Background: an optimization exercise with open tools, aiming at small area and a short achievable clock period. Do not read the settings as production practice. RTL that was checked went through simulation tests only; none was proved equivalent to the original. The series may have gaps, and a smaller design here may also do less where the tests do not look. The RTL of runs 2 to 6 was laid out without a check of its function. Power and IR drop assume default switching activity.

Fig. 1: run 1, I/O nets highlighted
(2 px per um)
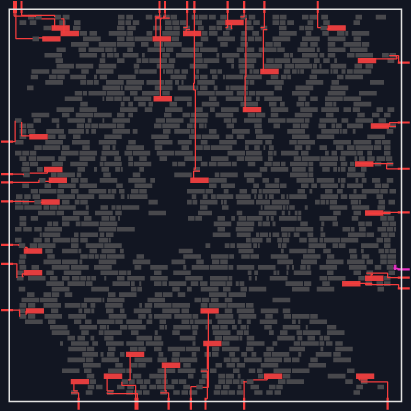
Fig. 2: run 1, wires after detailed routing
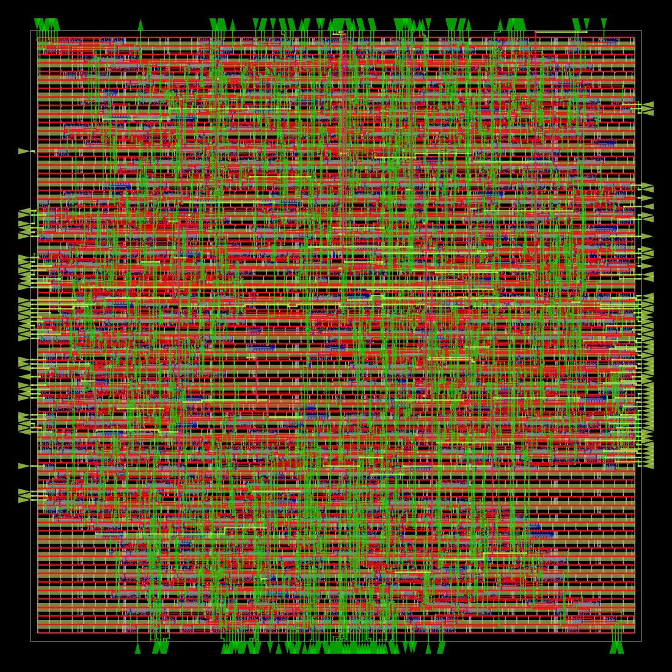
Fig. 3: run 1, cell area per tile
(2 px per um) The die is cut into 20 by 20 equal tiles; white is low, dark blue is high, 0 to 100% covered.
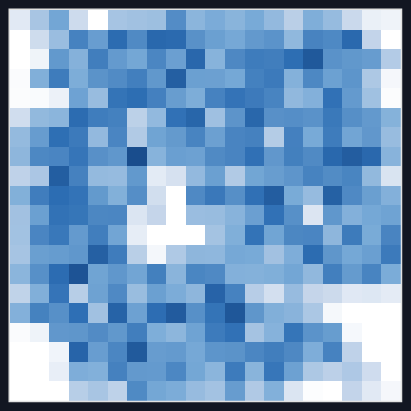
Fig. 4: run 1, hierarchy map of the flops
(4 px per um) Other cells in grey.
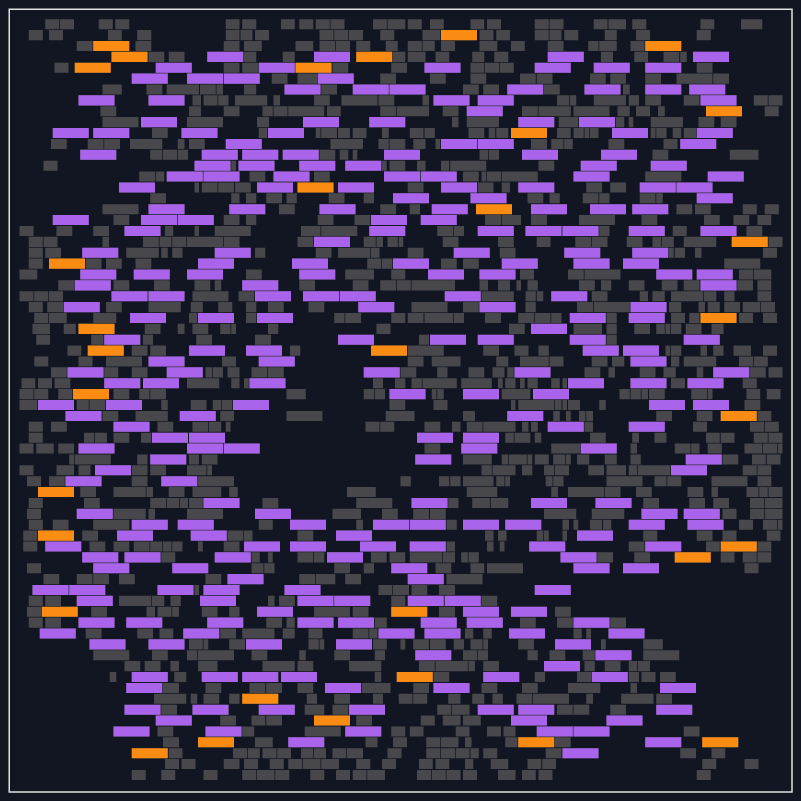
`flow/design.v`:
```
`timescale 1ns / 1ps
module APB_slave_interface (
    input pclk, 
    input presetn, 
    input psel, 
    input penable, 
    input pwrite,
    input [31:0] paddr, 
    input [31:0] pwdata, 
    input [31:0] gpio_dat_o, 
    input gpio_inta_o,
    output pready, 
    output sysclk, 
    output sysrst,
    output reg gpio_we, 
    output [31:0] gpio_addr, 
    output reg [31:0] gpio_dat_i, 
    output [31:0] prdata,
    output irq
);
wire access = psel && penable;
assign sysclk = pclk;
assign sysrst = ~presetn;
assign gpio_addr = paddr;
assign irq = gpio_inta_o;
reg [31:0] data_out;
assign prdata = data_out;
always @(*) begin
    gpio_we = 1'b0;
    gpio_dat_i = 32'b0;
    data_out = 32'b0;
    if (pwrite && access) begin
        gpio_dat_i = pwdata;
        gpio_we = 1'b1;
    end
    else if (!pwrite && access) begin
        data_out = gpio_dat_o;
    end
end
assign pready = 1'b1;
endmodule
`timescale 1ns / 1ps
module aux_in (
    input  wire        sys_clk,    
    input  wire        sys_rst,    
    input  wire [31:0] aux_in,     
    output wire [31:0] aux_i       
);
    reg [31:0] aux_reg;
      always @(posedge sys_clk or posedge sys_rst) begin
        if (sys_rst)
            aux_reg <= 32'b0;
        else
            aux_reg <= aux_in;
    end
    assign aux_i = aux_reg;
endmodule
`timescale 1ns / 1ps
module GPIO_register (
    input         sysclk,
    input         sysrst,
    input         gpio_we,
    input  [31:0] gpio_addr,
    input  [31:0] gpio_dat_i,
    input  [31:0] aux_i,
    input  [31:0] in_pad_i,
    input         gpio_eclk,
    output        gpio_inta_o,
    output reg [31:0] gpio_dat_o,
    output [31:0] out_pad_o,
    output [31:0] oen_padoe_o
);
    reg [31:0] rgpio_in;
    reg [31:0] rgpio_out;
    reg [31:0] rgpio_oe;
    reg [31:0] rgpio_inte;
    reg [31:0] rgpio_ptrig;
    reg [31:0] rgpio_aux;
    reg [31:0] rgpio_ints;
    reg [31:0] rgpio_eclk;
    reg [31:0] rgpio_nec;
    reg [1:0]  rgpio_ctrl;
    reg [31:0] data_reg;
    always @(posedge sysclk or posedge sysrst) begin
        if (sysrst)
            rgpio_in <= 32'b0;
        else
            rgpio_in <= in_pad_i;
    end
    assign out_pad_o    = (rgpio_aux & aux_i) | (~rgpio_aux & rgpio_out);
    assign oen_padoe_o  = rgpio_oe;
    always @(posedge sysclk or posedge sysrst) begin
        if (sysrst)
            rgpio_out <= 32'b0;
        else if ((gpio_addr == 32'h04) && gpio_we)
            rgpio_out <= gpio_dat_i;
    end
    always @(posedge sysclk or posedge sysrst) begin
        if (sysrst)
            rgpio_oe <= 32'b0;
        else if ((gpio_addr == 32'h08) && gpio_we)
            rgpio_oe <= gpio_dat_i;
    end
    always @(posedge sysclk or posedge sysrst) begin
        if (sysrst)
            rgpio_inte <= 32'b0;
        else if ((gpio_addr == 32'h0C) && gpio_we)
            rgpio_inte <= gpio_dat_i;
    end
    always @(posedge sysclk or posedge sysrst) begin
        if (sysrst)
            rgpio_ptrig <= 32'b0;
        else if ((gpio_addr == 32'h10) && gpio_we)
            rgpio_ptrig <= gpio_dat_i;
    end
    always @(posedge sysclk or posedge sysrst) begin
        if (sysrst)
            rgpio_aux <= 32'b0;
        else if ((gpio_addr == 32'h14) && gpio_we)
            rgpio_aux <= gpio_dat_i;
    end
    always @(posedge sysclk or posedge sysrst) begin
        if (sysrst)
            rgpio_eclk <= 32'b0;
        else if ((gpio_addr == 32'h20) && gpio_we)
            rgpio_eclk <= gpio_dat_i;
    end
    always @(posedge sysclk or posedge sysrst) begin
        if (sysrst)
            rgpio_nec <= 32'b0;
        else if ((gpio_addr == 32'h24) && gpio_we)
            rgpio_nec <= gpio_dat_i;
    end
    always @(posedge sysclk or posedge sysrst) begin
        if (sysrst)
            rgpio_ctrl <= 2'b00;
        else if ((gpio_addr == 32'h18) && gpio_we)
            rgpio_ctrl <= gpio_dat_i[1:0];
        else if (rgpio_ctrl[1'b0])
            rgpio_ctrl[1'b1] <= rgpio_ctrl[1'b1] | gpio_inta_o;
    end
    always @(posedge sysclk or posedge sysrst) begin
        if (sysrst)
            rgpio_ints <= 32'b0;
        else
            rgpio_ints <= rgpio_inte & (rgpio_in ^ rgpio_ptrig);
    end
    assign gpio_inta_o = |(rgpio_ints);
    always @(*) begin
        case (gpio_addr)
            32'h00:     gpio_dat_o = rgpio_in;
            32'h04:    gpio_dat_o = rgpio_out;
            32'h08:     gpio_dat_o = rgpio_oe;
            32'h0C:   gpio_dat_o = rgpio_inte;
            32'h10:  gpio_dat_o = rgpio_ptrig;
            32'h14:    gpio_dat_o = rgpio_aux;
            32'h18:   gpio_dat_o = {30'b0, rgpio_ctrl};
            32'h1C:   gpio_dat_o = rgpio_ints;
            32'h20:   gpio_dat_o = rgpio_eclk;
            32'h24:    gpio_dat_o = rgpio_nec;
            default:       gpio_dat_o = 32'h00000000;
        endcase
    end
endmodule
`timescale 1ns / 1ps
module gpio_io (
    input         sys_clk,
    input         sys_rst,
    input  [31:0] gpio_data_out,
    input  [31:0] gpio_oe,
    output [31:0] gpio_data_in,
    input  [31:0] pad_i,
    output [31:0] pad_o,
    output [31:0] pad_oe
);
genvar i;
generate
    for (i = 0; i < 32; i = i + 1) begin : io_buf
        assign pad_o[i]        = gpio_data_out[i];
        assign pad_oe[i]       = gpio_oe[i];
        assign gpio_data_in[i] = gpio_oe[i] ? gpio_data_out[i] : pad_i[i];
    end
endgenerate
endmodule
`timescale 1ns / 1ps
module top_module (
    input         pclk,
    input         presetn,
    input         psel,
    input         penable,
    input         pwrite,
    input  [31:0] paddr,
    input  [31:0] pwdata,
    output [31:0] prdata,
    output        pready,
    output        irq,
    input  [31:0] aux_in,
    input  [31:0] pad_in,
    output [31:0] pad_out,
    output [31:0] pad_oe
);
    wire         sysclk;
    wire         sysrst;
    wire         gpio_we;
    wire [31:0]  gpio_addr;
    wire [31:0]  gpio_dat_i;
    wire [31:0]  gpio_dat_o;
    wire [31:0]  aux_i;
    wire [31:0]  in_pad_i;
    wire [31:0]  out_pad_o;
    wire [31:0]  oen_padoe_o;
    wire         gpio_inta_o;
    APB_slave_interface u_apb_slave (
        .pclk        (pclk),
        .presetn     (presetn),
        .psel        (psel),
        .penable     (penable),
        .pwrite      (pwrite),
        .paddr       (paddr),
        .pwdata      (pwdata),
        .gpio_dat_o  (gpio_dat_o),
        .gpio_inta_o (gpio_inta_o),
        .pready      (pready),
        .sysclk      (sysclk),
        .sysrst      (sysrst),
        .gpio_we     (gpio_we),
        .gpio_addr   (gpio_addr),
        .gpio_dat_i  (gpio_dat_i),
        .prdata      (prdata),
        .irq         (irq)
    );
    aux_in u_aux (
        .sys_clk (sysclk),
        .sys_rst (sysrst),
        .aux_in  (aux_in),
        .aux_i   (aux_i)
    );
    GPIO_register u_gpio_reg (
        .sysclk        (sysclk),
        .sysrst        (sysrst),
        .gpio_we       (gpio_we),
        .gpio_addr     (gpio_addr),
        .gpio_dat_i    (gpio_dat_i),
        .aux_i         (aux_i),
        .in_pad_i      (in_pad_i),
        .gpio_eclk     (1'b0),
        .gpio_inta_o   (gpio_inta_o),
        .gpio_dat_o    (gpio_dat_o),
        .out_pad_o     (out_pad_o),
        .oen_padoe_o   (oen_padoe_o)
    );
    gpio_io u_io (
        .sys_clk        (sysclk),
        .sys_rst        (sysrst),
        .gpio_data_out  (out_pad_o),
        .gpio_oe        (oen_padoe_o),
        .gpio_data_in   (in_pad_i),
        .pad_i          (pad_in),
        .pad_o          (pad_out),
        .pad_oe         (pad_oe)
    );
endmodule
```
`flow/run.sh`:
```
#!/bin/bash
# synth_recipe.tcl (not shown) runs the flow's synth.tcl, then flattens the netlist and writes it again
# the make line also repeats each setting of config.mk as NAME=value (left out here)
make -C /OpenROAD-flow-scripts/flow DESIGN_CONFIG=/design/flow/config.mk WORK_HOME=/design/flow/orfs CLKGATE_MAP_FILE= SYNTH_SCRIPT=/design/flow/synth_recipe.tcl finish
```
`flow/config.mk`:
```
export PLATFORM = sky130hd
export DESIGN_NAME = top_module
export DESIGN_NICKNAME = top_module
export VERILOG_FILES = /design/flow/design.v
export SDC_FILE = /design/flow/constraint.sdc
export NUM_CORES = 4
export LEC_CHECK = 0
export CAP_MARGIN = 20
export CORE_MARGIN = 2
export CORE_UTILIZATION = 40
export SLEW_MARGIN = 20
```
`flow/constraint.sdc`:
```
create_clock -name core_clock -period 4.5 [get_ports {pclk}]
set_input_delay 0.9000 -clock core_clock [delete_from_list [all_inputs] [get_ports {pclk}]]
set_output_delay 0.9000 -clock core_clock [all_outputs]
set_load 0.01 [all_outputs]
```
==> impl_metrics.toml, run 1 <==
[cts]
cts_buffers = 37
clkLatencyLatePin_ps = 530
clockBufferDepth = 3
h-tree-depth = 2
cts_tree = "built"
clkTransAtPathRegs_ps = 60
clock_sinks = 322
clk_root_buffer_cell = "clkbuf_16"

[floorplan]
fp.dieW_um = 195
core_area_sq_mm = 0.0363
die_h_um = 195
rows = 70

[route]
avgRoutedWirePerCell_um = 22.9
drt-pass1-iter-count = 4
via_per_inst = 5.46
drt.antenna.violating_nets = 0
drc_errors = 0
drtIter0Drc = 542
drt-total-wl_um = 40600

[setup_path]
crit_required_ps = 3600
reg2reg_depth = 5
critPathMaxFanout = 3
critical_path_depth = 9
start_kind = "primary input"
crit-reg2reg-launch = "u_gpio_reg.rgpio_ints[23]"
endpoint_kind = "output pin"
reg2reg_setup_slack_ps = 2320
arrival_ps = 3450
cp_slowest_cell = "clkdlybuf4s50_1"
worstSetupPathType = "in -> out"
crit_buf_inv = 4
slowest_delay_ps = 610
critPathTopFamily = "buffers and inverters"
r2r_end = "u_gpio_reg.rgpio_ctrl[1]"
path_cells = "clkdlybuf4s50_1, nor4_2, nand4_1, nor3_1, buf_4, nand4_1, buf_4, o32ai_1, clkdlybuf4s50_1"

[synth]
synth_seq_cells = 322
synth_nets = 1162
avgSynthCellArea_sq_um = 14.2
yosys_warnings = 3
seq_area_frac_synth_pct = 55.0
netlist_instances = 1029
ys_async_sr_fraction_pct = 100
synth_cell_types = 44
synth_edf_count = 0
synth_ff_type = "dfrtp_1"
syn_area_sq_mm = 0.0146

[finish]
num-nets-final = 1406
final_common_cell = "dfrtp_1"
syn2layout_area_growth_pct = 30.1
stdcell_area_sq_mm = 0.0191
layout_common_cells = "dfrtp_1 (322), mux2_2 (273), clkdlybuf4s50_1 (197)"
layout-drive-gt1-share_pct = 33.6

[timing]
fmax_ghz = 0.230
setup_viol = 0
slew_viol_final = 0
setup_tns_ps = 0
holdWs_ps = 336
hold_viol = 0
worst_slew_pin_slew_ps = 752
fin_crit_sh_pct = 96.7
slew_headroom_pct = 49.4
clock_skew_ps = 13.6
fin_crit_ps = 4350

[grt]
antenna_found_initial = 2
grt_pass1_vias = 10400
grt_pass1_wl_um = 63400
grt_max_degree = 84
grt_remaining_overflow = 0

[pwr]
ir_drop_mv = 0.204
p_leak_nw = 9.14
p_per_area_mw_per_mm2 = 333

[status]
status = "finished clean"

[hold_path]
hold_path_class = "in -> async"

[flow_run]
cap_violations = 0

[place]
dp_hpwl_um = 27400
gp_congestion = 0.798
placed_area_sq_mm = 0.0177
dp.cells = 1701
Notes on Fig. 1 above:
- `aux_in`: red (bits 32; direction input; edge 11 top, 8 bottom, 7 left, 6 right; end cells 32; buffers 32; wire 839 um)
- `pready`: magenta (bits 1; direction output; edge right; end cells 1; buffers 0; wire 3.40 um)
# port buffers: 229
I/O pin count: 231

Notes on Fig. 2 above:
Total GRT Usage: 21.7%
top sig layer: met4
Met2 Routed Length: 19700 um
vias: 9661
met1 WL: 18400 um

Notes on Fig. 3 above:
- tiles over 75% full: 7.7%
- mean over tiles: 48%
- fullest tile: 88%
- nearly empty tiles: 7.0%
Layout Utilization: 52.4%
Starting Density: 40.3%

Notes on Fig. 4 above:
- `u_gpio_reg`: purple (sequential cells 290; where widely spread)
- `u_aux`: orange (sequential cells 32; where widely spread)
fin cells: 1771
DIE AREA: 0.0381 sq mm

==> run 1: logic make-up (layout without fill, tap and decap cells) <==
| kind of cell | count (synthesis) | in the layout | share of synthesized area (%) |
|---|---|---|---|
| mux | 350 | 350 | 29.2 |
| flops | 322 | 322 | 55.0 |
| compound gates | 134 | 134 | 6.47 |
| simple gates | 120 | 120 | 4.93 |
| buf+inv | 70 | 341 | 2.44 |
| xor+xnor | 32 | 32 | 1.91 |
| other cells | 1 | 4 | 0.0256 |
==> run 1: synth_stat cells, types with 20 or more instances <==
| cell type | instances | area share (%) |
|---|---|---|
| mux2i_1 | 32 | 2.2 |
| buf_2 | 20 | 0.68 |
| mux2_2 | 273 | 21 |
| clkbuf_1 | 26 | 0.67 |
| nand2_1 | 36 | 0.92 |
| a22oi_1 | 30 | 1.5 |
| xor2_1 | 32 | 1.9 |
| dfrtp_1 | 322 | 55 |
| o32ai_1 | 29 | 1.7 |
| and2_1 | 33 | 1.4 |
| o211ai_1 | 29 | 1.5 |
| o21ai_0 | 36 | 1.2 |
| mux4_2 | 33 | 5.1 |
==> run 1: through the flow <==
stage | total power [W] | worst slack (ps) | utilization [%]
6_report | 0.00634 | 148 | 52.4
5_1_grt | 0.00659 | -13.7 | 52.4
4_1_cts | 0.00643 | 7.01 | 52.1
3_5_place_dp | 0.00338 | -89.9 | 48.6
3_3_place_gp | 0.00338 | -32.2 | 48.6
2_1_floorplan | 0.00311 | 1170 | -
==> run 1: where the power goes <==
part | internal [W] | switching [W] | total (W)
sequential | 0.00293 | 0.0000150 | 0.00294
clock | 0.00183 | 0.00119 | 0.00302
combinational | 0.000184 | 0.000202 | 0.000386
==> run 1: per-layer routing <==
layer | vias to the layer above | share of wire (%) | global-route usage [%]
met5 | - | 0 | 0
met4 | 0 | 2.0 | 6.28
met3 | 46 | 4.1 | 3.18
met2 | 203 | 49 | 35.3
met1 | 5071 | 45 | 30.4
li1 | 4341 | - | -
==> run 1: worst reg2reg max path: stages (launching register included) <==
cell and delay (ps):
dfrtp_1 430, nor4_1 700, nand4_1 290, or2_2 390, a21oi_1 150, mux2i_1 90
==> run 1: worst max path at each step <==
stage                    from    endpoint  slack (ps)
finish              paddr[30]  prdata[23]         150
floorplan            paddr[3]  prdata[19]        1170
detailed placement  paddr[21]  prdata[24]         -90
global placement    paddr[21]  prdata[16]         -30
global route        paddr[30]  prdata[23]         -10
CTS                  paddr[7]   prdata[6]           7
==> run 1: area by class of cell <==
| type | count | area [sq um] |
|---|---|---|
| well taps | 468 | 586 |
| repair buffers | 272 | 2850 |
| multi-input cells | 637 | 6290 |
| clock buffers | 54 | 1150 |
| fillers | 3099 | 17300 |
| flip-flops and latches | 322 | 8060 |
| inverters | 3 | 11.3 |
| clock inverters | 12 | 91.3 |
| diodes | 3 | 7.51 |
==> run 1: repair_timing <==
item	in CTS	in global routing
hold buffers	0	0
pin swaps	1	2
buffers inserted	1	0
resized for setup	7	31
setup endpoints to repair	25	28
Fig. 5: run 1, I/O pins on the die edge
(2 px per um) Pins as bars across the die edge, other pins in grey.
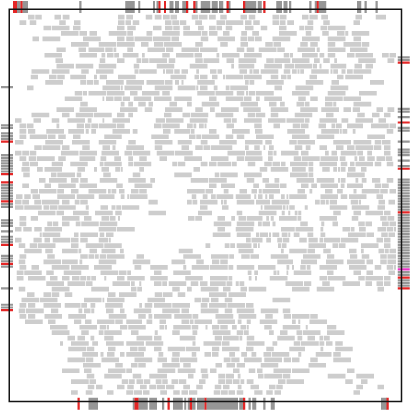

==> run 2: changes to the inputs <==
==> flow/design.v (replaced) <==
module top_module (
    input         pclk,
    input         presetn,
    input         psel,
    input         penable,
    input         pwrite,
    input  [31:0] paddr,
    input  [31:0] pwdata,
    output [31:0] prdata,
    output        pready,
    output        irq,
    input  [31:0] aux_in,
    input  [31:0] pad_in,
    output [31:0] pad_out,
    output [31:0] pad_oe
);
    reg  [31:0] r_in, r_out, r_oe, r_inte, r_ptrig, r_aux, r_eclk, r_nec;
    reg  [1:0]  r_ctrl;
    reg         v_inte, v_eclk, v_nec;
    reg         r_irq;
    reg  [31:0] r_pad_out;
    reg  [31:0] r_prdata;
    wire        aligned = (paddr[31:6] == 26'd0) && (paddr[1:0] == 2'd0);
    wire [3:0]  a = paddr[5:2];
    wire        wr = psel && penable && pwrite;
    reg s_out, s_oe, s_inte, s_ptrig, s_aux, s_ctrl, s_eclk, s_nec;
    always @(posedge pclk) begin
        s_out   <= aligned && (a == 4'd1);
        s_oe    <= aligned && (a == 4'd2);
        s_inte  <= aligned && (a == 4'd3);
        s_ptrig <= aligned && (a == 4'd4);
        s_aux   <= aligned && (a == 4'd5);
        s_ctrl  <= aligned && (a == 4'd6);
        s_eclk  <= aligned && (a == 4'd8);
        s_nec   <= aligned && (a == 4'd9);
    end
    wire we_out   = wr && s_out;
    wire we_oe    = wr && s_oe;
    wire we_inte  = wr && s_inte;
    wire we_ptrig = wr && s_ptrig;
    wire we_aux   = wr && s_aux;
    wire we_ctrl  = wr && s_ctrl;
    wire we_eclk  = wr && s_eclk;
    wire we_nec   = wr && s_nec;
    wire [31:0] out_nx  = we_out ? pwdata : r_out;
    wire [31:0] aux_nx  = we_aux ? pwdata : r_aux;
    wire [31:0] pad_nx  = (aux_nx & aux_in) | (~aux_nx & out_nx);
    wire [31:0] pad_val = (r_oe & r_pad_out) | (~r_oe & pad_in);
    wire [31:0] inte    = r_inte & {32{v_inte}};
    wire [31:0] ints_nx = inte & (r_in ^ r_ptrig);
    wire [1:0]  ctrl_nx = we_ctrl ? pwdata[1:0]
                                  : {r_ctrl[1] | (r_ctrl[0] & r_irq), r_ctrl[0]};
    reg  [31:0] rd_nx;
    always @(*) begin
        rd_nx = 32'd0;
        if (aligned) begin
            case (a)
                4'd0: rd_nx = pad_val;
                4'd1: rd_nx = r_out;
                4'd2: rd_nx = r_oe;
                4'd3: rd_nx = inte;
                4'd4: rd_nx = r_ptrig;
                4'd5: rd_nx = r_aux;
                4'd6: rd_nx = {30'd0, ctrl_nx};
                4'd7: rd_nx = ints_nx;
                4'd8: rd_nx = r_eclk & {32{v_eclk}};
                4'd9: rd_nx = r_nec & {32{v_nec}};
                default: rd_nx = 32'd0;
            endcase
        end
    end
    always @(posedge pclk or negedge presetn) begin
        if (!presetn) begin
            r_out     <= 32'd0;
            r_oe      <= 32'd0;
            r_ptrig   <= 32'd0;
            r_aux     <= 32'd0;
            r_ctrl    <= 2'd0;
            v_inte    <= 1'b0;
            v_eclk    <= 1'b0;
            v_nec     <= 1'b0;
            r_irq     <= 1'b0;
            r_pad_out <= 32'd0;
            r_prdata  <= 32'd0;
        end else begin
            r_out     <= out_nx;
            if (we_oe)    r_oe    <= pwdata;
            if (we_ptrig) r_ptrig <= pwdata;
            r_aux     <= aux_nx;
            r_ctrl    <= ctrl_nx;
            if (we_inte)  v_inte  <= 1'b1;
            if (we_eclk)  v_eclk  <= 1'b1;
            if (we_nec)   v_nec   <= 1'b1;
            r_irq     <= |ints_nx;
            r_pad_out <= pad_nx;
            r_prdata  <= rd_nx;
        end
    end
    always @(posedge pclk) begin
        r_in <= pad_val;
        if (we_inte) r_inte <= pwdata;
        if (we_eclk) r_eclk <= pwdata;
        if (we_nec)  r_nec  <= pwdata;
    end
    assign prdata  = r_prdata;
    assign pready  = 1'b1;
    assign irq     = r_irq;
    assign pad_out = r_pad_out;
    assign pad_oe  = r_oe;
endmodule
Fig. 6: run 2, I/O pins on the die edge
(2 px per um) Pins as bars across the die edge, other pins in grey.
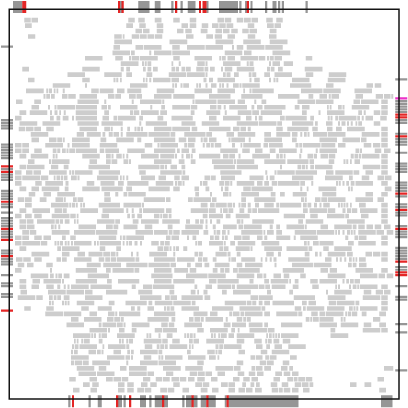
- `pready`: magenta (pins 1; direction output; edge right)
- `aux_in`: red (pins 32; direction input; edge 9 top, 9 right, 7 bottom, 7 left)
- all pins by edge: 82 bottom, 53 right, 50 top, 46 left

Fig. 7: run 2, wires after detailed routing
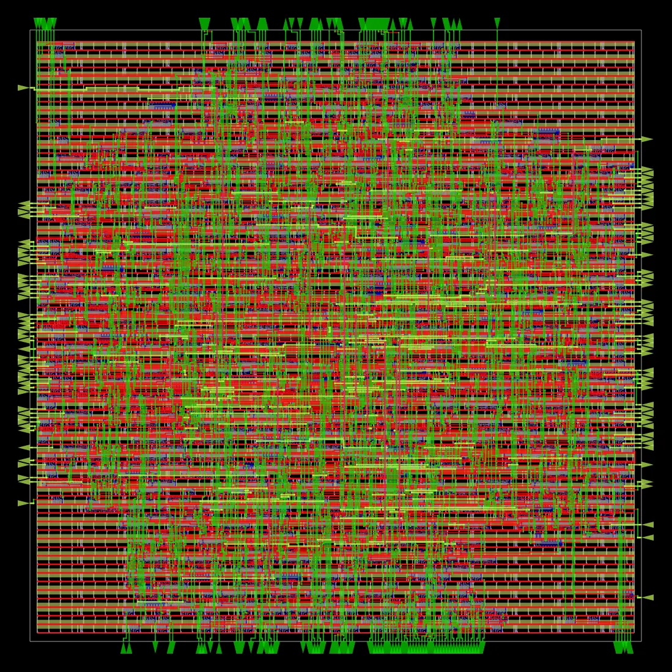
drt total wl: 44200 um
Total GRT Usage: 23.0%
drt wl/cell: 22.7 um

==> run 2 against run 1 <==
Still clean. Clock skew increased by 9.4 ps. Count of clock-buffer cells in the layout decreased by 1. Sequential power increased by 6.8%. First-iteration DRC count increased by 64%. Worst hold slack improved by 130 ps. Global-route usage increased by 1.3 points. Setup slack improved by 1100 ps. Largest cell class unchanged. Largest power group is now sequential cells.
==> impl_metrics.toml, run 2 <==
[floorplan]
dieArea_sq_mm = 0.0377
rows = 69
die_h_um = 194
ioPinCount = 231
fp.dieW_um = 194

[cts]
cts_buffers = 36
post_cts_buffers = 0
clkLatencyLatePin_ps = 520
clk_root_buffer_cell = "clkbuf_16"
hold_buffers = 0
h-tree-depth = 2
clockBufferDepth = 3
cts_resized = 0
cts_tree = "built"
clock_sinks = 334

[setup_path]
crit-reg2reg-launch = "v_inte"
cp_slowest_cell = "clkdlybuf4s50_1"
reg2reg_setup_slack_ps = 2380
arrival_ps = 3610
worstSetupPathType = "in -> reg"
start_kind = "primary input"
path_cells = "clkdlybuf4s50_1, inv_1, nand2_1, o21ai_0, a221oi_1, a31oi_1"
endpoint_kind = "flip-flop"
reg2reg_depth = 7
crit_required_ps = 4880
critical_path.endpoint = "r_prdata[28]"
r2r_end = "r_irq"
crit_start = "paddr[5]"
critPathMaxFanout = 14

[route]
vias = 11000
drt-pass1-iter-count = 6
drc_errors = 0
drt.antenna.violating_nets = 0
drtIter0Drc = 890
via_per_inst = 5.67

[timing]
clock_skew_ps = 23.0
worst_slew_pin_slew_ps = 1060
slew_viol_final = 0
fin_crit_ps = 3230
fin_ws_ps = 1270
fmax_ghz = 0.309
setup_tns_ps = 0
slew_headroom_pct = 28.8
hold_viol = 0
fin_crit_sh_pct = 71.8
setup_viol = 0

[finish]
antenna_cells = 0
num-nets-final = 1587
syn2layout_area_growth_pct = 27.7
layout-drive-gt1-share_pct = 15.7
final_common_cell = "clkdlybuf4s50_1"
layout_common_cells = "clkdlybuf4s50_1 (228), dfrtp_1 (198), nand2_1 (178)"

[synth]
netlist_instances = 1221
synth.top_cells.by_count = "dfrtp_1 (198), nand2_1 (181), mux2_2 (130)"
synth_cell_types = 51
synth_ff_type = "dfrtp_1"
ys_async_sr_fraction_pct = 59.3
yosys_warnings = 1
synth_area_leaders = "dfrtp_1 (34%), edfxtp_1 (20%), mux2_2 (10%)"
synth_seq_cells = 334
syn_area_sq_mm = 0.0145
synth_nets = 1354
synth_top_area_share_pct = 34.3
yosys.cell_count.top_type = "dfrtp_1"
avgSynthCellArea_sq_um = 11.8
yosysTopAreaCell = "dfrtp_1"
synth_edf_count = 96
seq_area_frac_synth_pct = 59.7

[place]
gp_congestion = 0.828
portBuffers = 229
dp_hpwl_um = 29600
preCtsSetupSlack_ps = 770

[status]
status = "finished clean"

[pwr]
p_leak_nw = 7.68
totalPowerFinal_w = 0.00631
p_per_area_mw_per_mm2 = 341

[grt]
grtUsageMet3_pct = 3.65
grt_max_degree = 101
busiest_layer = "met2"
grt_pass1_wl_um = 66700
grtUsageMet2_pct = 37.7
grt_use_met1_pct = 32.4
grt_remaining_overflow = 0
antenna_found_initial = 0
grt_pass1_vias = 10900

[hold_path]
hold_path_class = "in -> async"

[flow_run]
cap_violations = 0
Fig. 8: run 2, routed clock nets over the placement
(3 px per um)
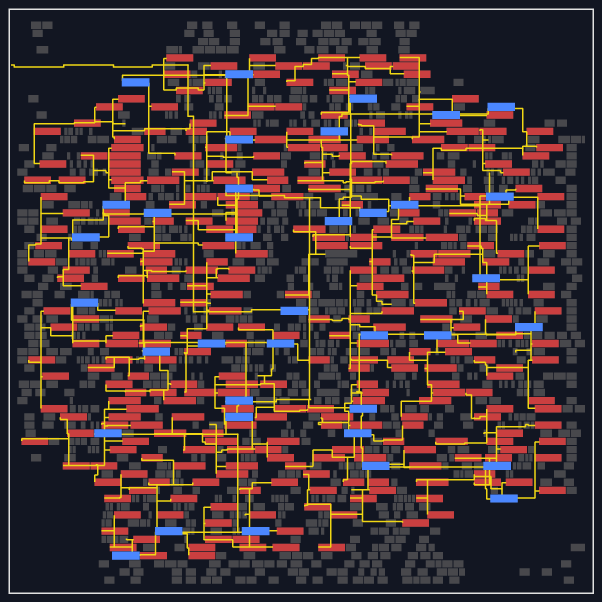
- cells driving clock nets: blue (count 36)
- clock wires: yellow (length 4130 um)
- flip-flops: red (count 334)
- flops lie: widely spread
- routed clock nets: 37

Fig. 9: run 2, cell area per tile
(2 px per um) The die is cut into 19 by 19 equal tiles; white is low, dark blue is high, 0 to 100% covered.
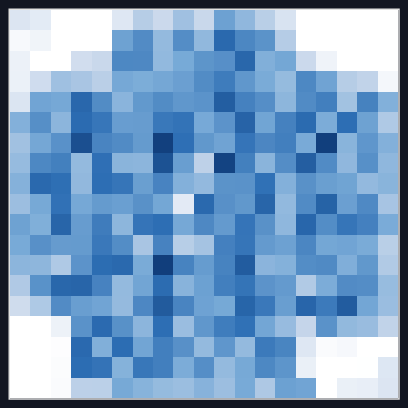
- nearly empty tiles: 10%
- tiles over 75% full: 10%
- mean over tiles: 48%
- fullest tile: 94%
Starting Density: 40.7%
Layout Utilization: 51.9%
Placeable Area: 0.0356 sq mm

-- run 2: kinds of logic (layout without fill, tap and decap cells) --
kind of cell           count (synthesis)  in the layout  share of synthesized area (%)
flip-flops                           334            334                           59.7
AO/OA/AOI/OAI                        314            314                           15.1
AND/OR/NAND/NOR                      275            275                           8.51
multiplexers                         145            145                           11.2
buffers and inverters                120            381                           3.55
XOR/XNOR                              32             32                           1.94
other                                  1              1                         0.0259
-- run 2: worst min-delay path by stage --
stage	to	cells after the start
after floorplan	v_eclk	1
after global placement	v_eclk	1
after detailed placement	v_nec	1
after CTS	v_eclk	1
after global routing	v_eclk	1
final	r_out[8]	1
-- run 2: critical path, delay by kind of cell --
kind / cells / cell delay, ps
buf+inv: 2 / 1240
simple gates: 1 / 730
compound gates: 3 / 730
-- run 2: layout make-up --
type	instances	area, sq um
clock inverter	13	97.6
multi-input combinational	767	5340
sequential	334	8640
clock buffer	53	1020
inverter	50	188
fill	3186	17100
timing repair buffer	265	2600
tap	461	577
-- run 2: metrics by stage --
stage	utilization [%]	hold WS, ps	area, sq um	instances
2_1_floorplan	-	430	14500	1221
3_3_place_gp	48.8	445	17400	1877
3_5_place_dp	48.8	451	17400	1877
4_1_cts	51.9	466	18500	1943
5_1_grt	51.9	487	18500	1943
6_report	51.9	467	18500	1943
-- run 2: metal layers --
metal	up-vias	part of all wire [%]
li1	5022	-
met1	5555	45
met2	397	47
met3	40	6.3
met4	0	1.5
met5	-	0
-- run 2: power by group --
group	switching [W]	internal, W	total [W]
logic	0.000182	0.000152	0.000334
clock network	0.00120	0.00163	0.00283
registers	0.00000808	0.00313	0.00314
Fig. 10: run 2, I/O nets highlighted
(2 px per um)
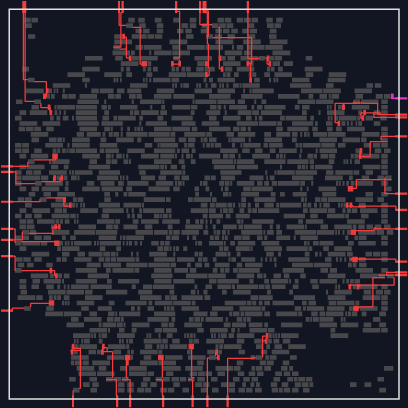

==> run 3: changes to the inputs <==
==> flow/flow/run.sh (new file) <==
#!/bin/bash
# Standard layout, with the port buffers made of buf_1 cells instead of the
# resizer's default choice.
set -euo pipefail
export BUFFER_PORTS_ARGS="-buffer_cell sky130_fd_sc_hd__buf_1"
bash standard.sh > standard.log 2>&1
==> flow/standard.sh (new file) <==
#!/bin/bash
# synth_recipe.tcl (not shown) runs the flow's synth.tcl, then flattens the netlist and writes it again
# the make line also repeats each setting of config.mk as NAME=value (left out here)
make -C /OpenROAD-flow-scripts/flow DESIGN_CONFIG=/design/flow/config.mk WORK_HOME=/design/flow/orfs CLKGATE_MAP_FILE= SYNTH_SCRIPT=/design/flow/synth_recipe.tcl "${@:-finish}"
removed: flow/run.sh
Fig. 11: run 3, I/O nets highlighted
(2 px per um)
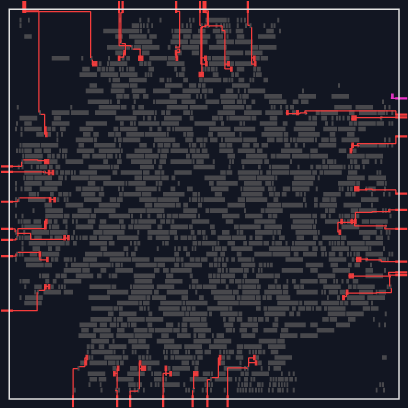
- `pready`: magenta (bits 1; direction output; edge right; end cells 1; buffers 0; wire 3.20 um)
- `aux_in`: red (bits 32; direction input; edge 9 top, 9 right, 7 bottom, 7 left; end cells 64; buffers 32; wire 997 um)

Fig. 12: run 3, I/O pins on the die edge
(2 px per um) Pins as bars across the die edge, other pins in grey.
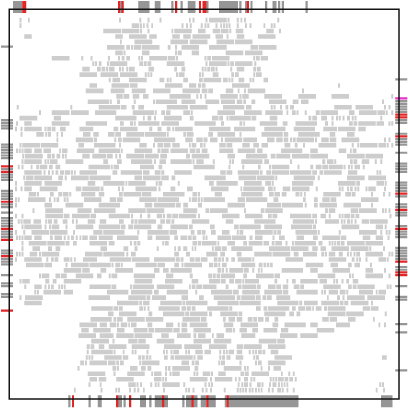
- `pready`: magenta (pins 1; direction output; edge right)
- `aux_in`: red (pins 32; direction input; edge 9 top, 9 right, 7 bottom, 7 left)
die width: 194 um
die height: 194 um

Fig. 13: run 3, cell area per tile
(2 px per um) The die is cut into 19 by 19 equal tiles; white is low, dark blue is high, 0 to 100% covered.
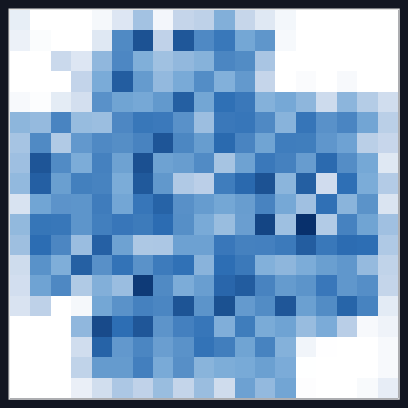
- emptiest ninth of the die: top right
- nearly empty tiles: 15%
- fullest tile: 100%
- mean over tiles: 44%

Fig. 14: run 3, wires after detailed routing
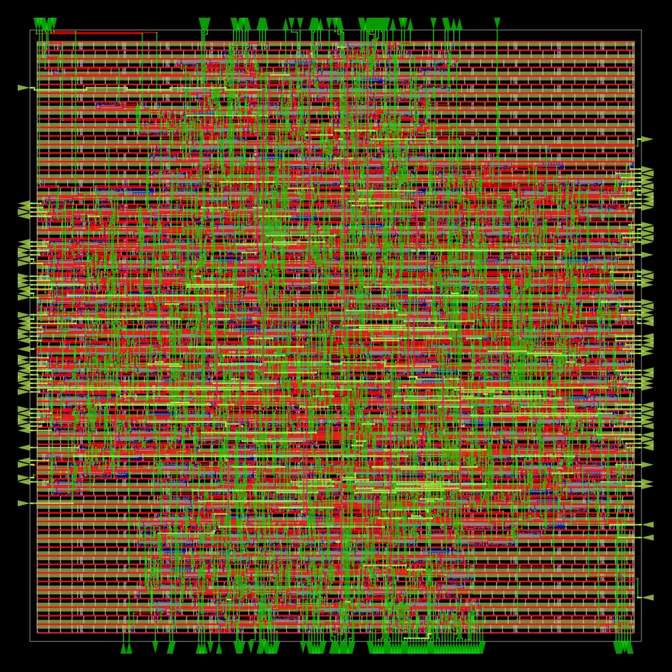
Total GRT Usage: 22.6%
met1 WL: 19200 um
drt total wl: 43000 um
drt wl/cell: 22.2 um
metal3 WL: 2810 um

==> run 3 against run 2 <==
Worst hold slack got worse by 170 ps. Sequential share of layout area increased by 3.8 points. Power is 0.70% higher. Clock skew shrank 6.7 ps. Count of clock-buffer cells in the layout is 8 higher.
==> impl_metrics.toml, run 3 <==
[status]
status = "finished clean"

[synth]
seq_area_frac_synth_pct = 59.7
synth_xor_area_share_pct = 1.94
synth_mux_area_share_pct = 11.2
synthAdderAreaFrac_pct = 0
synth_seq_cells = 334
synth_nets = 1354
syn_area_sq_mm = 0.0145
synth_compound_area_share_pct = 15.1
netlist_instances = 1221
synth-simple-area-share_pct = 8.51
synth_ff_type = "dfrtp_1"
ys_async_sr_fraction_pct = 59.3
yosys.cell_count.top_type = "dfrtp_1"
synth_edf_count = 96
synth.top_cells.by_count = "dfrtp_1 (198), nand2_1 (181), mux2_2 (130)"
synth_top_family_by_area = "compound AO/OA/AOI/OAI gates"
yosysTopAreaCell = "dfrtp_1"
avgSynthCellArea_sq_um = 11.8
synth_area_leaders = "dfrtp_1 (34%), edfxtp_1 (20%), mux2_2 (10%)"

[grt]
grt_pass1_wl_um = 65500
antenna_found_initial = 1
grt_pass1_vias = 10500
grt_remaining_overflow = 0

[finish]
num-nets-final = 1579
nFillCells = 3260
seq_area_sq_mm = 0.00864
syn2layout_area_growth_pct = 18.0

[timing]
slew_headroom_pct = 28.2
fin_crit_ps = 2910
fmax_ghz = 0.344
fin_crit_sh_pct = 64.7
clock_skew_ps = 16.3
setup_tns_ps = 0
fin_ws_ps = 1590
worst_slew_pin_slew_ps = 1080

[cts]
clockBufferDepth = 3
post_cts_buffers = 0
cts_resized = 0
clk_root_buffer_cell = "clkbuf_16"
cts_tree = "built"
cts_buffers = 37
clock_sinks = 334
h-tree-depth = 2

[place]
dp.cells = 1868
portBuffers = 229
gp_congestion = 0.801
dp_hpwl_um = 29000

[floorplan]
dieArea_sq_mm = 0.0377
rows = 69
core_area_sq_mm = 0.0356

[route]
vias = 10900
drc_errors = 0

[pwr]
p_leak_nw = 7.11
totalPowerFinal_w = 0.00635
p_per_area_mw_per_mm2 = 372

[setup_path]
arrival_ps = 3330
reg2reg_setup_slack_ps = 2250
critPathMaxFanout = 11
r2r_end = "r_irq"
start_kind = "primary input"
endpoint_kind = "flip-flop"
crit_required_ps = 4920

[hold_path]
hold_path_class = "in -> async"

[flow_run]
cap_violations = 0
==> run 3: cell count changes in the layout (fill, tap and decap cells not counted), moves of 3 or more <==
| cell | change |
|---|---|
| clkbuf_8 | +3 |
| clkinv_1 | -5 |
| buf_1 | +227 |
| buf_4 | -11 |
| clkdlybuf4s50_1 | -228 |
==> run 3: critical path, cell delays in order <==
cell and delay, ps:
buf_1 450, nand2b_1 270, nor2_1 810, buf_4 310, a22oi_1 130, o221a_1 300, a31oi_1 150
==> run 3: kinds of logic (layout without fill, tap and decap cells) <==
| group | count (synthesis) | after routing |
|---|---|---|
| and+or+nand+nor | 275 | 275 |
| AOI/OAI and AO/OA | 314 | 314 |
| other | 1 | 2 |
| buffers and inverters | 120 | 374 |
| DFF | 334 | 334 |
| xor gates and xnor gates | 32 | 32 |
| muxes | 145 | 145 |
==> run 3: how the worst max path moves through the flow <==
| stage | startpoint | endpoint | slack (ps) |
|---|---|---|---|
| after floorplan | pwrite | r_eclk[0] | 2010 |
| after global placement | paddr[3] | r_prdata[17] | 1130 |
| after detailed placement | paddr[3] | r_prdata[17] | 1110 |
| after CTS | paddr[4] | r_prdata[12] | 1650 |
| after global routing | paddr[5] | r_prdata[2] | 1400 |
| final | paddr[3] | r_prdata[17] | 1590 |
==> run 3: layer usage <==
layer | vias up | global-route usage, % | share of wire [%]
met5 | - | 0 | 0
met3 | 55 | 3.62 | 6.5
met1 | 5444 | 32.4 | 45
met2 | 390 | 35.7 | 47
met4 | 0 | 6.29 | 2.0
li1 | 4986 | - | -
==> run 3: metrics by stage <==
step / area (sq um) / hold WS (ps) / util, %
after floorplan: 14500 / 430 / -
after global placement: 15800 / 452 / 44.5
after detailed placement: 15900 / 446 / 44.6
after CTS: 17100 / 300 / 48.0
after global routing: 17100 / 320 / 48.0
final: 17100 / 297 / 48.0
==> run 3: final cells by class <==
cell class	instances	area share (%)
sequential	334	50.6
multi-input combinational	767	31.3
clock buffer	61	6.61
timing repair buffer	256	6.57
tap	461	3.38
inverter	50	1.10
clock inverter	7	0.374
antenna	1	0.0147
==> run 3: where the power goes <==
group	internal, W	switching, W
registers	0.00313	0.00000828
clock network	0.00177	0.00118
logic	0.0000775	0.000179
Fig. 15: run 3, routed clock nets over the placement
(3 px per um)
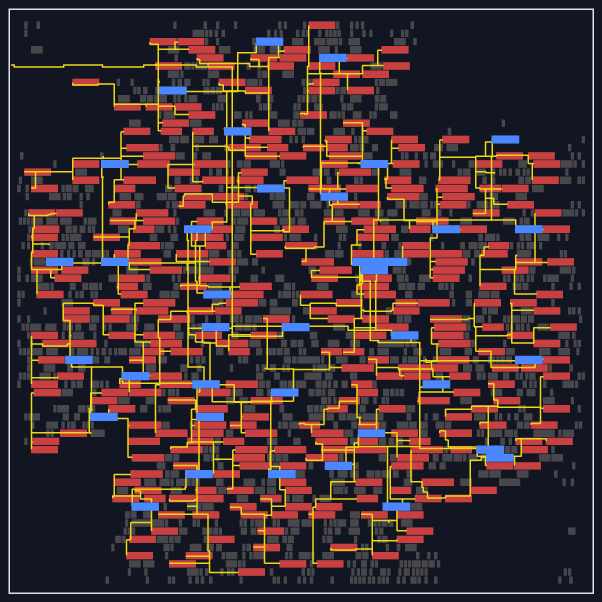

==> run 4: changes to the inputs <==
--- a/flow/config.mk
+++ b/flow/config.mk
@@ -8,4 +8,5 @@
 export CAP_MARGIN = 20
 export CORE_MARGIN = 2
 export CORE_UTILIZATION = 40
+export SETUP_SLACK_MARGIN = 2.6
 export SLEW_MARGIN = 20
Fig. 16: run 4, routed clock nets over the placement
(3 px per um)
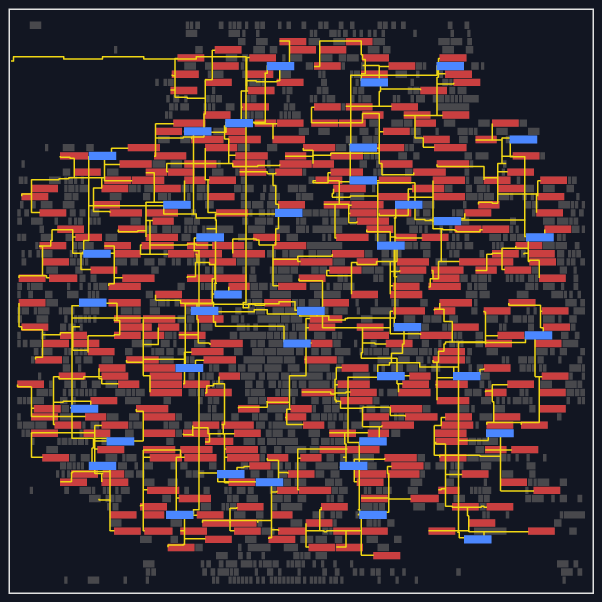
- cells driving clock nets: blue (count 38)
- flip-flops: red (count 334)
- clock wires: yellow (length 4190 um)
- flops lie: widely spread

Fig. 17: run 4, wires after detailed routing
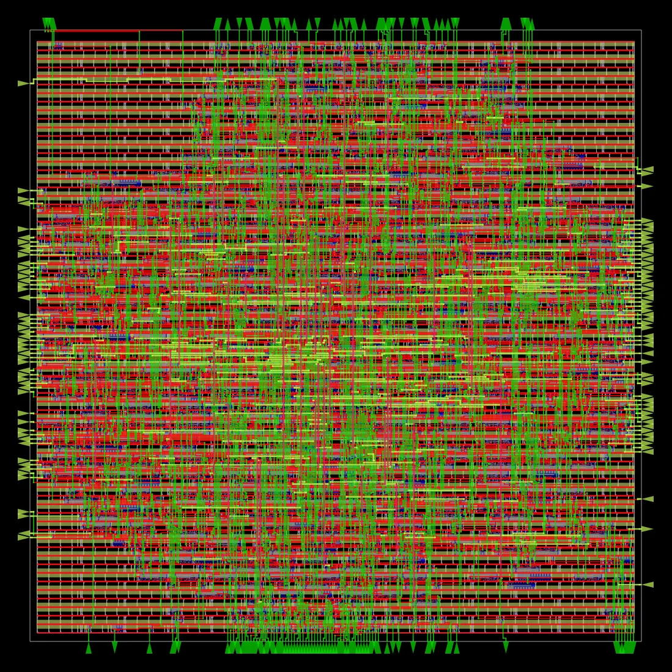
met1 WL: 20100 um
vias: 11500
metal3 WL: 3390 um

Fig. 18: run 4, I/O nets highlighted
(2 px per um)
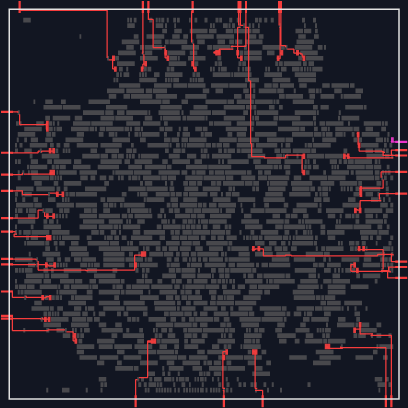
- `aux_in`: red (bits 32; direction input; edge 11 left, 9 top, 7 right, 5 bottom; end cells 64; buffers 32; wire 1220 um)
- `pready`: magenta (bits 1; direction output; edge right; end cells 1; buffers 0; wire 3.20 um)

Fig. 19: run 4, cell area per tile
(2 px per um) The die is cut into 19 by 19 equal tiles; white is low, dark blue is high, 0 to 100% covered.
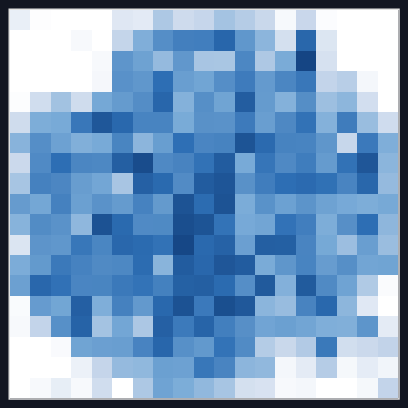
- tiles over 75% full: 16%
- mean over tiles: 48%
- emptiest ninth of the die: top left
Layout Utilization: 52.3%

==> run 4 against run 3 <==
Wire length up 9.8%. Largest power group is now the clock network. Highest routed layer unchanged. Register-to-register slack improved by 280 ps. Worst hold slack improved by 180 ps.
==> impl_metrics.toml, run 4 <==
[status]
status = "finished clean"

[setup_path]
reg2reg_depth = 7
crit_required_ps = 3600
critical_path_depth = 1
crit_start = "r_irq"
crit_buf_inv = 1
arrival_ps = 1120
critPathTopFamily = "flip-flops"
endpoint_kind = "output pin"
path_cells = "buf_2"
crit-reg2reg-launch = "v_inte"
reg2reg_setup_slack_ps = 2530
cp_slowest_cell = "dfrtp_1"
r2r_end = "r_irq"
critical_path.endpoint = "irq"
worstSetupPathType = "reg -> out"
slowest_delay_ps = 430
critPathMaxFanout = 2
start_kind = "flip-flop"

[synth]
synth_seq_cells = 334
synth_nets = 1354
yosys_warnings = 1
ys_async_sr_fraction_pct = 59.3
synth_edf_count = 96
synth.top_cells.by_count = "dfrtp_1 (198), nand2_1 (181), mux2_2 (130)"
seq_area_frac_synth_pct = 59.7
synth_area_leaders = "dfrtp_1 (34%), edfxtp_1 (20%), mux2_2 (10%)"
synth_xor_area_share_pct = 1.94
synth-simple-area-share_pct = 8.51
yosysTopAreaCell = "dfrtp_1"
synth_top_family_by_area = "compound AO/OA/AOI/OAI gates"
synthAdderAreaFrac_pct = 0
synth_mux_area_share_pct = 11.2
synth_top_area_share_pct = 34.3
syn_area_sq_mm = 0.0145
yosys.cell_count.top_type = "dfrtp_1"
synth_ff_type = "dfrtp_1"
netlist_instances = 1221
synth_cell_types = 51
synth_compound_area_share_pct = 15.1
avgSynthCellArea_sq_um = 11.8

[pwr]
totalPowerFinal_w = 0.00664
intPower_w = 0.00519
p_leak_nw = 8.21
p_per_area_mw_per_mm2 = 357
ir_drop_mv = 0.247
p_sw_w = 0.00145
swShare_pct = 21.8
p_comb_share_pct = 4.7
p_seq_share_pct = 47.3
power.share.clock_pct = 48.0

[finish]
fin_cells = 2030
num-nets-final = 1671
layout_common_cells = "dfrtp_1 (191), nand2_1 (168), buf_1 (135)"
syn2layout_area_growth_pct = 28.6
final_common_cell = "dfrtp_1"
layout-drive-gt1-share_pct = 30.0

[cts]
hold_buffers = 0
clockBufferDepth = 3
clk_root_buffer_cell = "clkbuf_16"
clkLatencyLatePin_ps = 530
cts_buffers = 38
h-tree-depth = 2
clkTransAtPathRegs_ps = 60
cts_tree = "built"
clock_sinks = 334

[floorplan]
die_h_um = 194
initial_core_util_pct = 40.7
core_area_sq_mm = 0.0356
ioPinCount = 231
rows = 69
dieArea_sq_mm = 0.0377
fp.dieW_um = 194

[route]
via_per_inst = 5.66
drt.antenna.violating_nets = 0
drtIter0Drc = 964
drc_errors = 0
avgRoutedWirePerCell_um = 23.2
drt-pass1-iter-count = 7
drt-total-wl_um = 47200

[timing]
grt_setup_unrepaired = "true"
fmax_ghz = 0.496
clock_skew_ps = 18.8
hold_viol = 0
setup_tns_ps = 0
fin_crit_sh_pct = 44.8
slew_viol_final = 0
fin_crit_ps = 2020
worst_slew_pin_slew_ps = 879
slew_headroom_pct = 41.4
fin_ws_ps = 2480
setup_viol = 0

[grt]
antenna_found_initial = 1
grt_pass1_wl_um = 68100
grt_use_total_pct = 23.7
grt_remaining_overflow = 0
grt_max_degree = 145
grt_pass1_vias = 11100

[place]
dp.cells = 1869
portBuffers = 229
dp_hpwl_um = 28700
gp_congestion = 0.784
preCtsSetupSlack_ps = 1280

[flow_run]
cap_violations = 0

[hold_path]
hold_path_class = "reg -> reg"
-- run 4: changes by cell type in the layout (fill, tap and decap cells not counted), moves of 7 or more --
cell      previous run  this run
dfrtp_2              0         7
nand2_1            178       168
buf_1              227       135
buf_4               22        87
dfrtp_1            198       191
o21ai_0             56        31
o21ai_1              6        29
and2_4               0         8
buf_6                1        23
clkbuf_2             1        73
buf_2                0         8
-- run 4: worst min-delay path by stage --
stage,from,endpoint,slack [ps],cells past startpoint
2_1_floorplan,v_eclk,v_eclk,430,1
3_3_place_gp,v_nec,v_nec,450,1
3_5_place_dp,v_eclk,v_eclk,450,1
4_1_cts,v_eclk,v_eclk,470,1
5_1_grt,v_eclk,v_eclk,480,1
6_report,v_eclk,v_eclk,470,1
-- run 4: cell type report --
cell class / instances / area, sq um
Tap cell: 461 / 577
Timing Repair Buffer: 343 / 2150
Fill cell: 3132 / 17000
Antenna cell: 1 / 2.50
Clock buffer: 56 / 1150
Inverter: 50 / 188
Clock inverter: 14 / 148
Multi-Input combinational cell: 771 / 5720
Sequential cell: 334 / 8650
-- run 4: routing by layer --
layer	part of all wire, %	track usage (%)	wire [um]
met1	43	32.7	20100
met4	3.4	8.64	1590
met5	0	0.128	0
met3	7.2	4.26	3390
met2	47	37.5	22100
-- run 4: kinds of logic after synthesis --
group / Yosys count
other: 1
muxes: 145
DFF: 334
buffers and inverters: 120
AOI/OAI and AO/OA: 314
xor gates and xnor gates: 32
and+or+nand+nor: 275
-- run 4: repair_timing --
| action | in CTS | in global routing |
|---|---|---|
| pin swaps | 9 | 10 |
| resized for setup | 87 | 124 |
| gates cloned | 5 | 3 |
| buffers inserted | 57 | 25 |
| endpoints found under the setup margin | 200 | 185 |
-- run 4: power by group through the flow --
| stage | sequential (W) | clock (W) | combinational [W] |
|---|---|---|---|
| after floorplan | 0.00320 | 0 | 0.000101 |
| after global placement | 0.00320 | 0 | 0.000263 |
| after detailed placement | 0.00320 | 0 | 0.000267 |
| after CTS | 0.00314 | 0.00323 | 0.000297 |
| after global routing | 0.00314 | 0.00334 | 0.000336 |
| final | 0.00314 | 0.00319 | 0.000309 |
-- run 4: per-stage QoR --
step	cell area, sq um	hold slack (ps)
after CTS	18000	468
after global routing	18600	483
after floorplan	14800	432
final	18600	472
after detailed placement	15900	446
after global placement	15900	451
==> run 5: changes to the inputs <==
--- a/flow/config.mk
+++ b/flow/config.mk
@@ -5,6 +5,7 @@
 export SDC_FILE = /design/flow/constraint.sdc
 export NUM_CORES = 4
 export LEC_CHECK = 0
+export ABC_CLOCK_PERIOD_IN_PS = 1800
 export CAP_MARGIN = 20
 export CORE_MARGIN = 2
 export CORE_UTILIZATION = 40
Fig. 20: run 5, I/O pins on the die edge
(2 px per um) Pins as bars across the die edge, other pins in grey.
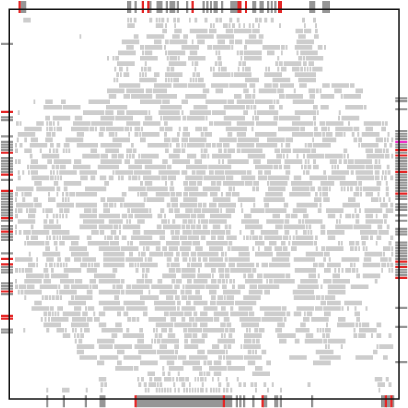
- `aux_in`: red (pins 32; direction input; edge 11 left, 9 top, 7 right, 5 bottom)
- `pready`: magenta (pins 1; direction output; edge right)

==> run 5 against run 4 <==
First-iteration DRC count stayed put. Still clean. Synthesized cell count stayed put. Register-to-register slack hardly changed. Critical endpoint unchanged. Utilization stayed put. Non-clock buffer count stayed put. Flip-flop and latch count stayed put. Largest cell class unchanged. Combinational power hardly changed. Highest routed layer unchanged.
==> impl_metrics.toml, run 5 <==
[status]
status = "finished clean"

[cts]
cts_tree = "built"
clkLatencyLatePin_ps = 530
clk_root_buffer_cell = "clkbuf_16"
h-tree-depth = 2
clockBufferDepth = 3
cts_buffers = 38
clkTransAtPathRegs_ps = 60
clock_sinks = 334

[grt]
grt_pass1_wl_um = 68100
antenna_found_initial = 1
grt_use_total_pct = 23.7
grt_remaining_overflow = 0
grt_pass1_vias = 11100
grt_max_degree = 145

[setup_path]
critPathMaxFanout = 2
crit_required_ps = 3600
start_kind = "flip-flop"
critical_path_depth = 1
reg2reg_setup_slack_ps = 2530
slowest_delay_ps = 430
crit_start = "r_irq"
arrival_ps = 1120
worstSetupPathType = "reg -> out"
endpoint_kind = "output pin"
path_cells = "buf_2"
reg2reg_depth = 7
crit-reg2reg-launch = "v_inte"
critical_path.endpoint = "irq"
critPathTopFamily = "flip-flops"
cp_slowest_cell = "dfrtp_1"
r2r_end = "r_irq"
crit_buf_inv = 1

[finish]
fin_cells = 2030
fin_util_pct = 52.3
layout-drive-gt1-share_pct = 30.0
final_common_cell = "dfrtp_1"
syn2layout_area_growth_pct = 28.6
nFillCells = 3132
multi_input_area_sq_mm = 0.00572
layout_common_cells = "dfrtp_1 (191), nand2_1 (168), buf_1 (135)"
num-nets-final = 1671
seq_area_sq_mm = 0.00865

[route]
drt.antenna.violating_nets = 0
drt-pass1-iter-count = 7
avgRoutedWirePerCell_um = 23.2
vias = 11500
drt-total-wl_um = 47200
drc_errors = 0
via_per_inst = 5.66
drtIter0Drc = 964

[synth]
synth_ff_type = "dfrtp_1"
synth_top_area_share_pct = 34.3
yosysTopAreaCell = "dfrtp_1"
seq_area_frac_synth_pct = 59.7
synth_top_family_by_area = "compound AO/OA/AOI/OAI gates"
synth_edf_count = 96
synth_xor_area_share_pct = 1.94
synth_area_leaders = "dfrtp_1 (34%), edfxtp_1 (20%), mux2_2 (10%)"
netlist_instances = 1221
yosys.cell_count.top_type = "dfrtp_1"
synth_compound_area_share_pct = 15.1
avgSynthCellArea_sq_um = 11.8
synth_cell_types = 51
synth_seq_cells = 334
ys_async_sr_fraction_pct = 59.3
synth_nets = 1354
syn_area_sq_mm = 0.0145
synth_mux_area_share_pct = 11.2
synthAdderAreaFrac_pct = 0
yosys_warnings = 1
synth.top_cells.by_count = "dfrtp_1 (198), nand2_1 (181), mux2_2 (130)"
synth-simple-area-share_pct = 8.51

[timing]
slew_headroom_pct = 41.4
fmax_ghz = 0.496
holdWs_ps = 472
hold_viol = 0
worst_slew_pin_slew_ps = 879
fin_crit_sh_pct = 44.8
slew_viol_final = 0
clock_skew_ps = 18.8
grt_setup_unrepaired = "true"
fin_crit_ps = 2020
setup_viol = 0
setup_tns_ps = 0

[floorplan]
initial_core_util_pct = 40.7
fp.dieW_um = 194
core_area_sq_mm = 0.0356
dieArea_sq_mm = 0.0377
ioPinCount = 231
die_h_um = 194
rows = 69

[place]
portBuffers = 229
gp_congestion = 0.784
dp_hpwl_um = 28700
dp.cells = 1869

[pwr]
ir_drop_mv = 0.247
p_leak_nw = 8.21
p_per_area_mw_per_mm2 = 357

[flow_run]
cap_violations = 0

[hold_path]
hold_path_class = "reg -> reg"
hold_depth = 1
==> run 5: cell families (layout without fill, tap and decap cells) <==
kind of cell | count (synthesis) | count (layout)
buffers and inverters | 120 | 463
DFF | 334 | 334
AOI/OAI and AO/OA | 314 | 314
xor gates and xnor gates | 32 | 32
muxes | 145 | 145
and+or+nand+nor | 275 | 279
other | 1 | 2
==> run 5: final cells by class <==
cell class	count	area share (%)
sequential	334	46.5
timing repair buffer	343	11.6
clock inverter	14	0.794
clock buffer	56	6.20
multi-input combinational	771	30.8
antenna	1	0.0135
inverter	50	1.01
tap	461	3.10
==> run 5: what timing repair did <==
action | CTS | global route
hold buffers | 0 | 0
setup endpoints to repair | 200 | 185
pin swaps | 9 | 10
buffers inserted | 57 | 25
hold endpoints to repair | 0 | 0
gates resized for setup | 87 | 124
gates cloned | 5 | 3
==> run 5: worst min path at each step <==
stage          slack, ps   start      to
2_1_floorplan        430  v_eclk  v_eclk
3_3_place_gp         450   v_nec   v_nec
3_5_place_dp         450  v_eclk  v_eclk
4_1_cts              470  v_eclk  v_eclk
5_1_grt              480  v_eclk  v_eclk
6_report             470  v_eclk  v_eclk
==> run 5: power by group <==
| part | switching, W | total, W | internal [W] | leakage [nW] |
|---|---|---|---|---|
| clock network | 0.00123 | 0.00319 | 0.00195 | 0.645 |
| registers | 0.00000871 | 0.00314 | 0.00313 | 3.95 |
| logic | 0.000202 | 0.000309 | 0.000107 | 3.62 |
==> run 5: layer usage <==
layer	track usage, %	up-vias	wire length (um)
met5	0.128	-	0
li1	-	5185	-
met4	8.64	0	1590
met2	37.5	503	22100
met3	4.26	98	3390
met1	32.7	5694	20100
==> run 5: metrics by stage <==
stage	cell area (sq um)	setup WS (ps)	total power (W)
floorplan	14800	2340	0.00330
global placement	15900	1410	0.00346
detailed placement	15900	1280	0.00347
CTS	18000	2470	0.00667
global route	18600	2440	0.00682
finish	18600	2480	0.00664
==> run 6: changes to the inputs <==
==> flow/config.mk (replaced) <==
export PLATFORM = sky130hd
export DESIGN_NAME = top_module
export DESIGN_NICKNAME = top_module
export VERILOG_FILES = /design/flow/design.v
export SDC_FILE = /design/flow/constraint.sdc
export NUM_CORES = 4
export LEC_CHECK = 0
export CAP_MARGIN = 20
export CORE_MARGIN = 2
export CORE_UTILIZATION = 40
export CTS_CLUSTER_DIAMETER = 100
export CTS_CLUSTER_SIZE = 30
export SETUP_SLACK_MARGIN = 2.5
export SLEW_MARGIN = 20
Fig. 21: run 6, cell area per tile
(2 px per um) The die is cut into 19 by 19 equal tiles; white is low, dark blue is high, 0 to 100% covered.
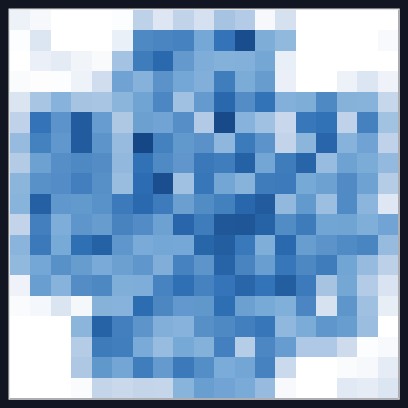
- fullest tile: 91%
- tiles over 75% full: 8.0%
- nearly empty tiles: 13%
- mean over tiles: 44%
- densest ninth of the die: middle
Layout Utilization: 48.0%

Fig. 22: run 6, I/O nets highlighted
(2 px per um)
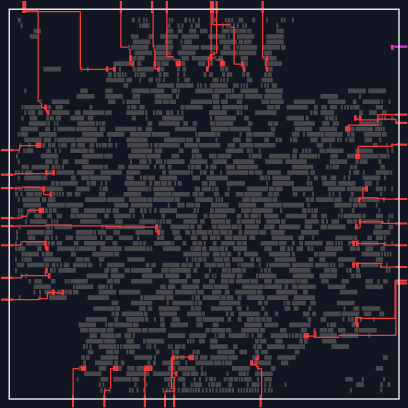
- `aux_in`: red (bits 32; direction input; edge 9 top, 9 right, 8 left, 6 bottom; end cells 64; buffers 32; wire 1060 um)
- `pready`: magenta (bits 1; direction output; edge right; end cells 1; buffers 0; wire 3.20 um)

Fig. 23: run 6, wires after detailed routing
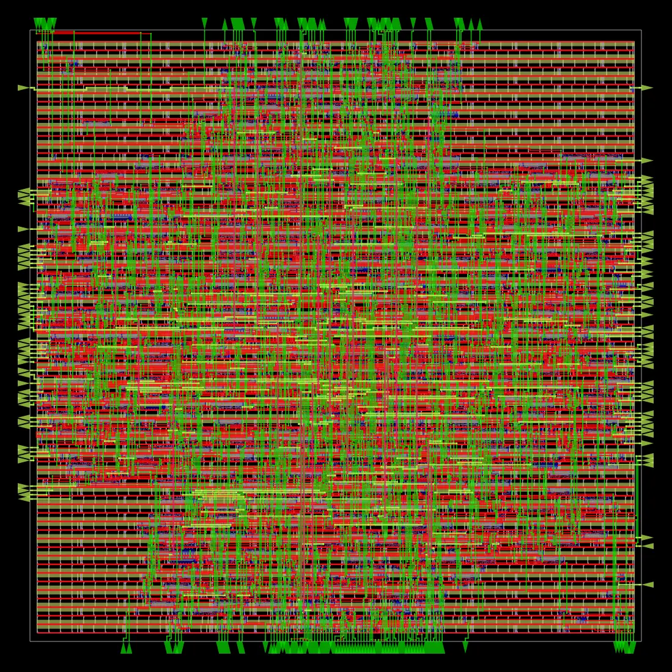
Total GRT Usage: 23.1%
drt total wl: 44900 um

Fig. 24: run 6, routed clock nets over the placement
(3 px per um)
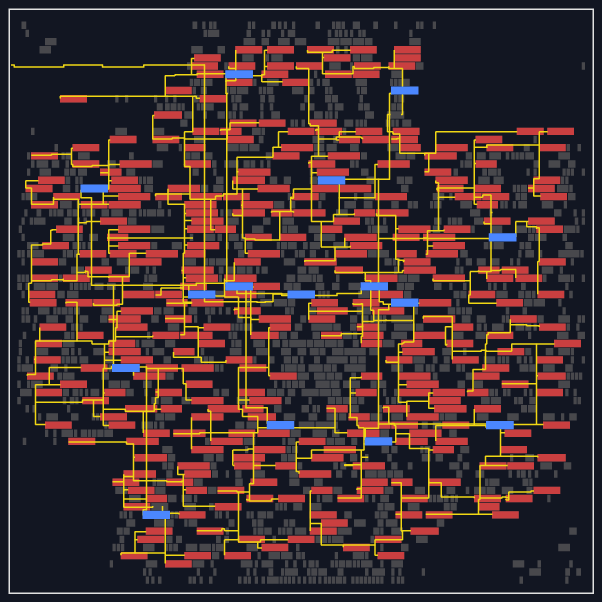
- flip-flops: red (count 334)
- clock wires: yellow (length 3770 um)
- cells driving clock nets: blue (count 15)
- flops lie: widely spread
- routed clock nets: 16

==> run 6 against run 5 <==
Still clean. Final area decreased by 8.2%. Via count fell by 3.9%. Synthesized area stayed put. Sequential share of layout area rose by 4.2 points. Final cell count decreased by 4.1%. Global-route usage shrank 0.64 points. Setup slack improved by 0.78 ps. Combinational power fell by 7.1%. Critical path depth unchanged. Worst hold slack improved by 27 ps. Count of clock-buffer cells in the layout down 33. First-iteration DRC count down 21%. Largest power group is now sequential cells. Highest routed layer unchanged.
==> impl_metrics.toml, run 6 <==
[place]
dp.cells = 1868
gp_congestion = 0.794
dp_hpwl_um = 28500
portBuffers = 229

[synth]
yosys.cell_count.top_type = "dfrtp_1"
synth_top_area_share_pct = 34.3
yosysTopAreaCell = "dfrtp_1"
synth_area_leaders = "dfrtp_1 (34%), edfxtp_1 (20%), mux2_2 (10%)"
seq_area_frac_synth_pct = 59.7
syn_area_sq_mm = 0.0145
synth_ff_type = "dfrtp_1"
ys_async_sr_fraction_pct = 59.3
avgSynthCellArea_sq_um = 11.8
synth_cell_types = 51
synth.top_cells.by_count = "dfrtp_1 (198), nand2_1 (181), mux2_2 (130)"
synth_seq_cells = 334
synth_edf_count = 96
synth_nets = 1354

[floorplan]
ioPinCount = 231
rows = 69
dieArea_sq_mm = 0.0377
core_area_sq_mm = 0.0356
initial_core_util_pct = 40.7
die_h_um = 194

[timing]
slew_viol_final = 0
fin_crit_ps = 2020
fin_crit_sh_pct = 44.8
slew_headroom_pct = 38.6
fmax_ghz = 0.496
hold_viol = 0
setup_viol = 0
clock_skew_ps = 34.0
setup_tns_ps = 0

[finish]
final_common_cell = "buf_1"
layout_common_cells = "buf_1 (201), dfrtp_1 (190), nand2_1 (170)"
fin_cells = 1946
num-nets-final = 1609
layout-drive-gt1-share_pct = 20.9
syn2layout_area_growth_pct = 18.1

[grt]
grt_pass1_vias = 10600
grt_max_degree = 97
grt_pass1_wl_um = 66800
grt_remaining_overflow = 0
antenna_found_initial = 1

[pwr]
ir_drop_mv = 0.212
p_per_area_mw_per_mm2 = 297
p_leak_nw = 7.25
totalPowerFinal_w = 0.00506

[route]
drt.antenna.violating_nets = 0
via_per_inst = 5.67
drt-pass1-iter-count = 8
avgRoutedWirePerCell_um = 23.1
drc_errors = 0

[cts]
h-tree-depth = 1
cts_buffers = 15
hold_buffers = 0
clockBufferDepth = 3
clk_root_buffer_cell = "clkbuf_16"
cts_tree = "built"
clock_sinks = 334
clkTransAtPathRegs_ps = 110

[status]
status = "finished clean"

[setup_path]
critPathTopFamily = "flip-flops"
endpoint_kind = "output pin"
arrival_ps = 1120
start_kind = "flip-flop"
crit_required_ps = 3600
slowest_delay_ps = 440
crit_buf_inv = 1
path_cells = "buf_2"
worstSetupPathType = "reg -> out"
cp_slowest_cell = "dfrtp_1"

[flow_run]
cap_violations = 0

[hold_path]
hold_path_class = "reg -> reg"
run 6: power by group:
| group | internal (W) | switching, W |
|---|---|---|
| clock network | 0.000653 | 0.000986 |
| registers | 0.00313 | 0.00000798 |
| logic | 0.0000934 | 0.000193 |
run 6: worst paths after layout:
kind / slack (ps) / cells past startpoint / startpoint / endpoint
max: 2480 / 1 / r_prdata[24] / prdata[24]
min: 500 / 1 / v_nec / v_nec
max reg2reg: 2560 / 6 / v_inte / r_irq
min reg2reg: 500 / 1 / v_nec / v_nec
max in group asynchronous: 3070 / 2 / presetn / r_pad_out[29]
min in group asynchronous: 530 / 1 / presetn / r_pad_out[8]
run 6: cells by family after synthesis:
| family | share of synthesized area (%) |
|---|---|
| flops | 59.7 |
| compound gates | 15.1 |
| simple gates | 8.51 |
| mux | 11.2 |
| buf+inv | 3.55 |
| xor+xnor | 1.94 |
| other cells | 0.0259 |
run 6: final cells by class:
class | count | area (sq um)
tap | 461 | 577
fill | 3331 | 18500
inverter | 50 | 188
timing repair buffer | 305 | 1670
antenna | 1 | 2.50
clock inverter | 2 | 32.5
sequential | 334 | 8650
clock buffer | 23 | 405
multi-input combinational | 770 | 5550
run 6: layer usage:
metal | part of all wire [%] | vias up | GRT usage, % | wire (um)
met5 | 0 | - | 0 | 0
met4 | 2.5 | 0 | 5.70 | 1130
met3 | 6.2 | 52 | 2.61 | 2780
met2 | 47 | 421 | 37.2 | 21000
met1 | 45 | 5526 | 33.3 | 20000
li1 | - | 5028 | - | -
run 6: worst register-to-register path: cells and delay by family (launching register included):
family / cells / cell delay (ps)
simple gates: 5 / 910
flops: 1 / 590
compound gates: 1 / 320
run 6: timing repair:
| item | CTS | global route |
|---|---|---|
| endpoints found under the hold margin | 0 | 0 |
| pin swaps | 2 | 4 |
| cloned | 1 | 2 |
| setup buffers | 40 | 9 |
| endpoints found under the setup margin | 188 | 121 |
| gates resized for setup | 53 | 47 |
run 6: stage by stage:
| step | worst slack [ps] | hold slack, ps | instance area, sq um |
|---|---|---|---|
| finish | 2480 | 499 | 17100 |
| global route | 2460 | 517 | 17100 |
| CTS | 2470 | 496 | 16800 |
| detailed placement | 1410 | 469 | 15900 |
| global placement | 1470 | 447 | 15900 |
| floorplan | 2340 | 432 | 14700 |
Fig. 25: run 6, I/O pins on the die edge
(2 px per um) Pins as bars across the die edge, other pins in grey.
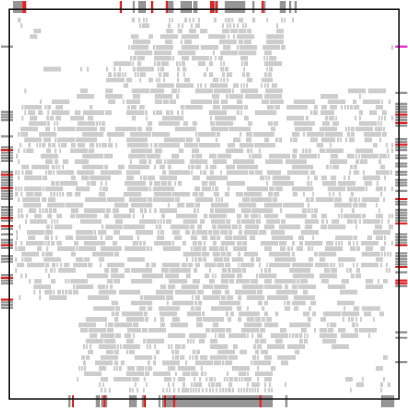

==> run 7: changes to the inputs <==
--- a/flow/design.v
+++ b/flow/design.v
@@ -22,26 +22,15 @@
     reg  [31:0] r_prdata;
     wire        aligned = (paddr[31:6] == 26'd0) && (paddr[1:0] == 2'd0);
     wire [3:0]  a = paddr[5:2];
-    wire        wr = psel && penable && pwrite;
-    reg s_out, s_oe, s_inte, s_ptrig, s_aux, s_ctrl, s_eclk, s_nec;
-    always @(posedge pclk) begin
-        s_out   <= aligned && (a == 4'd1);
-        s_oe    <= aligned && (a == 4'd2);
-        s_inte  <= aligned && (a == 4'd3);
-        s_ptrig <= aligned && (a == 4'd4);
-        s_aux   <= aligned && (a == 4'd5);
-        s_ctrl  <= aligned && (a == 4'd6);
-        s_eclk  <= aligned && (a == 4'd8);
-        s_nec   <= aligned && (a == 4'd9);
-    end
-    wire we_out   = wr && s_out;
-    wire we_oe    = wr && s_oe;
-    wire we_inte  = wr && s_inte;
-    wire we_ptrig = wr && s_ptrig;
-    wire we_aux   = wr && s_aux;
-    wire we_ctrl  = wr && s_ctrl;
-    wire we_eclk  = wr && s_eclk;
-    wire we_nec   = wr && s_nec;
+    wire        wr = psel && penable && pwrite && aligned;
+    wire we_out   = wr && (a == 4'd1);
+    wire we_oe    = wr && (a == 4'd2);
+    wire we_inte  = wr && (a == 4'd3);
+    wire we_ptrig = wr && (a == 4'd4);
+    wire we_aux   = wr && (a == 4'd5);
+    wire we_ctrl  = wr && (a == 4'd6);
+    wire we_eclk  = wr && (a == 4'd8);
+    wire we_nec   = wr && (a == 4'd9);
     wire [31:0] out_nx  = we_out ? pwdata : r_out;
     wire [31:0] aux_nx  = we_aux ? pwdata : r_aux;
     wire [31:0] pad_nx  = (aux_nx & aux_in) | (~aux_nx & out_nx);
==> flow/run.sh (new file) <==
#!/bin/bash
# synth_recipe.tcl (not shown) runs the flow's synth.tcl, then flattens the netlist and writes it again
# the make line also repeats each setting of config.mk as NAME=value (left out here)
make -C /OpenROAD-flow-scripts/flow DESIGN_CONFIG=/design/flow/config.mk WORK_HOME=/design/flow/orfs CLKGATE_MAP_FILE= SYNTH_SCRIPT=/design/flow/synth_recipe.tcl finish
--- a/flow/config.mk
+++ b/flow/config.mk
@@ -8,7 +8,4 @@
 export CAP_MARGIN = 20
 export CORE_MARGIN = 2
 export CORE_UTILIZATION = 40
-export CTS_CLUSTER_DIAMETER = 100
-export CTS_CLUSTER_SIZE = 30
-export SETUP_SLACK_MARGIN = 2.5
 export SLEW_MARGIN = 20
removed: flow/flow/run.sh
removed: flow/standard.sh
Fig. 26: run 7, I/O pins on the die edge
(2 px per um) Pins as bars across the die edge, other pins in grey.
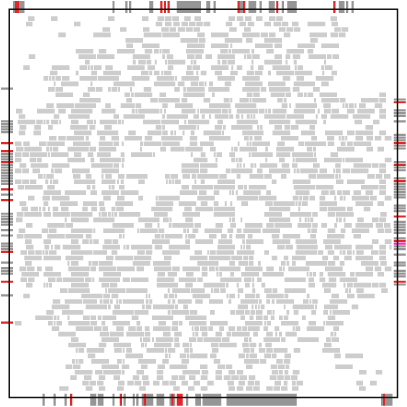
- `aux_in`: red (pins 32; direction input; edge 9 top, 8 bottom, 8 left, 7 right)
- `pready`: magenta (pins 1; direction output; edge right)

Fig. 27: run 7, I/O nets highlighted
(2 px per um)
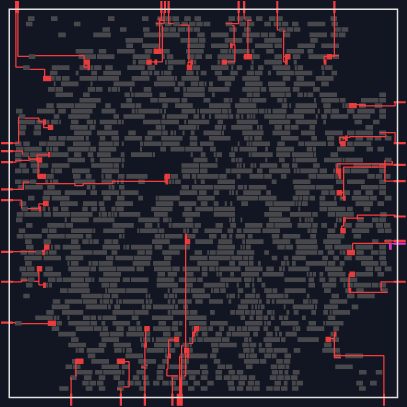
- `aux_in`: red (bits 32; direction input; edge 9 top, 8 bottom, 8 left, 7 right; end cells 64; buffers 32; wire 1200 um)
- `pready`: magenta (bits 1; direction output; edge right; end cells 1; buffers 0; wire 4.50 um)

Fig. 28: run 7, cell area per tile
(2 px per um) The die is cut into 19 by 19 equal tiles; white is low, dark blue is high, 0 to 100% covered.
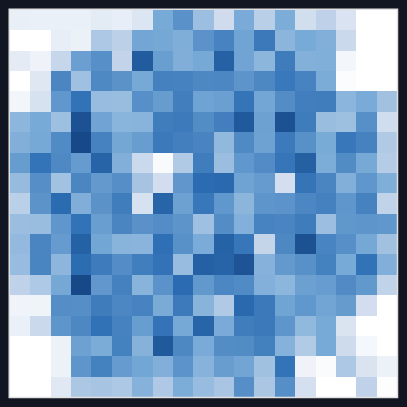
- nearly empty tiles: 6.6%
- fullest tile: 90%
- tiles over 75% full: 6.6%

Fig. 29: run 7, routed clock nets over the placement
(3 px per um)
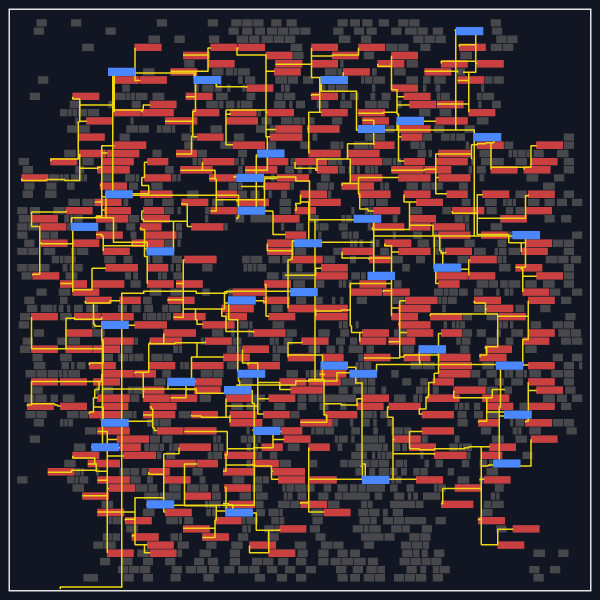
- cells driving clock nets: blue (count 36)
- clock wires: yellow (length 3980 um)
- flip-flops: red (count 326)
- flops lie: widely spread
- routed clock nets: 37

==> run 7 against run 6 <==
Synthesized area shrank 0.82%. Wire length shrank 6.7%. Non-clock buffer count shrank 44. Sequential power shrank 2%. Die area shrank 0.81%. Clock power grew 73%. Flip-flop and latch count shrank 8. First-iteration DRC count grew 21%. Critical path type is now in -> reg.
==> impl_metrics.toml, run 7 <==
[cts]
clockBufferDepth = 3
hold_buffers = 0
clkLatencyLatePin_ps = 520
cts_buffers = 36
post_cts_buffers = 0
clkTransAtPathRegs_ps = 60
cts_resized = 0
h-tree-depth = 2
clk_root_buffer_cell = "clkbuf_16"
clock_sinks = 326
cts_tree = "built"

[grt]
grt_pass1_vias = 10700
grt_use_total_pct = 22.1
grt_max_degree = 97
antenna_found_initial = 1
grt_pass1_wl_um = 64600
grt_remaining_overflow = 0

[route]
drt-pass1-iter-count = 6
drtIter0Drc = 922
drt-total-wl_um = 41900
vias = 10600
avgRoutedWirePerCell_um = 22.8
via_per_inst = 5.74
drc_errors = 0
drt.antenna.violating_nets = 0

[floorplan]
core_area_sq_mm = 0.0354
die_h_um = 193
dieArea_sq_mm = 0.0374
fp.dieW_um = 193
initial_core_util_pct = 40.5
rows = 69
ioPinCount = 231

[synth]
synth_nets = 1259
synth_cell_types = 55
synth.top_cells.by_count = "dfrtp_1 (198), mux2_2 (158), nand2_1 (102)"
yosysTopAreaCell = "dfrtp_1"
synth_edf_count = 96
yosys_warnings = 1
synth_top_area_share_pct = 34.6
syn_area_sq_mm = 0.0143
synth_area_leaders = "dfrtp_1 (35%), edfxtp_1 (20%), mux2_2 (12%)"
ys_async_sr_fraction_pct = 60.7
yosys.cell_count.top_type = "dfrtp_1"
avgSynthCellArea_sq_um = 12.7
synth_seq_cells = 326
netlist_instances = 1126
seq_area_frac_synth_pct = 59.1
synth_ff_type = "dfrtp_1"

[flow_run]
cap_violations = 0

[setup_path]
worstSetupPathType = "in -> reg"
start_kind = "primary input"
critPathMaxFanout = 12
arrival_ps = 3560
endpoint_kind = "flip-flop"
crit_required_ps = 4900
reg2reg_setup_slack_ps = 2230

[timing]
clock_skew_ps = 20.3
slew_headroom_pct = 27.6
holdWs_ps = 412
slew_viol_final = 0
grt_setup_unrepaired = "false"
fin_crit_sh_pct = 70.2
setup_tns_ps = 0
hold_viol = 0
fin_crit_ps = 3160
setup_viol = 0
fmax_ghz = 0.316
worst_slew_pin_slew_ps = 1090

[finish]
syn2layout_area_growth_pct = 28.4
fin_cells = 1840
final_common_cell = "clkdlybuf4s50_1"
layout_common_cells = "clkdlybuf4s50_1 (228), dfrtp_1 (198), mux2_2 (158)"
layout-drive-gt1-share_pct = 20.1
antenna_cells = 0
num-nets-final = 1485

[hold_path]
hold_path_class = "in -> async"

[place]
dp.cells = 1775
gp_congestion = 0.813
dp_hpwl_um = 27400
portBuffers = 229

[status]
status = "finished clean"

[pwr]
totalPowerFinal_w = 0.00623
ir_drop_mv = 0.201
p_leak_nw = 7.33
p_per_area_mw_per_mm2 = 338
run 7: changes by cell type in the layout (fill, tap and decap cells not counted), moves of 21 or more:
cell,previous run,this run
a31oi_1,59,11
buf_4,58,29
mux2_2,130,158
buf_1,201,0
inv_1,50,18
a22oi_1,39,5
nand2_1,170,102
o22ai_1,39,9
o21ai_0,26,56
clkbuf_16,15,36
o21ai_1,35,0
clkdlybuf4s50_1,0,228
nand3b_1,1,34
run 7: final timing paths:
check                      startpoint      endpoint  depth (start not counted)
setup / recovery             paddr[8]    r_ptrig[2]                          7
min in group core_clock         v_nec         v_nec                          1
max in group asynchronous     presetn  r_prdata[28]                          2
hold / removal                presetn  r_pad_out[5]                          1
hold reg to reg                 v_nec         v_nec                          1
setup reg to reg               v_inte  r_prdata[25]                          5
run 7: layer usage:
layer  routed length [um]  share of wire [%]  vias to the layer above  GRT usage (%)
li1                     -                  -                     4796              -
met1                18500                 44                     5380           30.4
met2                20400                 49                      330           36.4
met3                 2080                5.0                       50           3.26
met4                  930                2.2                        2           6.42
met5                   16              0.038                        -              0
run 7: stage by stage:
stage | setup slack, ps | utilization, % | cell area [sq um]
2_1_floorplan | 744 | - | 14300
3_3_place_gp | 823 | 48.8 | 17300
3_5_place_dp | 772 | 48.8 | 17300
4_1_cts | 1310 | 52.0 | 18400
5_1_grt | 1130 | 52.0 | 18400
6_report | 1340 | 52.0 | 18400
run 7: critical path, cell delays in order:
cell	delay, ps
clkdlybuf4s50_1	400
nor4_1	360
and4_1	470
nand3_1	340
nor2b_4	430
buf_4	290
mux2_2	360
run 7: layout make-up:
cell class	count	area, sq um
clock inverters	21	171
multi-input cells	709	5580
fillers	3080	17000
repair buffers	261	2570
flip-flops and latches	326	8480
inverters	18	67.6
clock buffers	44	961
well taps	461	577
run 7: power by group:
group	leakage [nW]	internal (W)	switching [W]	total [W]
Clock	0.556	0.00164	0.00118	0.00283
Sequential	3.89	0.00306	0.00000709	0.00307
Combinational	2.88	0.000157	0.000178	0.000335
Total	7.33	0.00486	0.00137	0.00623
run 7: kinds of logic (layout without fill, tap and decap cells):
logic type | after synthesis | in the layout | synth area share [%]
DFF | 326 | 326 | 59.1
AOI/OAI and AO/OA | 273 | 273 | 14.9
and+or+nand+nor | 241 | 241 | 8.71
muxes | 162 | 162 | 12.7
buffers and inverters | 91 | 344 | 2.62
xor gates and xnor gates | 32 | 32 | 1.95
other | 1 | 1 | 0.0262
Fig. 30: run 7, wires after detailed routing
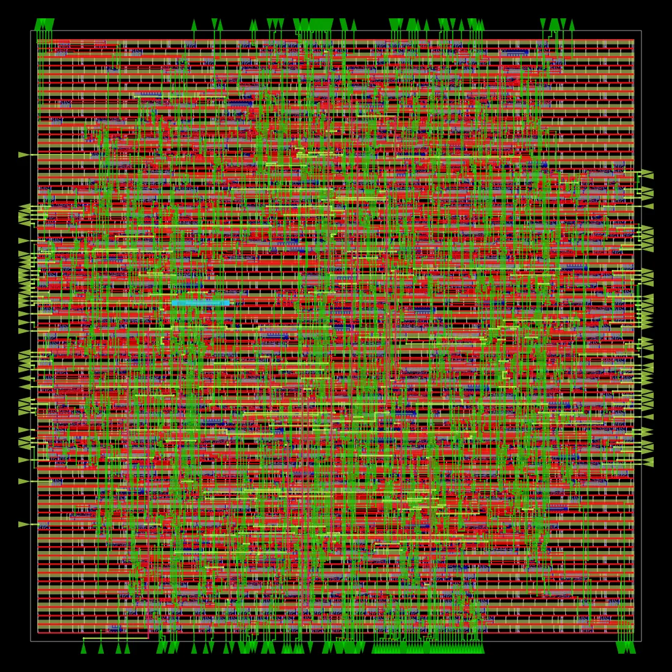

==> run 8: a larger rewrite; changed files in full <==
removed: flow/run.sh
==> flow/design.v <==
module top_module (
    input         pclk,
    input         presetn,
    input         psel,
    input         penable,
    input         pwrite,
    input  [31:0] paddr,
    input  [31:0] pwdata,
    output [31:0] prdata,
    output        pready,
    output        irq,
    input  [31:0] aux_in,
    input  [31:0] pad_in,
    output [31:0] pad_out,
    output [31:0] pad_oe
);
    reg  [31:0] r_in, r_out, r_oe, r_inte, r_ptrig, r_aux, r_eclk, r_nec;
    reg  [1:0]  r_ctrl;
    reg         v_out, v_inte, v_ptrig, v_aux, v_eclk, v_nec;
    reg         r_irq;
    reg  [31:0] r_pad_out;
    reg  [31:0] r_prdata;
    wire        aligned = (paddr[31:6] == 26'd0) && (paddr[1:0] == 2'd0);
    wire [3:0]  a = paddr[5:2];
    wire        wr = psel && penable && pwrite;
    reg s_out, s_oe, s_inte, s_ptrig, s_aux, s_ctrl, s_eclk, s_nec;
    always @(posedge pclk) begin
        s_out   <= aligned && (a == 4'd1);
        s_oe    <= aligned && (a == 4'd2);
        s_inte  <= aligned && (a == 4'd3);
        s_ptrig <= aligned && (a == 4'd4);
        s_aux   <= aligned && (a == 4'd5);
        s_ctrl  <= aligned && (a == 4'd6);
        s_eclk  <= aligned && (a == 4'd8);
        s_nec   <= aligned && (a == 4'd9);
    end
    wire we_out   = wr && s_out;
    wire we_oe    = wr && s_oe;
    wire we_inte  = wr && s_inte;
    wire we_ptrig = wr && s_ptrig;
    wire we_aux   = wr && s_aux;
    wire we_ctrl  = wr && s_ctrl;
    wire we_eclk  = wr && s_eclk;
    wire we_nec   = wr && s_nec;
    wire        hold_out   = !we_out   && v_out;
    wire        hold_inte  = !we_inte  && v_inte;
    wire        hold_ptrig = !we_ptrig && v_ptrig;
    wire        hold_aux   = !we_aux   && v_aux;
    wire        hold_eclk  = !we_eclk  && v_eclk;
    wire        hold_nec   = !we_nec   && v_nec;
    wire [31:0] out_nx   = ({32{we_out}}   & pwdata) | ({32{hold_out}}   & r_out);
    wire [31:0] inte_nx  = ({32{we_inte}}  & pwdata) | ({32{hold_inte}}  & r_inte);
    wire [31:0] ptrig_nx = ({32{we_ptrig}} & pwdata) | ({32{hold_ptrig}} & r_ptrig);
    wire [31:0] aux_nx   = ({32{we_aux}}   & pwdata) | ({32{hold_aux}}   & r_aux);
    wire [31:0] eclk_nx  = ({32{we_eclk}}  & pwdata) | ({32{hold_eclk}}  & r_eclk);
    wire [31:0] nec_nx   = ({32{we_nec}}   & pwdata) | ({32{hold_nec}}   & r_nec);
    wire [31:0] pad_nx  = (aux_nx & aux_in) | (~aux_nx & out_nx);
    wire [31:0] pad_val = (r_oe & r_pad_out) | (~r_oe & pad_in);
    wire [31:0] ints_raw = r_inte & (r_in ^ r_ptrig);
    wire [1:0]  ctrl_nx = we_ctrl ? pwdata[1:0]
                                  : {r_ctrl[1] | (r_ctrl[0] & r_irq), r_ctrl[0]};
    reg  [31:0] rd_nx;
    always @(*) begin
        rd_nx = 32'd0;
        if (aligned) begin
            case (a)
                4'd0: rd_nx = pad_val;
                4'd1: rd_nx = v_out   ? r_out   : 32'd0;
                4'd2: rd_nx = r_oe;
                4'd3: rd_nx = v_inte  ? r_inte  : 32'd0;
                4'd4: rd_nx = v_ptrig ? r_ptrig : 32'd0;
                4'd5: rd_nx = v_aux   ? r_aux   : 32'd0;
                4'd6: rd_nx = {30'd0, ctrl_nx};
                4'd7: rd_nx = v_inte  ? ints_raw : 32'd0;
                4'd8: rd_nx = v_eclk  ? r_eclk  : 32'd0;
                4'd9: rd_nx = v_nec   ? r_nec   : 32'd0;
                default: rd_nx = 32'd0;
            endcase
        end
    end
    always @(posedge pclk or negedge presetn) begin
        if (!presetn) begin
            r_oe      <= 32'd0;
            r_ctrl    <= 2'd0;
            v_out     <= 1'b0;
            v_inte    <= 1'b0;
            v_ptrig   <= 1'b0;
            v_aux     <= 1'b0;
            v_eclk    <= 1'b0;
            v_nec     <= 1'b0;
            r_irq     <= 1'b0;
            r_pad_out <= 32'd0;
            r_prdata  <= 32'd0;
        end else begin
            if (we_oe) r_oe <= pwdata;
            r_ctrl    <= ctrl_nx;
            if (we_out)   v_out   <= 1'b1;
            if (we_inte)  v_inte  <= 1'b1;
            if (we_ptrig) v_ptrig <= 1'b1;
            if (we_aux)   v_aux   <= 1'b1;
            if (we_eclk)  v_eclk  <= 1'b1;
            if (we_nec)   v_nec   <= 1'b1;
            r_irq     <= v_inte && (|ints_raw);
            r_pad_out <= pad_nx;
            r_prdata  <= rd_nx;
        end
    end
    always @(posedge pclk) begin
        r_in    <= pad_val;
        r_out   <= out_nx;
        r_inte  <= inte_nx;
        r_ptrig <= ptrig_nx;
        r_aux   <= aux_nx;
        r_eclk  <= eclk_nx;
        r_nec   <= nec_nx;
    end
    assign prdata  = r_prdata;
    assign pready  = 1'b1;
    assign irq     = r_irq;
    assign pad_out = r_pad_out;
    assign pad_oe  = r_oe;
endmodule
==> flow/flow/run.sh <==
#!/bin/bash
# Standard layout, with the port buffers made of buf_1 cells instead of the
# resizer's default choice.
set -euo pipefail
export BUFFER_PORTS_ARGS="-buffer_cell sky130_fd_sc_hd__buf_1"
bash standard.sh > standard.log 2>&1
==> flow/standard.sh <==
#!/bin/bash
# synth_recipe.tcl (not shown) runs the flow's synth.tcl, then flattens the netlist and writes it again
# the make line also repeats each setting of config.mk as NAME=value (left out here)
make -C /OpenROAD-flow-scripts/flow DESIGN_CONFIG=/design/flow/config.mk WORK_HOME=/design/flow/orfs CLKGATE_MAP_FILE= SYNTH_SCRIPT=/design/flow/synth_recipe.tcl "${@:-finish}"
==> flow/config.mk <==
export PLATFORM = sky130hd
export DESIGN_NAME = top_module
export DESIGN_NICKNAME = top_module
export VERILOG_FILES = /design/flow/design.v
export SDC_FILE = /design/flow/constraint.sdc
export NUM_CORES = 4
export LEC_CHECK = 0
export CAP_MARGIN = 20
export CORE_MARGIN = 2
export CORE_UTILIZATION = 55
export CTS_CLUSTER_DIAMETER = 80
export CTS_CLUSTER_SIZE = 24
export SETUP_SLACK_MARGIN = 2.5
export SLEW_MARGIN = 20
Fig. 31: run 8, wires after detailed routing
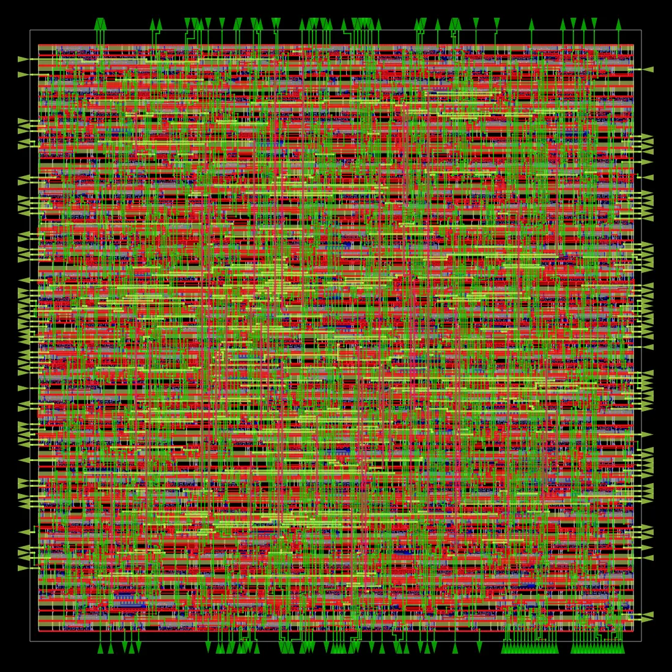
drt total wl: 44200 um
vias: 12100

Fig. 32: run 8, routed clock nets over the placement
(4 px per um)
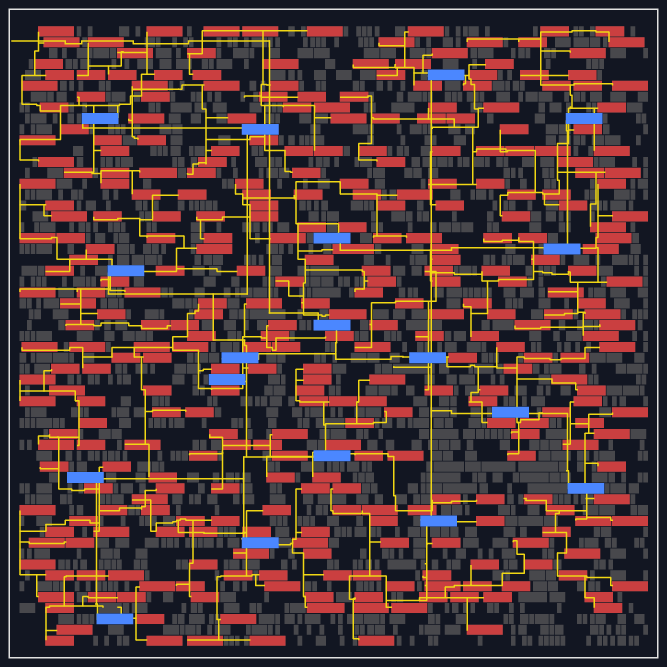
- cells driving clock nets: blue (count 18)
- flip-flops: red (count 337)
- clock wires: yellow (length 3660 um)
- flops lie: widely spread
- routed clock nets: 19

Fig. 33: run 8, I/O pins on the die edge
(3 px per um) Pins as bars across the die edge, other pins in grey.
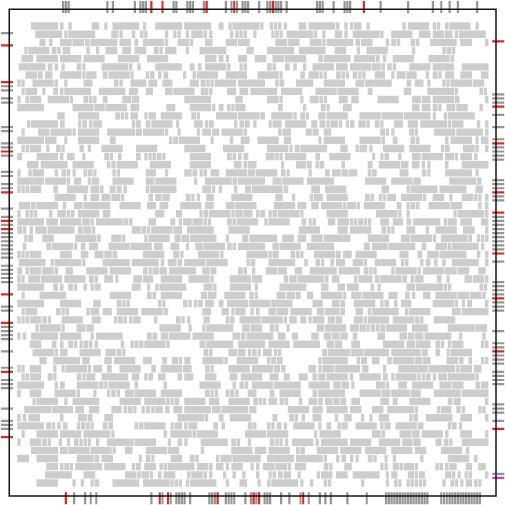
- `pready`: magenta (pins 1; direction output; edge right)
- `aux_in`: red (pins 32; direction input; edge 10 left, 9 right, 7 bottom, 6 top)
die height: 162 um
die width: 162 um

Fig. 34: run 8, I/O nets highlighted
(3 px per um)
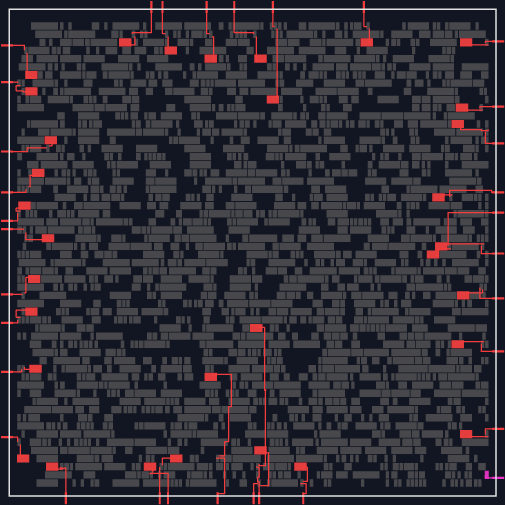
- `pready`: magenta (bits 1; direction output; edge right; end cells 1; buffers 0; wire 3.80 um)
- `aux_in`: red (bits 32; direction input; edge 10 left, 9 right, 7 bottom, 6 top; end cells 32; buffers 32; wire 595 um)

==> run 8 against run 7 <==
Final area is 12% lower. Power is 19% lower. Critical path type is now reg -> out. Worst hold slack better by 44 ps. Non-clock buffer count is 54 higher. Sequential share of layout area is 0.93 points lower. Critical endpoint is now irq. Utilization is 14 points higher. Sequential power is 2% lower. Highest routed layer is now met4. Via count is 14% higher.
==> impl_metrics.toml, run 8 <==
[synth]
avgSynthCellArea_sq_um = 9.37
yosys.cell_count.top_type = "nand2_1"
synth_top_area_share_pct = 33.9
yosysTopAreaCell = "dfxtp_1"
synth_ff_type = "dfxtp_1"
syn_area_sq_mm = 0.0137
synth_edf_count = 0
synth_seq_cells = 337
synth_nets = 1593
synth_area_leaders = "dfxtp_1 (34%), dfrtp_1 (19%), nand2_1 (10%)"
netlist_instances = 1460
seq_area_frac_synth_pct = 53.1
yosys_warnings = 1
synth_cell_types = 50
ys_async_sr_fraction_pct = 31.2
synth.top_cells.by_count = "nand2_1 (368), dfxtp_1 (232), o21ai_0 (185)"

[cts]
cts_buffers = 18
clk_root_buffer_cell = "clkbuf_16"
cts_tree = "built"
h-tree-depth = 1
clkLatencyLatePin_ps = 520
clock_sinks = 337
clockBufferDepth = 3
hold_buffers = 0
clkTransAtPathRegs_ps = 100

[setup_path]
crit_required_ps = 3600
critPathMaxFanout = 2
slowest_delay_ps = 460
cp_slowest_cell = "dfrtp_1"
endpoint_kind = "output pin"
crit_buf_inv = 1
start_kind = "flip-flop"
critPathTopFamily = "flip-flops"
path_cells = "buf_2"
arrival_ps = 1150
worstSetupPathType = "reg -> out"

[route]
drt.antenna.violating_nets = 0
drtIter0Drc = 1344
drc_errors = 0
avgRoutedWirePerCell_um = 21.8
drt-pass1-iter-count = 6
via_per_inst = 5.95

[timing]
setup_viol = 0
setup_tns_ps = 0
grt_setup_unrepaired = "true"
hold_viol = 0
slew_headroom_pct = 47.7
fin_ws_ps = 2450
fin_crit_ps = 2050
fin_crit_sh_pct = 45.6
slew_viol_final = 0
fmax_ghz = 0.488
worst_slew_pin_slew_ps = 784
holdWs_ps = 455
clock_skew_ps = 19.2

[finish]
num-nets-final = 1823
stdcell_area_sq_mm = 0.0161
layout_common_cells = "nand2_1 (367), dfxtp_1 (232), buf_1 (215)"
nFillCells = 2066
antenna_cells = 0
syn2layout_area_growth_pct = 17.9
final_common_cell = "nand2_1"
layout-drive-gt1-share_pct = 15.9

[grt]
grt_max_degree = 58
grt_pass1_wl_um = 65800
grt_remaining_overflow = 0
grt_pass1_vias = 11300
grt_use_total_pct = 32.5
antenna_found_initial = 0

[floorplan]
dieArea_sq_mm = 0.0262
rows = 57
ioPinCount = 231
core_area_sq_mm = 0.0244
initial_core_util_pct = 56.1

[hold_path]
hold_path_class = "in -> async"

[place]
gp_congestion = 0.862
dp_hpwl_um = 27200
preCtsSetupSlack_ps = 1300
portBuffers = 229
placed_area_sq_mm = 0.0149

[status]
status = "finished clean"

[pwr]
p_leak_nw = 5.90
ir_drop_mv = 0.297
totalPowerFinal_w = 0.00507
p_per_area_mw_per_mm2 = 314

[flow_run]
cap_violations = 0
run 8: worst register-to-register path, delay by kind of cell (launching register included):
kind / cells / cell delay, ps
flip-flops: 1 / 590
buffers and inverters: 3 / 750
AO/OA/AOI/OAI: 2 / 390
AND/OR/NAND/NOR: 1 / 130
run 8: routing by layer:
metal  vias to the layer above  part of all wire [%]  track usage (%)
met2                       591                    45             52.3
met3                        99                   8.1             3.98
met4                         0                   3.6             11.9
met1                      5767                    43             45.4
met5                         -                     0                0
li1                       5595                     -                -
run 8: area by class of cell:
type / count / area (sq um) / share of cell area [%]
inverter: 31 / 116 / 0.721
clock inverter: 2 / 25.0 / 0.155
tap: 324 / 405 / 2.51
sequential: 337 / 7280 / 45.1
multi-input combinational: 987 / 6070 / 37.6
timing repair buffer: 315 / 1710 / 10.6
clock buffer: 30 / 527 / 3.26
run 8: cells by family after synthesis:
group           after synthesis  synth area share [%]
compound gates              389                  18.1
xor+xnor                     32                  2.05
buf+inv                     138                  4.00
flops                       337                  53.1
mux                          97                  7.97
other cells                   1                0.0274
simple gates                466                  14.7
run 8: path summary, 6_finish.rpt:
path,from,endpoint,slack (ps),cells after the start
max in group asynchronous,presetn,v_aux,3200,2
setup reg to reg,v_aux,r_prdata[27],2540,6
setup / recovery,r_irq,irq,2450,1
hold reg to reg,r_eclk[31],r_eclk[31],480,2
hold / removal,presetn,r_prdata[1],460,1
min in group core_clock,r_eclk[31],r_eclk[31],480,2
run 8: what timing repair did:
| item | CTS | global route |
|---|---|---|
| buffers inserted | 43 | 9 |
| cloned | 1 | 3 |
| resized for setup | 27 | 35 |
| setup endpoints to repair | 171 | 168 |
| pin swaps | 3 | 4 |
| endpoints found under the hold margin | 0 | 0 |
run 8: power by group:
part / internal (W) / total (W) / switching [W] / leakage, nW
clock: 0.000824 / 0.00184 / 0.00102 / 0.265
sequential: 0.00301 / 0.00302 / 0.00000900 / 3.34
combinational: 0.0000756 / 0.000210 / 0.000135 / 2.29
total: 0.00391 / 0.00507 / 0.00116 / 5.90
run 8: through the flow:
stage,cells,util (%)
5_1_grt,2026,66.2
6_report,2026,66.2
4_1_cts,2014,65.3
3_3_place_gp,1938,61.1
2_1_floorplan,1460,-
3_5_place_dp,1938,61.1
Fig. 35: run 8, cell area per tile
(2 px per um) The die is cut into 16 by 16 equal tiles; white is low, dark blue is high, 0 to 100% covered.
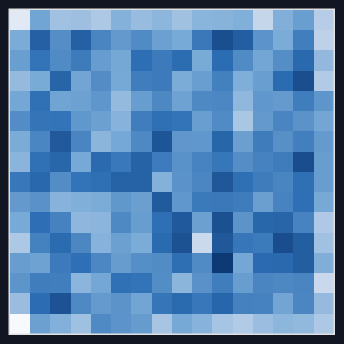

==> run 9: changes to the inputs <==
==> flow/config.mk (replaced) <==
export PLATFORM = sky130hd
export DESIGN_NAME = top_module
export DESIGN_NICKNAME = top_module
export VERILOG_FILES = /design/flow/design.v
export SDC_FILE = /design/flow/constraint.sdc
export NUM_CORES = 4
export LEC_CHECK = 0
export ABC_AREA = 1
export CAP_MARGIN = 20
export CORE_MARGIN = 2
export CORE_UTILIZATION = 40
export CTS_CLUSTER_DIAMETER = 100
export CTS_CLUSTER_SIZE = 30
export SETUP_SLACK_MARGIN = 2.5
export SLEW_MARGIN = 20
Fig. 36: run 9, cell area per tile
(2 px per um) The die is cut into 19 by 19 equal tiles; white is low, dark blue is high, 0 to 100% covered.
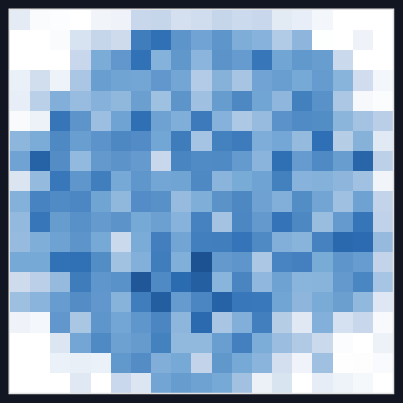
- tiles over 75% full: 3.0%
- fullest tile: 87%
- nearly empty tiles: 8.0%
- mean over tiles: 43%
Placeable Area: 0.0345 sq mm
Starting Density: 40.7%

Fig. 37: run 9, wires after detailed routing
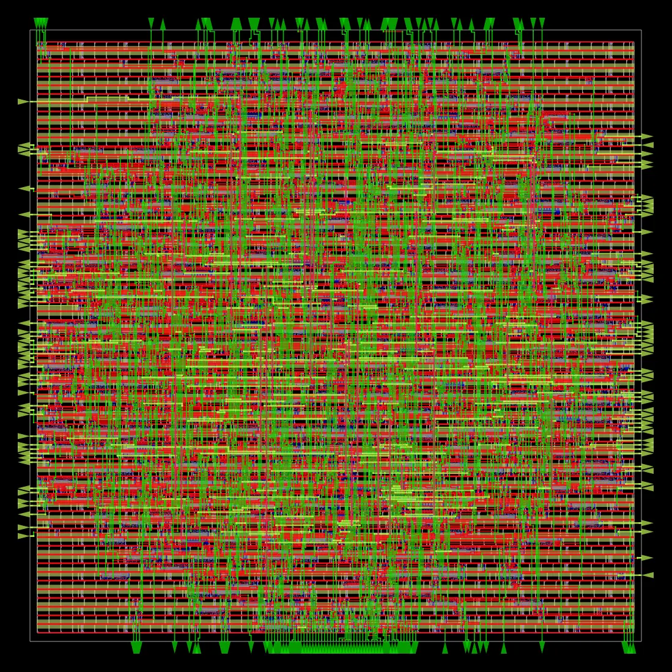
Total GRT Usage: 25.7%
drt wl/cell: 18.8 um
vias: 13300
met1 WL: 20600 um
Met2 Routed Length: 22800 um

Fig. 38: run 9, I/O nets highlighted
(2 px per um)
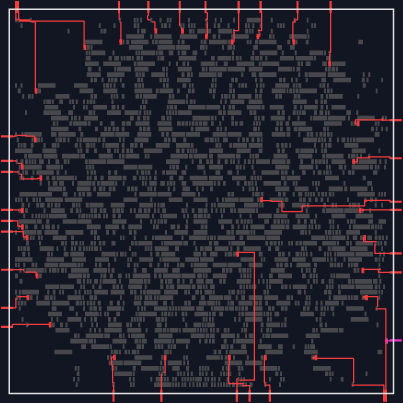
- `pready`: magenta (bits 1; direction output; edge right; end cells 1; buffers 0; wire 3.20 um)
- `aux_in`: red (bits 32; direction input; edge 10 top, 9 left, 7 bottom, 6 right; end cells 32; buffers 32; wire 809 um)

Fig. 39: run 9, routed clock nets over the placement
(3 px per um)
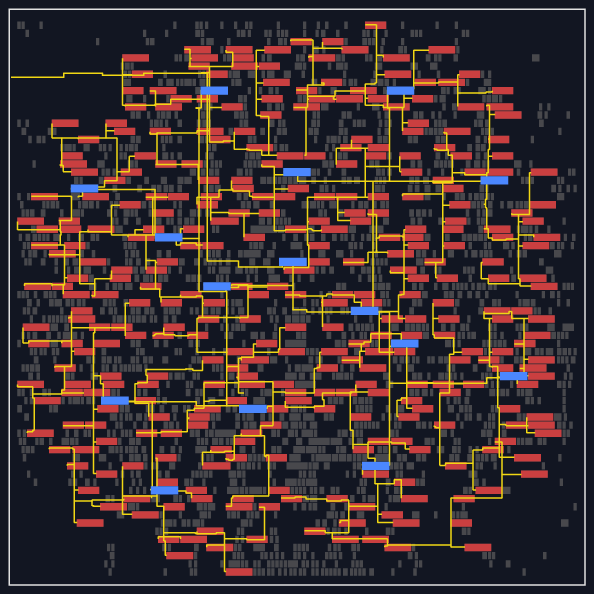
- clock wires: yellow (length 3710 um)
- flip-flops: red (count 337)
- cells driving clock nets: blue (count 15)
- flops lie: widely spread
- routed clock nets: 16

==> run 9 against run 8 <==
Still clean on timing, DRC and antenna. Non-clock buffer count decreased by 13. Flip-flop and latch count did not move. Largest cell class unchanged. Global-route usage is 6.8 points lower. Final cell count grew 25%. Highest routed layer unchanged. Sequential power barely moved.
==> impl_metrics.toml, run 9 <==
[finish]
fin_cells = 2532
stdcell_area_sq_mm = 0.0163
final_common_cell = "nand2_1"
antenna_cells = 0
syn2layout_area_growth_pct = 15.9
layout-drive-gt1-share_pct = 7.80
num-nets-final = 2202
layout_common_cells = "nand2_1 (393), dfxtp_1 (232), nand3_1 (222)"

[setup_path]
crit_buf_inv = 1
critPathMaxFanout = 1
crit-reg2reg-launch = "v_ptrig"
slowest_delay_ps = 450
arrival_ps = 1120
critical_path_depth = 1
reg2reg_setup_slack_ps = 2630
path_cells = "buf_2"
start_kind = "flip-flop"
cp_slowest_cell = "dfrtp_1"
critPathTopFamily = "flip-flops"
reg2reg_depth = 7
endpoint_kind = "output pin"
r2r_end = "r_prdata[22]"
worstSetupPathType = "reg -> out"
crit_required_ps = 3600

[cts]
cts_buffers = 15
clock_sinks = 337
h-tree-depth = 1
clk_root_buffer_cell = "clkbuf_16"
clockBufferDepth = 3
clkLatencyLatePin_ps = 520
cts_tree = "built"
clkTransAtPathRegs_ps = 120

[timing]
holdWs_ps = 464
setup_tns_ps = 0
fin_crit_sh_pct = 44.9
clock_skew_ps = 19.5
setup_viol = 0
grt_setup_unrepaired = "true"
worst_slew_pin_slew_ps = 817
fmax_ghz = 0.495
fin_crit_ps = 2020
slew_headroom_pct = 45.5
slew_viol_final = 0
hold_viol = 0

[place]
placed_area_sq_mm = 0.0152
portBuffers = 229
dp_hpwl_um = 30300
dp.cells = 2458
gp_congestion = 0.845

[synth]
ys_async_sr_fraction_pct = 31.2
synth_ff_type = "dfxtp_1"
netlist_instances = 1845
synth_area_leaders = "dfxtp_1 (33%), dfrtp_1 (19%), nand2_1 (11%)"
synth_cell_types = 31
yosys_warnings = 1
synth_nets = 1978
syn_area_sq_mm = 0.0140
seq_area_frac_synth_pct = 51.8
synth_edf_count = 0
synth_seq_cells = 337
avgSynthCellArea_sq_um = 7.62
synth.top_cells.by_count = "nand2_1 (401), dfxtp_1 (232), nand3_1 (222)"
synth_top_area_share_pct = 33.1
yosysTopAreaCell = "dfxtp_1"
yosys.cell_count.top_type = "nand2_1"

[route]
drt-pass1-iter-count = 6
drc_errors = 0
drtIter0Drc = 1169
drt.antenna.violating_nets = 0
via_per_inst = 5.25
drt-total-wl_um = 47600

[floorplan]
dieArea_sq_mm = 0.0366
rows = 68
die_h_um = 191
fp.dieW_um = 191
ioPinCount = 231

[grt]
antenna_found_initial = 0
grt_remaining_overflow = 0
grt_max_degree = 66
grt_pass1_wl_um = 72200
grt_pass1_vias = 12500

[pwr]
totalPowerFinal_w = 0.00494
p_leak_nw = 7.26
p_sw_w = 0.00118
power.share.clock_pct = 33.2
p_per_area_mw_per_mm2 = 303
intPower_w = 0.00376
p_comb_share_pct = 5.1
ir_drop_mv = 0.225
swShare_pct = 23.8
p_seq_share_pct = 61.7

[flow_run]
cap_violations = 0

[status]
status = "finished clean"

[hold_path]
hold_path_class = "in -> async"
[run 9: final cells by class]
cell class / count / area [sq um]
inverters: 218 / 845
fillers: 3541 / 18300
flip-flops and latches: 337 / 7280
multi-input cells: 1195 / 5620
clock inverters: 3 / 23.8
well taps: 455 / 569
clock buffers: 22 / 412
repair buffers: 302 / 1540
[run 9: how the worst max path moves through the flow]
| stage | from | to | slack [ps] |
|---|---|---|---|
| CTS | r_irq | irq | 2460 |
| global route | r_oe[27] | pad_oe[27] | 2460 |
| finish | r_prdata[20] | prdata[20] | 2480 |
| floorplan | pwrite | r_pad_out[31] | 2580 |
| global placement | paddr[3] | r_prdata[31] | 1620 |
| detailed placement | paddr[2] | r_prdata[31] | 1590 |
[run 9: cell families (layout without fill, tap and decap cells)]
kind of cell,Yosys count,in the layout,share of synthesized area [%]
simple gates,845,845,25.5
other cells,1,1,0.0267
buf+inv,313,545,9.08
flops,337,337,51.8
compound gates,349,349,13.6
[run 9: what timing repair did]
action | in CTS | in global routing
gates resized for setup | 36 | 39
buffers inserted | 37 | 11
endpoints found under the setup margin | 120 | 153
pin swaps | 3 | 3
endpoints found under the hold margin | 0 | 0
hold buffers | 0 | 0
cloned | 0 | 1
[run 9: power by group through the flow]
| stage | sequential [W] | clock [W] | combinational (W) |
|---|---|---|---|
| after floorplan | 0.00311 | 0 | 0.000102 |
| after global placement | 0.00311 | 0 | 0.000232 |
| after detailed placement | 0.00311 | 0 | 0.000235 |
| after CTS | 0.00305 | 0.00168 | 0.000243 |
| after global routing | 0.00305 | 0.00178 | 0.000281 |
| final | 0.00305 | 0.00164 | 0.000253 |
[run 9: per-stage QoR]
| step | setup WS (ps) | util (%) |
|---|---|---|
| 6_report | 2480 | 47.2 |
| 5_1_grt | 2460 | 47.2 |
| 4_1_cts | 2460 | 46.5 |
| 3_5_place_dp | 1590 | 44.1 |
| 3_3_place_gp | 1620 | 44.1 |
| 2_1_floorplan | 2580 | - |
[run 9: metal layers]
metal	share of wire, %	GRT usage (%)	wire length [um]
met5	0	0	0
met4	2.3	6.12	1110
met3	6.3	2.44	3020
met2	48	43.8	22800
met1	43	35.0	20600
Fig. 40: run 9, I/O pins on the die edge
(2 px per um) Pins as bars across the die edge, other pins in grey.
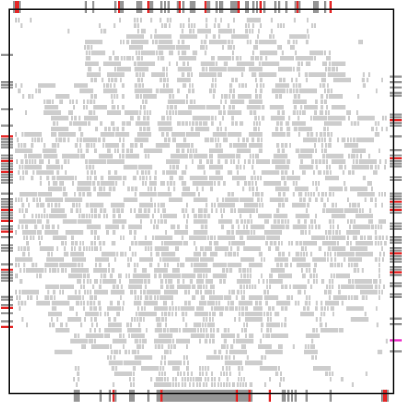

==> run 10: changes to the inputs <==
--- a/flow/config.mk
+++ b/flow/config.mk
@@ -5,7 +5,6 @@
 export SDC_FILE = /design/flow/constraint.sdc
 export NUM_CORES = 4
 export LEC_CHECK = 0
-export ABC_AREA = 1
 export CAP_MARGIN = 20
 export CORE_MARGIN = 2
 export CORE_UTILIZATION = 40
Fig. 41: run 10, I/O pins on the die edge
(2 px per um) Pins as bars across the die edge, other pins in grey.
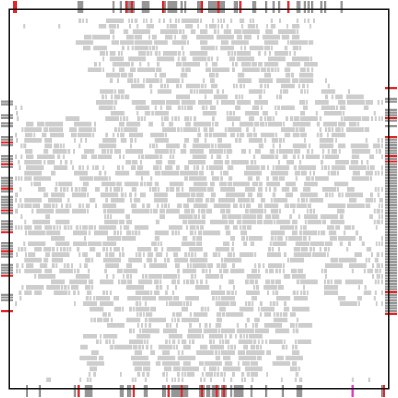
- `aux_in`: red (pins 32; direction input; edge 9 top, 8 bottom, 8 left, 7 right)
- `pready`: magenta (pins 1; direction output; edge bottom)

Fig. 42: run 10, wires after detailed routing
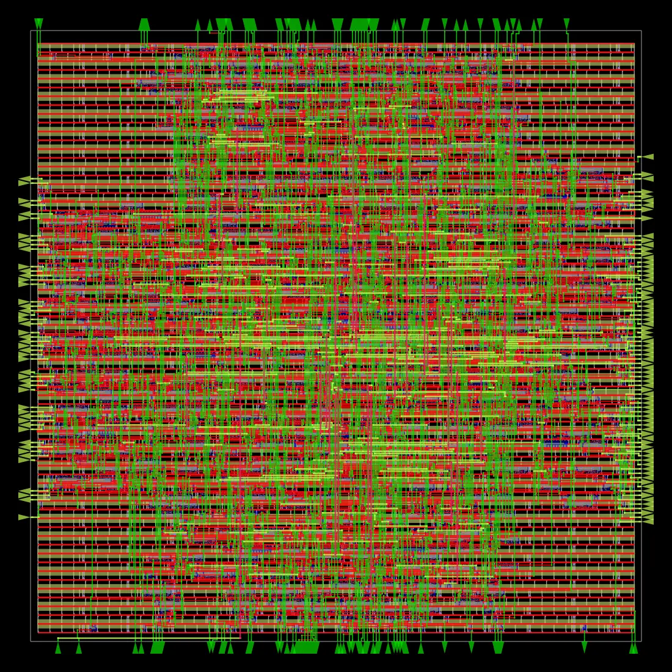
met1 WL: 21000 um
vias: 12000
drt wl/cell: 22.0 um
metal3 WL: 3690 um

Fig. 43: run 10, I/O nets highlighted
(2 px per um)
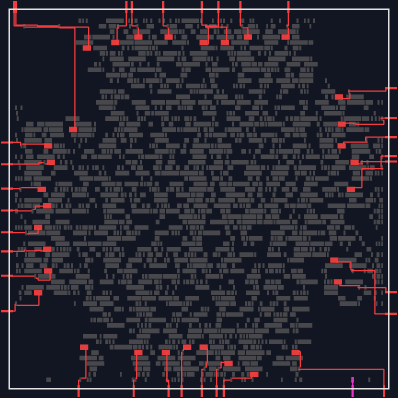
- `pready`: magenta (bits 1; direction output; edge bottom; end cells 1; buffers 0; wire 3.40 um)
- `aux_in`: red (bits 32; direction input; edge 9 top, 8 bottom, 8 left, 7 right; end cells 32; buffers 32; wire 845 um)

Fig. 44: run 10, routed clock nets over the placement
(3 px per um)
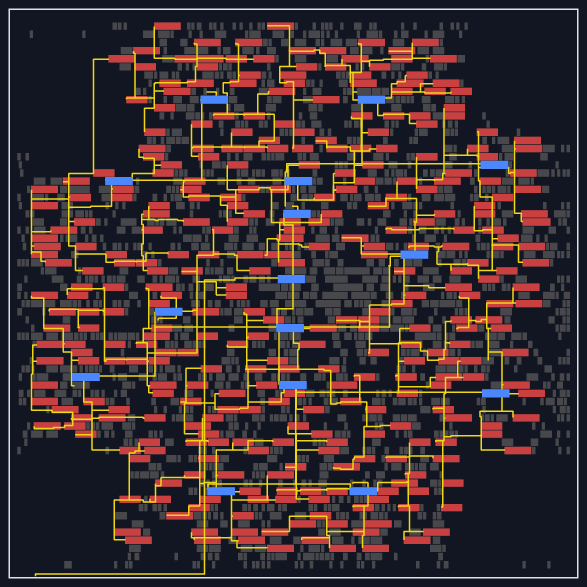
- clock wires: yellow (length 3700 um)
- flip-flops: red (count 337)
- cells driving clock nets: blue (count 15)
- flops lie: widely spread
- routed clock nets: 16
skew final: 43.3 ps
Clk power: 0.00166 W
clock latency on the worst-skew pair: 540 ps
clock network power share: 33.9%

==> run 10 against run 9 <==
Setup slack worse by 20 ps. Largest cell class unchanged. Flip-flop and latch count stayed put. Critical path depth did not move. Critical endpoint is now prdata[10]. Synthesized area down 2.6%. Power fell by 1.1%. Largest power group unchanged. Utilization is 0.72 points higher. First-iteration DRC count down 4.1%. Fmax fell by 0.97%. Sequential share of layout area increased by 0.51 points. Die area shrank 2.5%. Count of clock-buffer cells in the layout grew 1.
==> impl_metrics.toml, run 10 <==
[status]
status = "finished clean"

[setup_path]
critPathTopFamily = "flip-flops"
arrival_ps = 1140
crit_buf_inv = 1
critPathMaxFanout = 1
endpoint_kind = "output pin"
start_kind = "flip-flop"
path_cells = "buf_2"
worstSetupPathType = "reg -> out"
crit_required_ps = 3600
cp_slowest_cell = "dfrtp_1"
slowest_delay_ps = 440

[pwr]
ir_drop_mv = 0.223
totalPowerFinal_w = 0.00488
p_leak_nw = 5.86
p_per_area_mw_per_mm2 = 303

[timing]
slew_viol_final = 0
setup_viol = 0
setup_tns_ps = 0
slew_headroom_pct = 38.9
grt_setup_unrepaired = "true"
fmax_ghz = 0.490
hold_viol = 0
fin_crit_ps = 2040
worst_slew_pin_slew_ps = 917
fin_crit_sh_pct = 45.3
holdWs_ps = 477

[floorplan]
fp.dieW_um = 189
initial_core_util_pct = 40.7
die_h_um = 189
dieArea_sq_mm = 0.0357
core_area_sq_mm = 0.0336
ioPinCount = 231
rows = 67

[cts]
clk_root_buffer_cell = "clkbuf_16"
clock_sinks = 337
cts_buffers = 15
h-tree-depth = 1
clkTransAtPathRegs_ps = 120
clockBufferDepth = 3
cts_tree = "built"

[synth]
synth_area_leaders = "dfxtp_1 (34%), dfrtp_1 (19%), nand2_1 (10%)"
synth_ff_type = "dfxtp_1"
yosysTopAreaCell = "dfxtp_1"
netlist_instances = 1460
synth_seq_cells = 337
ys_async_sr_fraction_pct = 31.2
yosys.cell_count.top_type = "nand2_1"
synth_edf_count = 0
synth_nets = 1593
synth_top_area_share_pct = 33.9
synth_cell_types = 50
synth.top_cells.by_count = "nand2_1 (368), dfxtp_1 (232), o21ai_0 (185)"
yosys_warnings = 1
syn_area_sq_mm = 0.0137
seq_area_frac_synth_pct = 53.1
avgSynthCellArea_sq_um = 9.37

[route]
drt.antenna.violating_nets = 0
drt-total-wl_um = 47100
drc_errors = 0
via_per_inst = 5.62
drt-pass1-iter-count = 8
drtIter0Drc = 1121
routed.top_layer = "met4"
met2_length_um = 21400

[place]
gp_congestion = 0.816
dp_hpwl_um = 28800
portBuffers = 229

[finish]
layout-drive-gt1-share_pct = 16.5
layout_common_cells = "nand2_1 (368), dfxtp_1 (232), buf_1 (192)"
num-nets-final = 1815
syn2layout_area_growth_pct = 17.6
final_common_cell = "nand2_1"

[grt]
grt_pass1_wl_um = 67200
grt_pass1_vias = 11200
grt_use_total_pct = 24.3
antenna_found_initial = 2
grt_max_degree = 66
grt_remaining_overflow = 0

[hold_path]
hold_path_class = "in -> async"

[flow_run]
cap_violations = 0
## run 10: cell types whose count changed after synthesis, moves of 32 or more
cell / change
o2bb2ai_1: +32
inv_1: -183
mux2_2: +96
nor2_1: -144
clkbuf_1: +36
o21ai_1: -35
nand3_1: -220
nand2_1: -33
o22ai_1: -39
## run 10: where the power goes
part           leakage, nW  internal (W)  total [W]  switching, W
logic                 2.31     0.0000689   0.000207      0.000138
registers             3.34       0.00301    0.00302    0.00000907
clock network        0.218      0.000668    0.00166      0.000989
total                 5.86       0.00375    0.00488       0.00114
## run 10: cells by family (layout without fill, tap and decap cells)
| logic type | count (synthesis) | after routing | share of synthesized area (%) |
|---|---|---|---|
| multiplexers | 97 | 97 | 7.97 |
| flip-flops | 337 | 337 | 53.1 |
| other | 1 | 2 | 0.0274 |
| buffers and inverters | 138 | 362 | 4.00 |
| XOR/XNOR | 32 | 32 | 2.05 |
| AO/OA/AOI/OAI | 389 | 389 | 18.1 |
| AND/OR/NAND/NOR | 466 | 473 | 14.7 |
## run 10: repair_timing
action                     CTS  global route
buffers inserted            42             7
setup endpoints to repair  197           149
gates resized for setup     30            51
pin swaps                    7             8
hold buffers                 0             0
cloned                       1             6
## run 10: per-stage QoR
step                      area [sq um]  utilization [%]  setup slack, ps  instances
after floorplan                  13900                -             2380       1460
after global placement           15000             44.7             1170       2057
after detailed placement         15000             44.7             1070       2057
after CTS                        15900             47.3             2440       2126
after global routing             16100             47.9             2450       2139
final                            16100             47.9             2460       2140
## run 10: area by class of cell
type,instances,area [sq um]
inverter,31,116
antenna,1,2.50
clock buffer,23,415
fill,3213,17500
tap,448,561
clock inverter,3,36.3
multi-input combinational,992,6090
sequential,337,7280
timing repair buffer,305,1600
## run 10: final timing paths
check / cells after the start / endpoint / slack (ps) / from
max: 1 / prdata[10] / 2460 / r_prdata[10]
min: 1 / r_pad_out[7] / 480 / presetn
max reg2reg: 6 / r_prdata[22] / 2600 / v_inte
min reg2reg: 2 / r_eclk[25] / 480 / r_eclk[25]
max in group asynchronous: 2 / v_nec / 3160 / presetn
min in group core_clock: 2 / r_eclk[25] / 480 / r_eclk[25]
## run 10: layer usage
| layer | GRT usage, % | vias to the layer above |
|---|---|---|
| met4 | 6.01 | 0 |
| met3 | 2.93 | 70 |
| met1 | 34.6 | 5868 |
| met2 | 39.2 | 518 |
| li1 | - | 5581 |
| met5 | 0 | - |

-- what the ideal ports hide --
The results above use ideal ports. As a check the final layouts listed here were re-extracted and re-timed, cells and wires unchanged.
Step 1 (the two cells are an assumption about what drives the block):
set clk [get_ports {pclk}]
set_driving_cell -lib_cell sky130_fd_sc_hd__clkbuf_16 $clk
set_driving_cell -lib_cell sky130_fd_sc_hd__buf_2 [delete_from_list [all_inputs] $clk]
Step 2 moves the port delays by t, midway between the first and last clock arrival at a register: inputs arrive t later, outputs are due t later. That takes back most of the time a late clock gives input paths.
a / b / c = no drivers / after step 1 / after step 2; a / b = the first two.
run	shift t [ns]	setup WS [ns]	worst setup path at the end	pins driven straight from the clock port
run 1	0.577	0.148 / 0.119 / 0.119	input to output	1
run 2	0.565	1.268 / 1.299 / 0.734	input to register	1
run 3	0.565	1.590 / 1.578 / 1.013	input to register	1
run 4	0.573	2.483 / 2.426 / 2.077	input to register	1
run 5	0.573	2.483 / 2.426 / 2.077	input to register	1
run 6	0.555	2.483 / 2.433 / 1.980	input to register	1
run 7	0.561	1.339 / 1.362 / 0.801	input to register	1
run 8	0.565	2.450 / 2.400 / 1.921	input to register	1
run 9	0.559	2.480 / 2.430 / 2.009	input to register	1
run 10	0.569	2.460 / 2.408 / 2.011	input to register	1
After both steps every run listed still meets setup and hold. For run 3, which loses most, drivers alone change the setup slack by -0.012 ns; drivers and shift together by -0.577 ns.
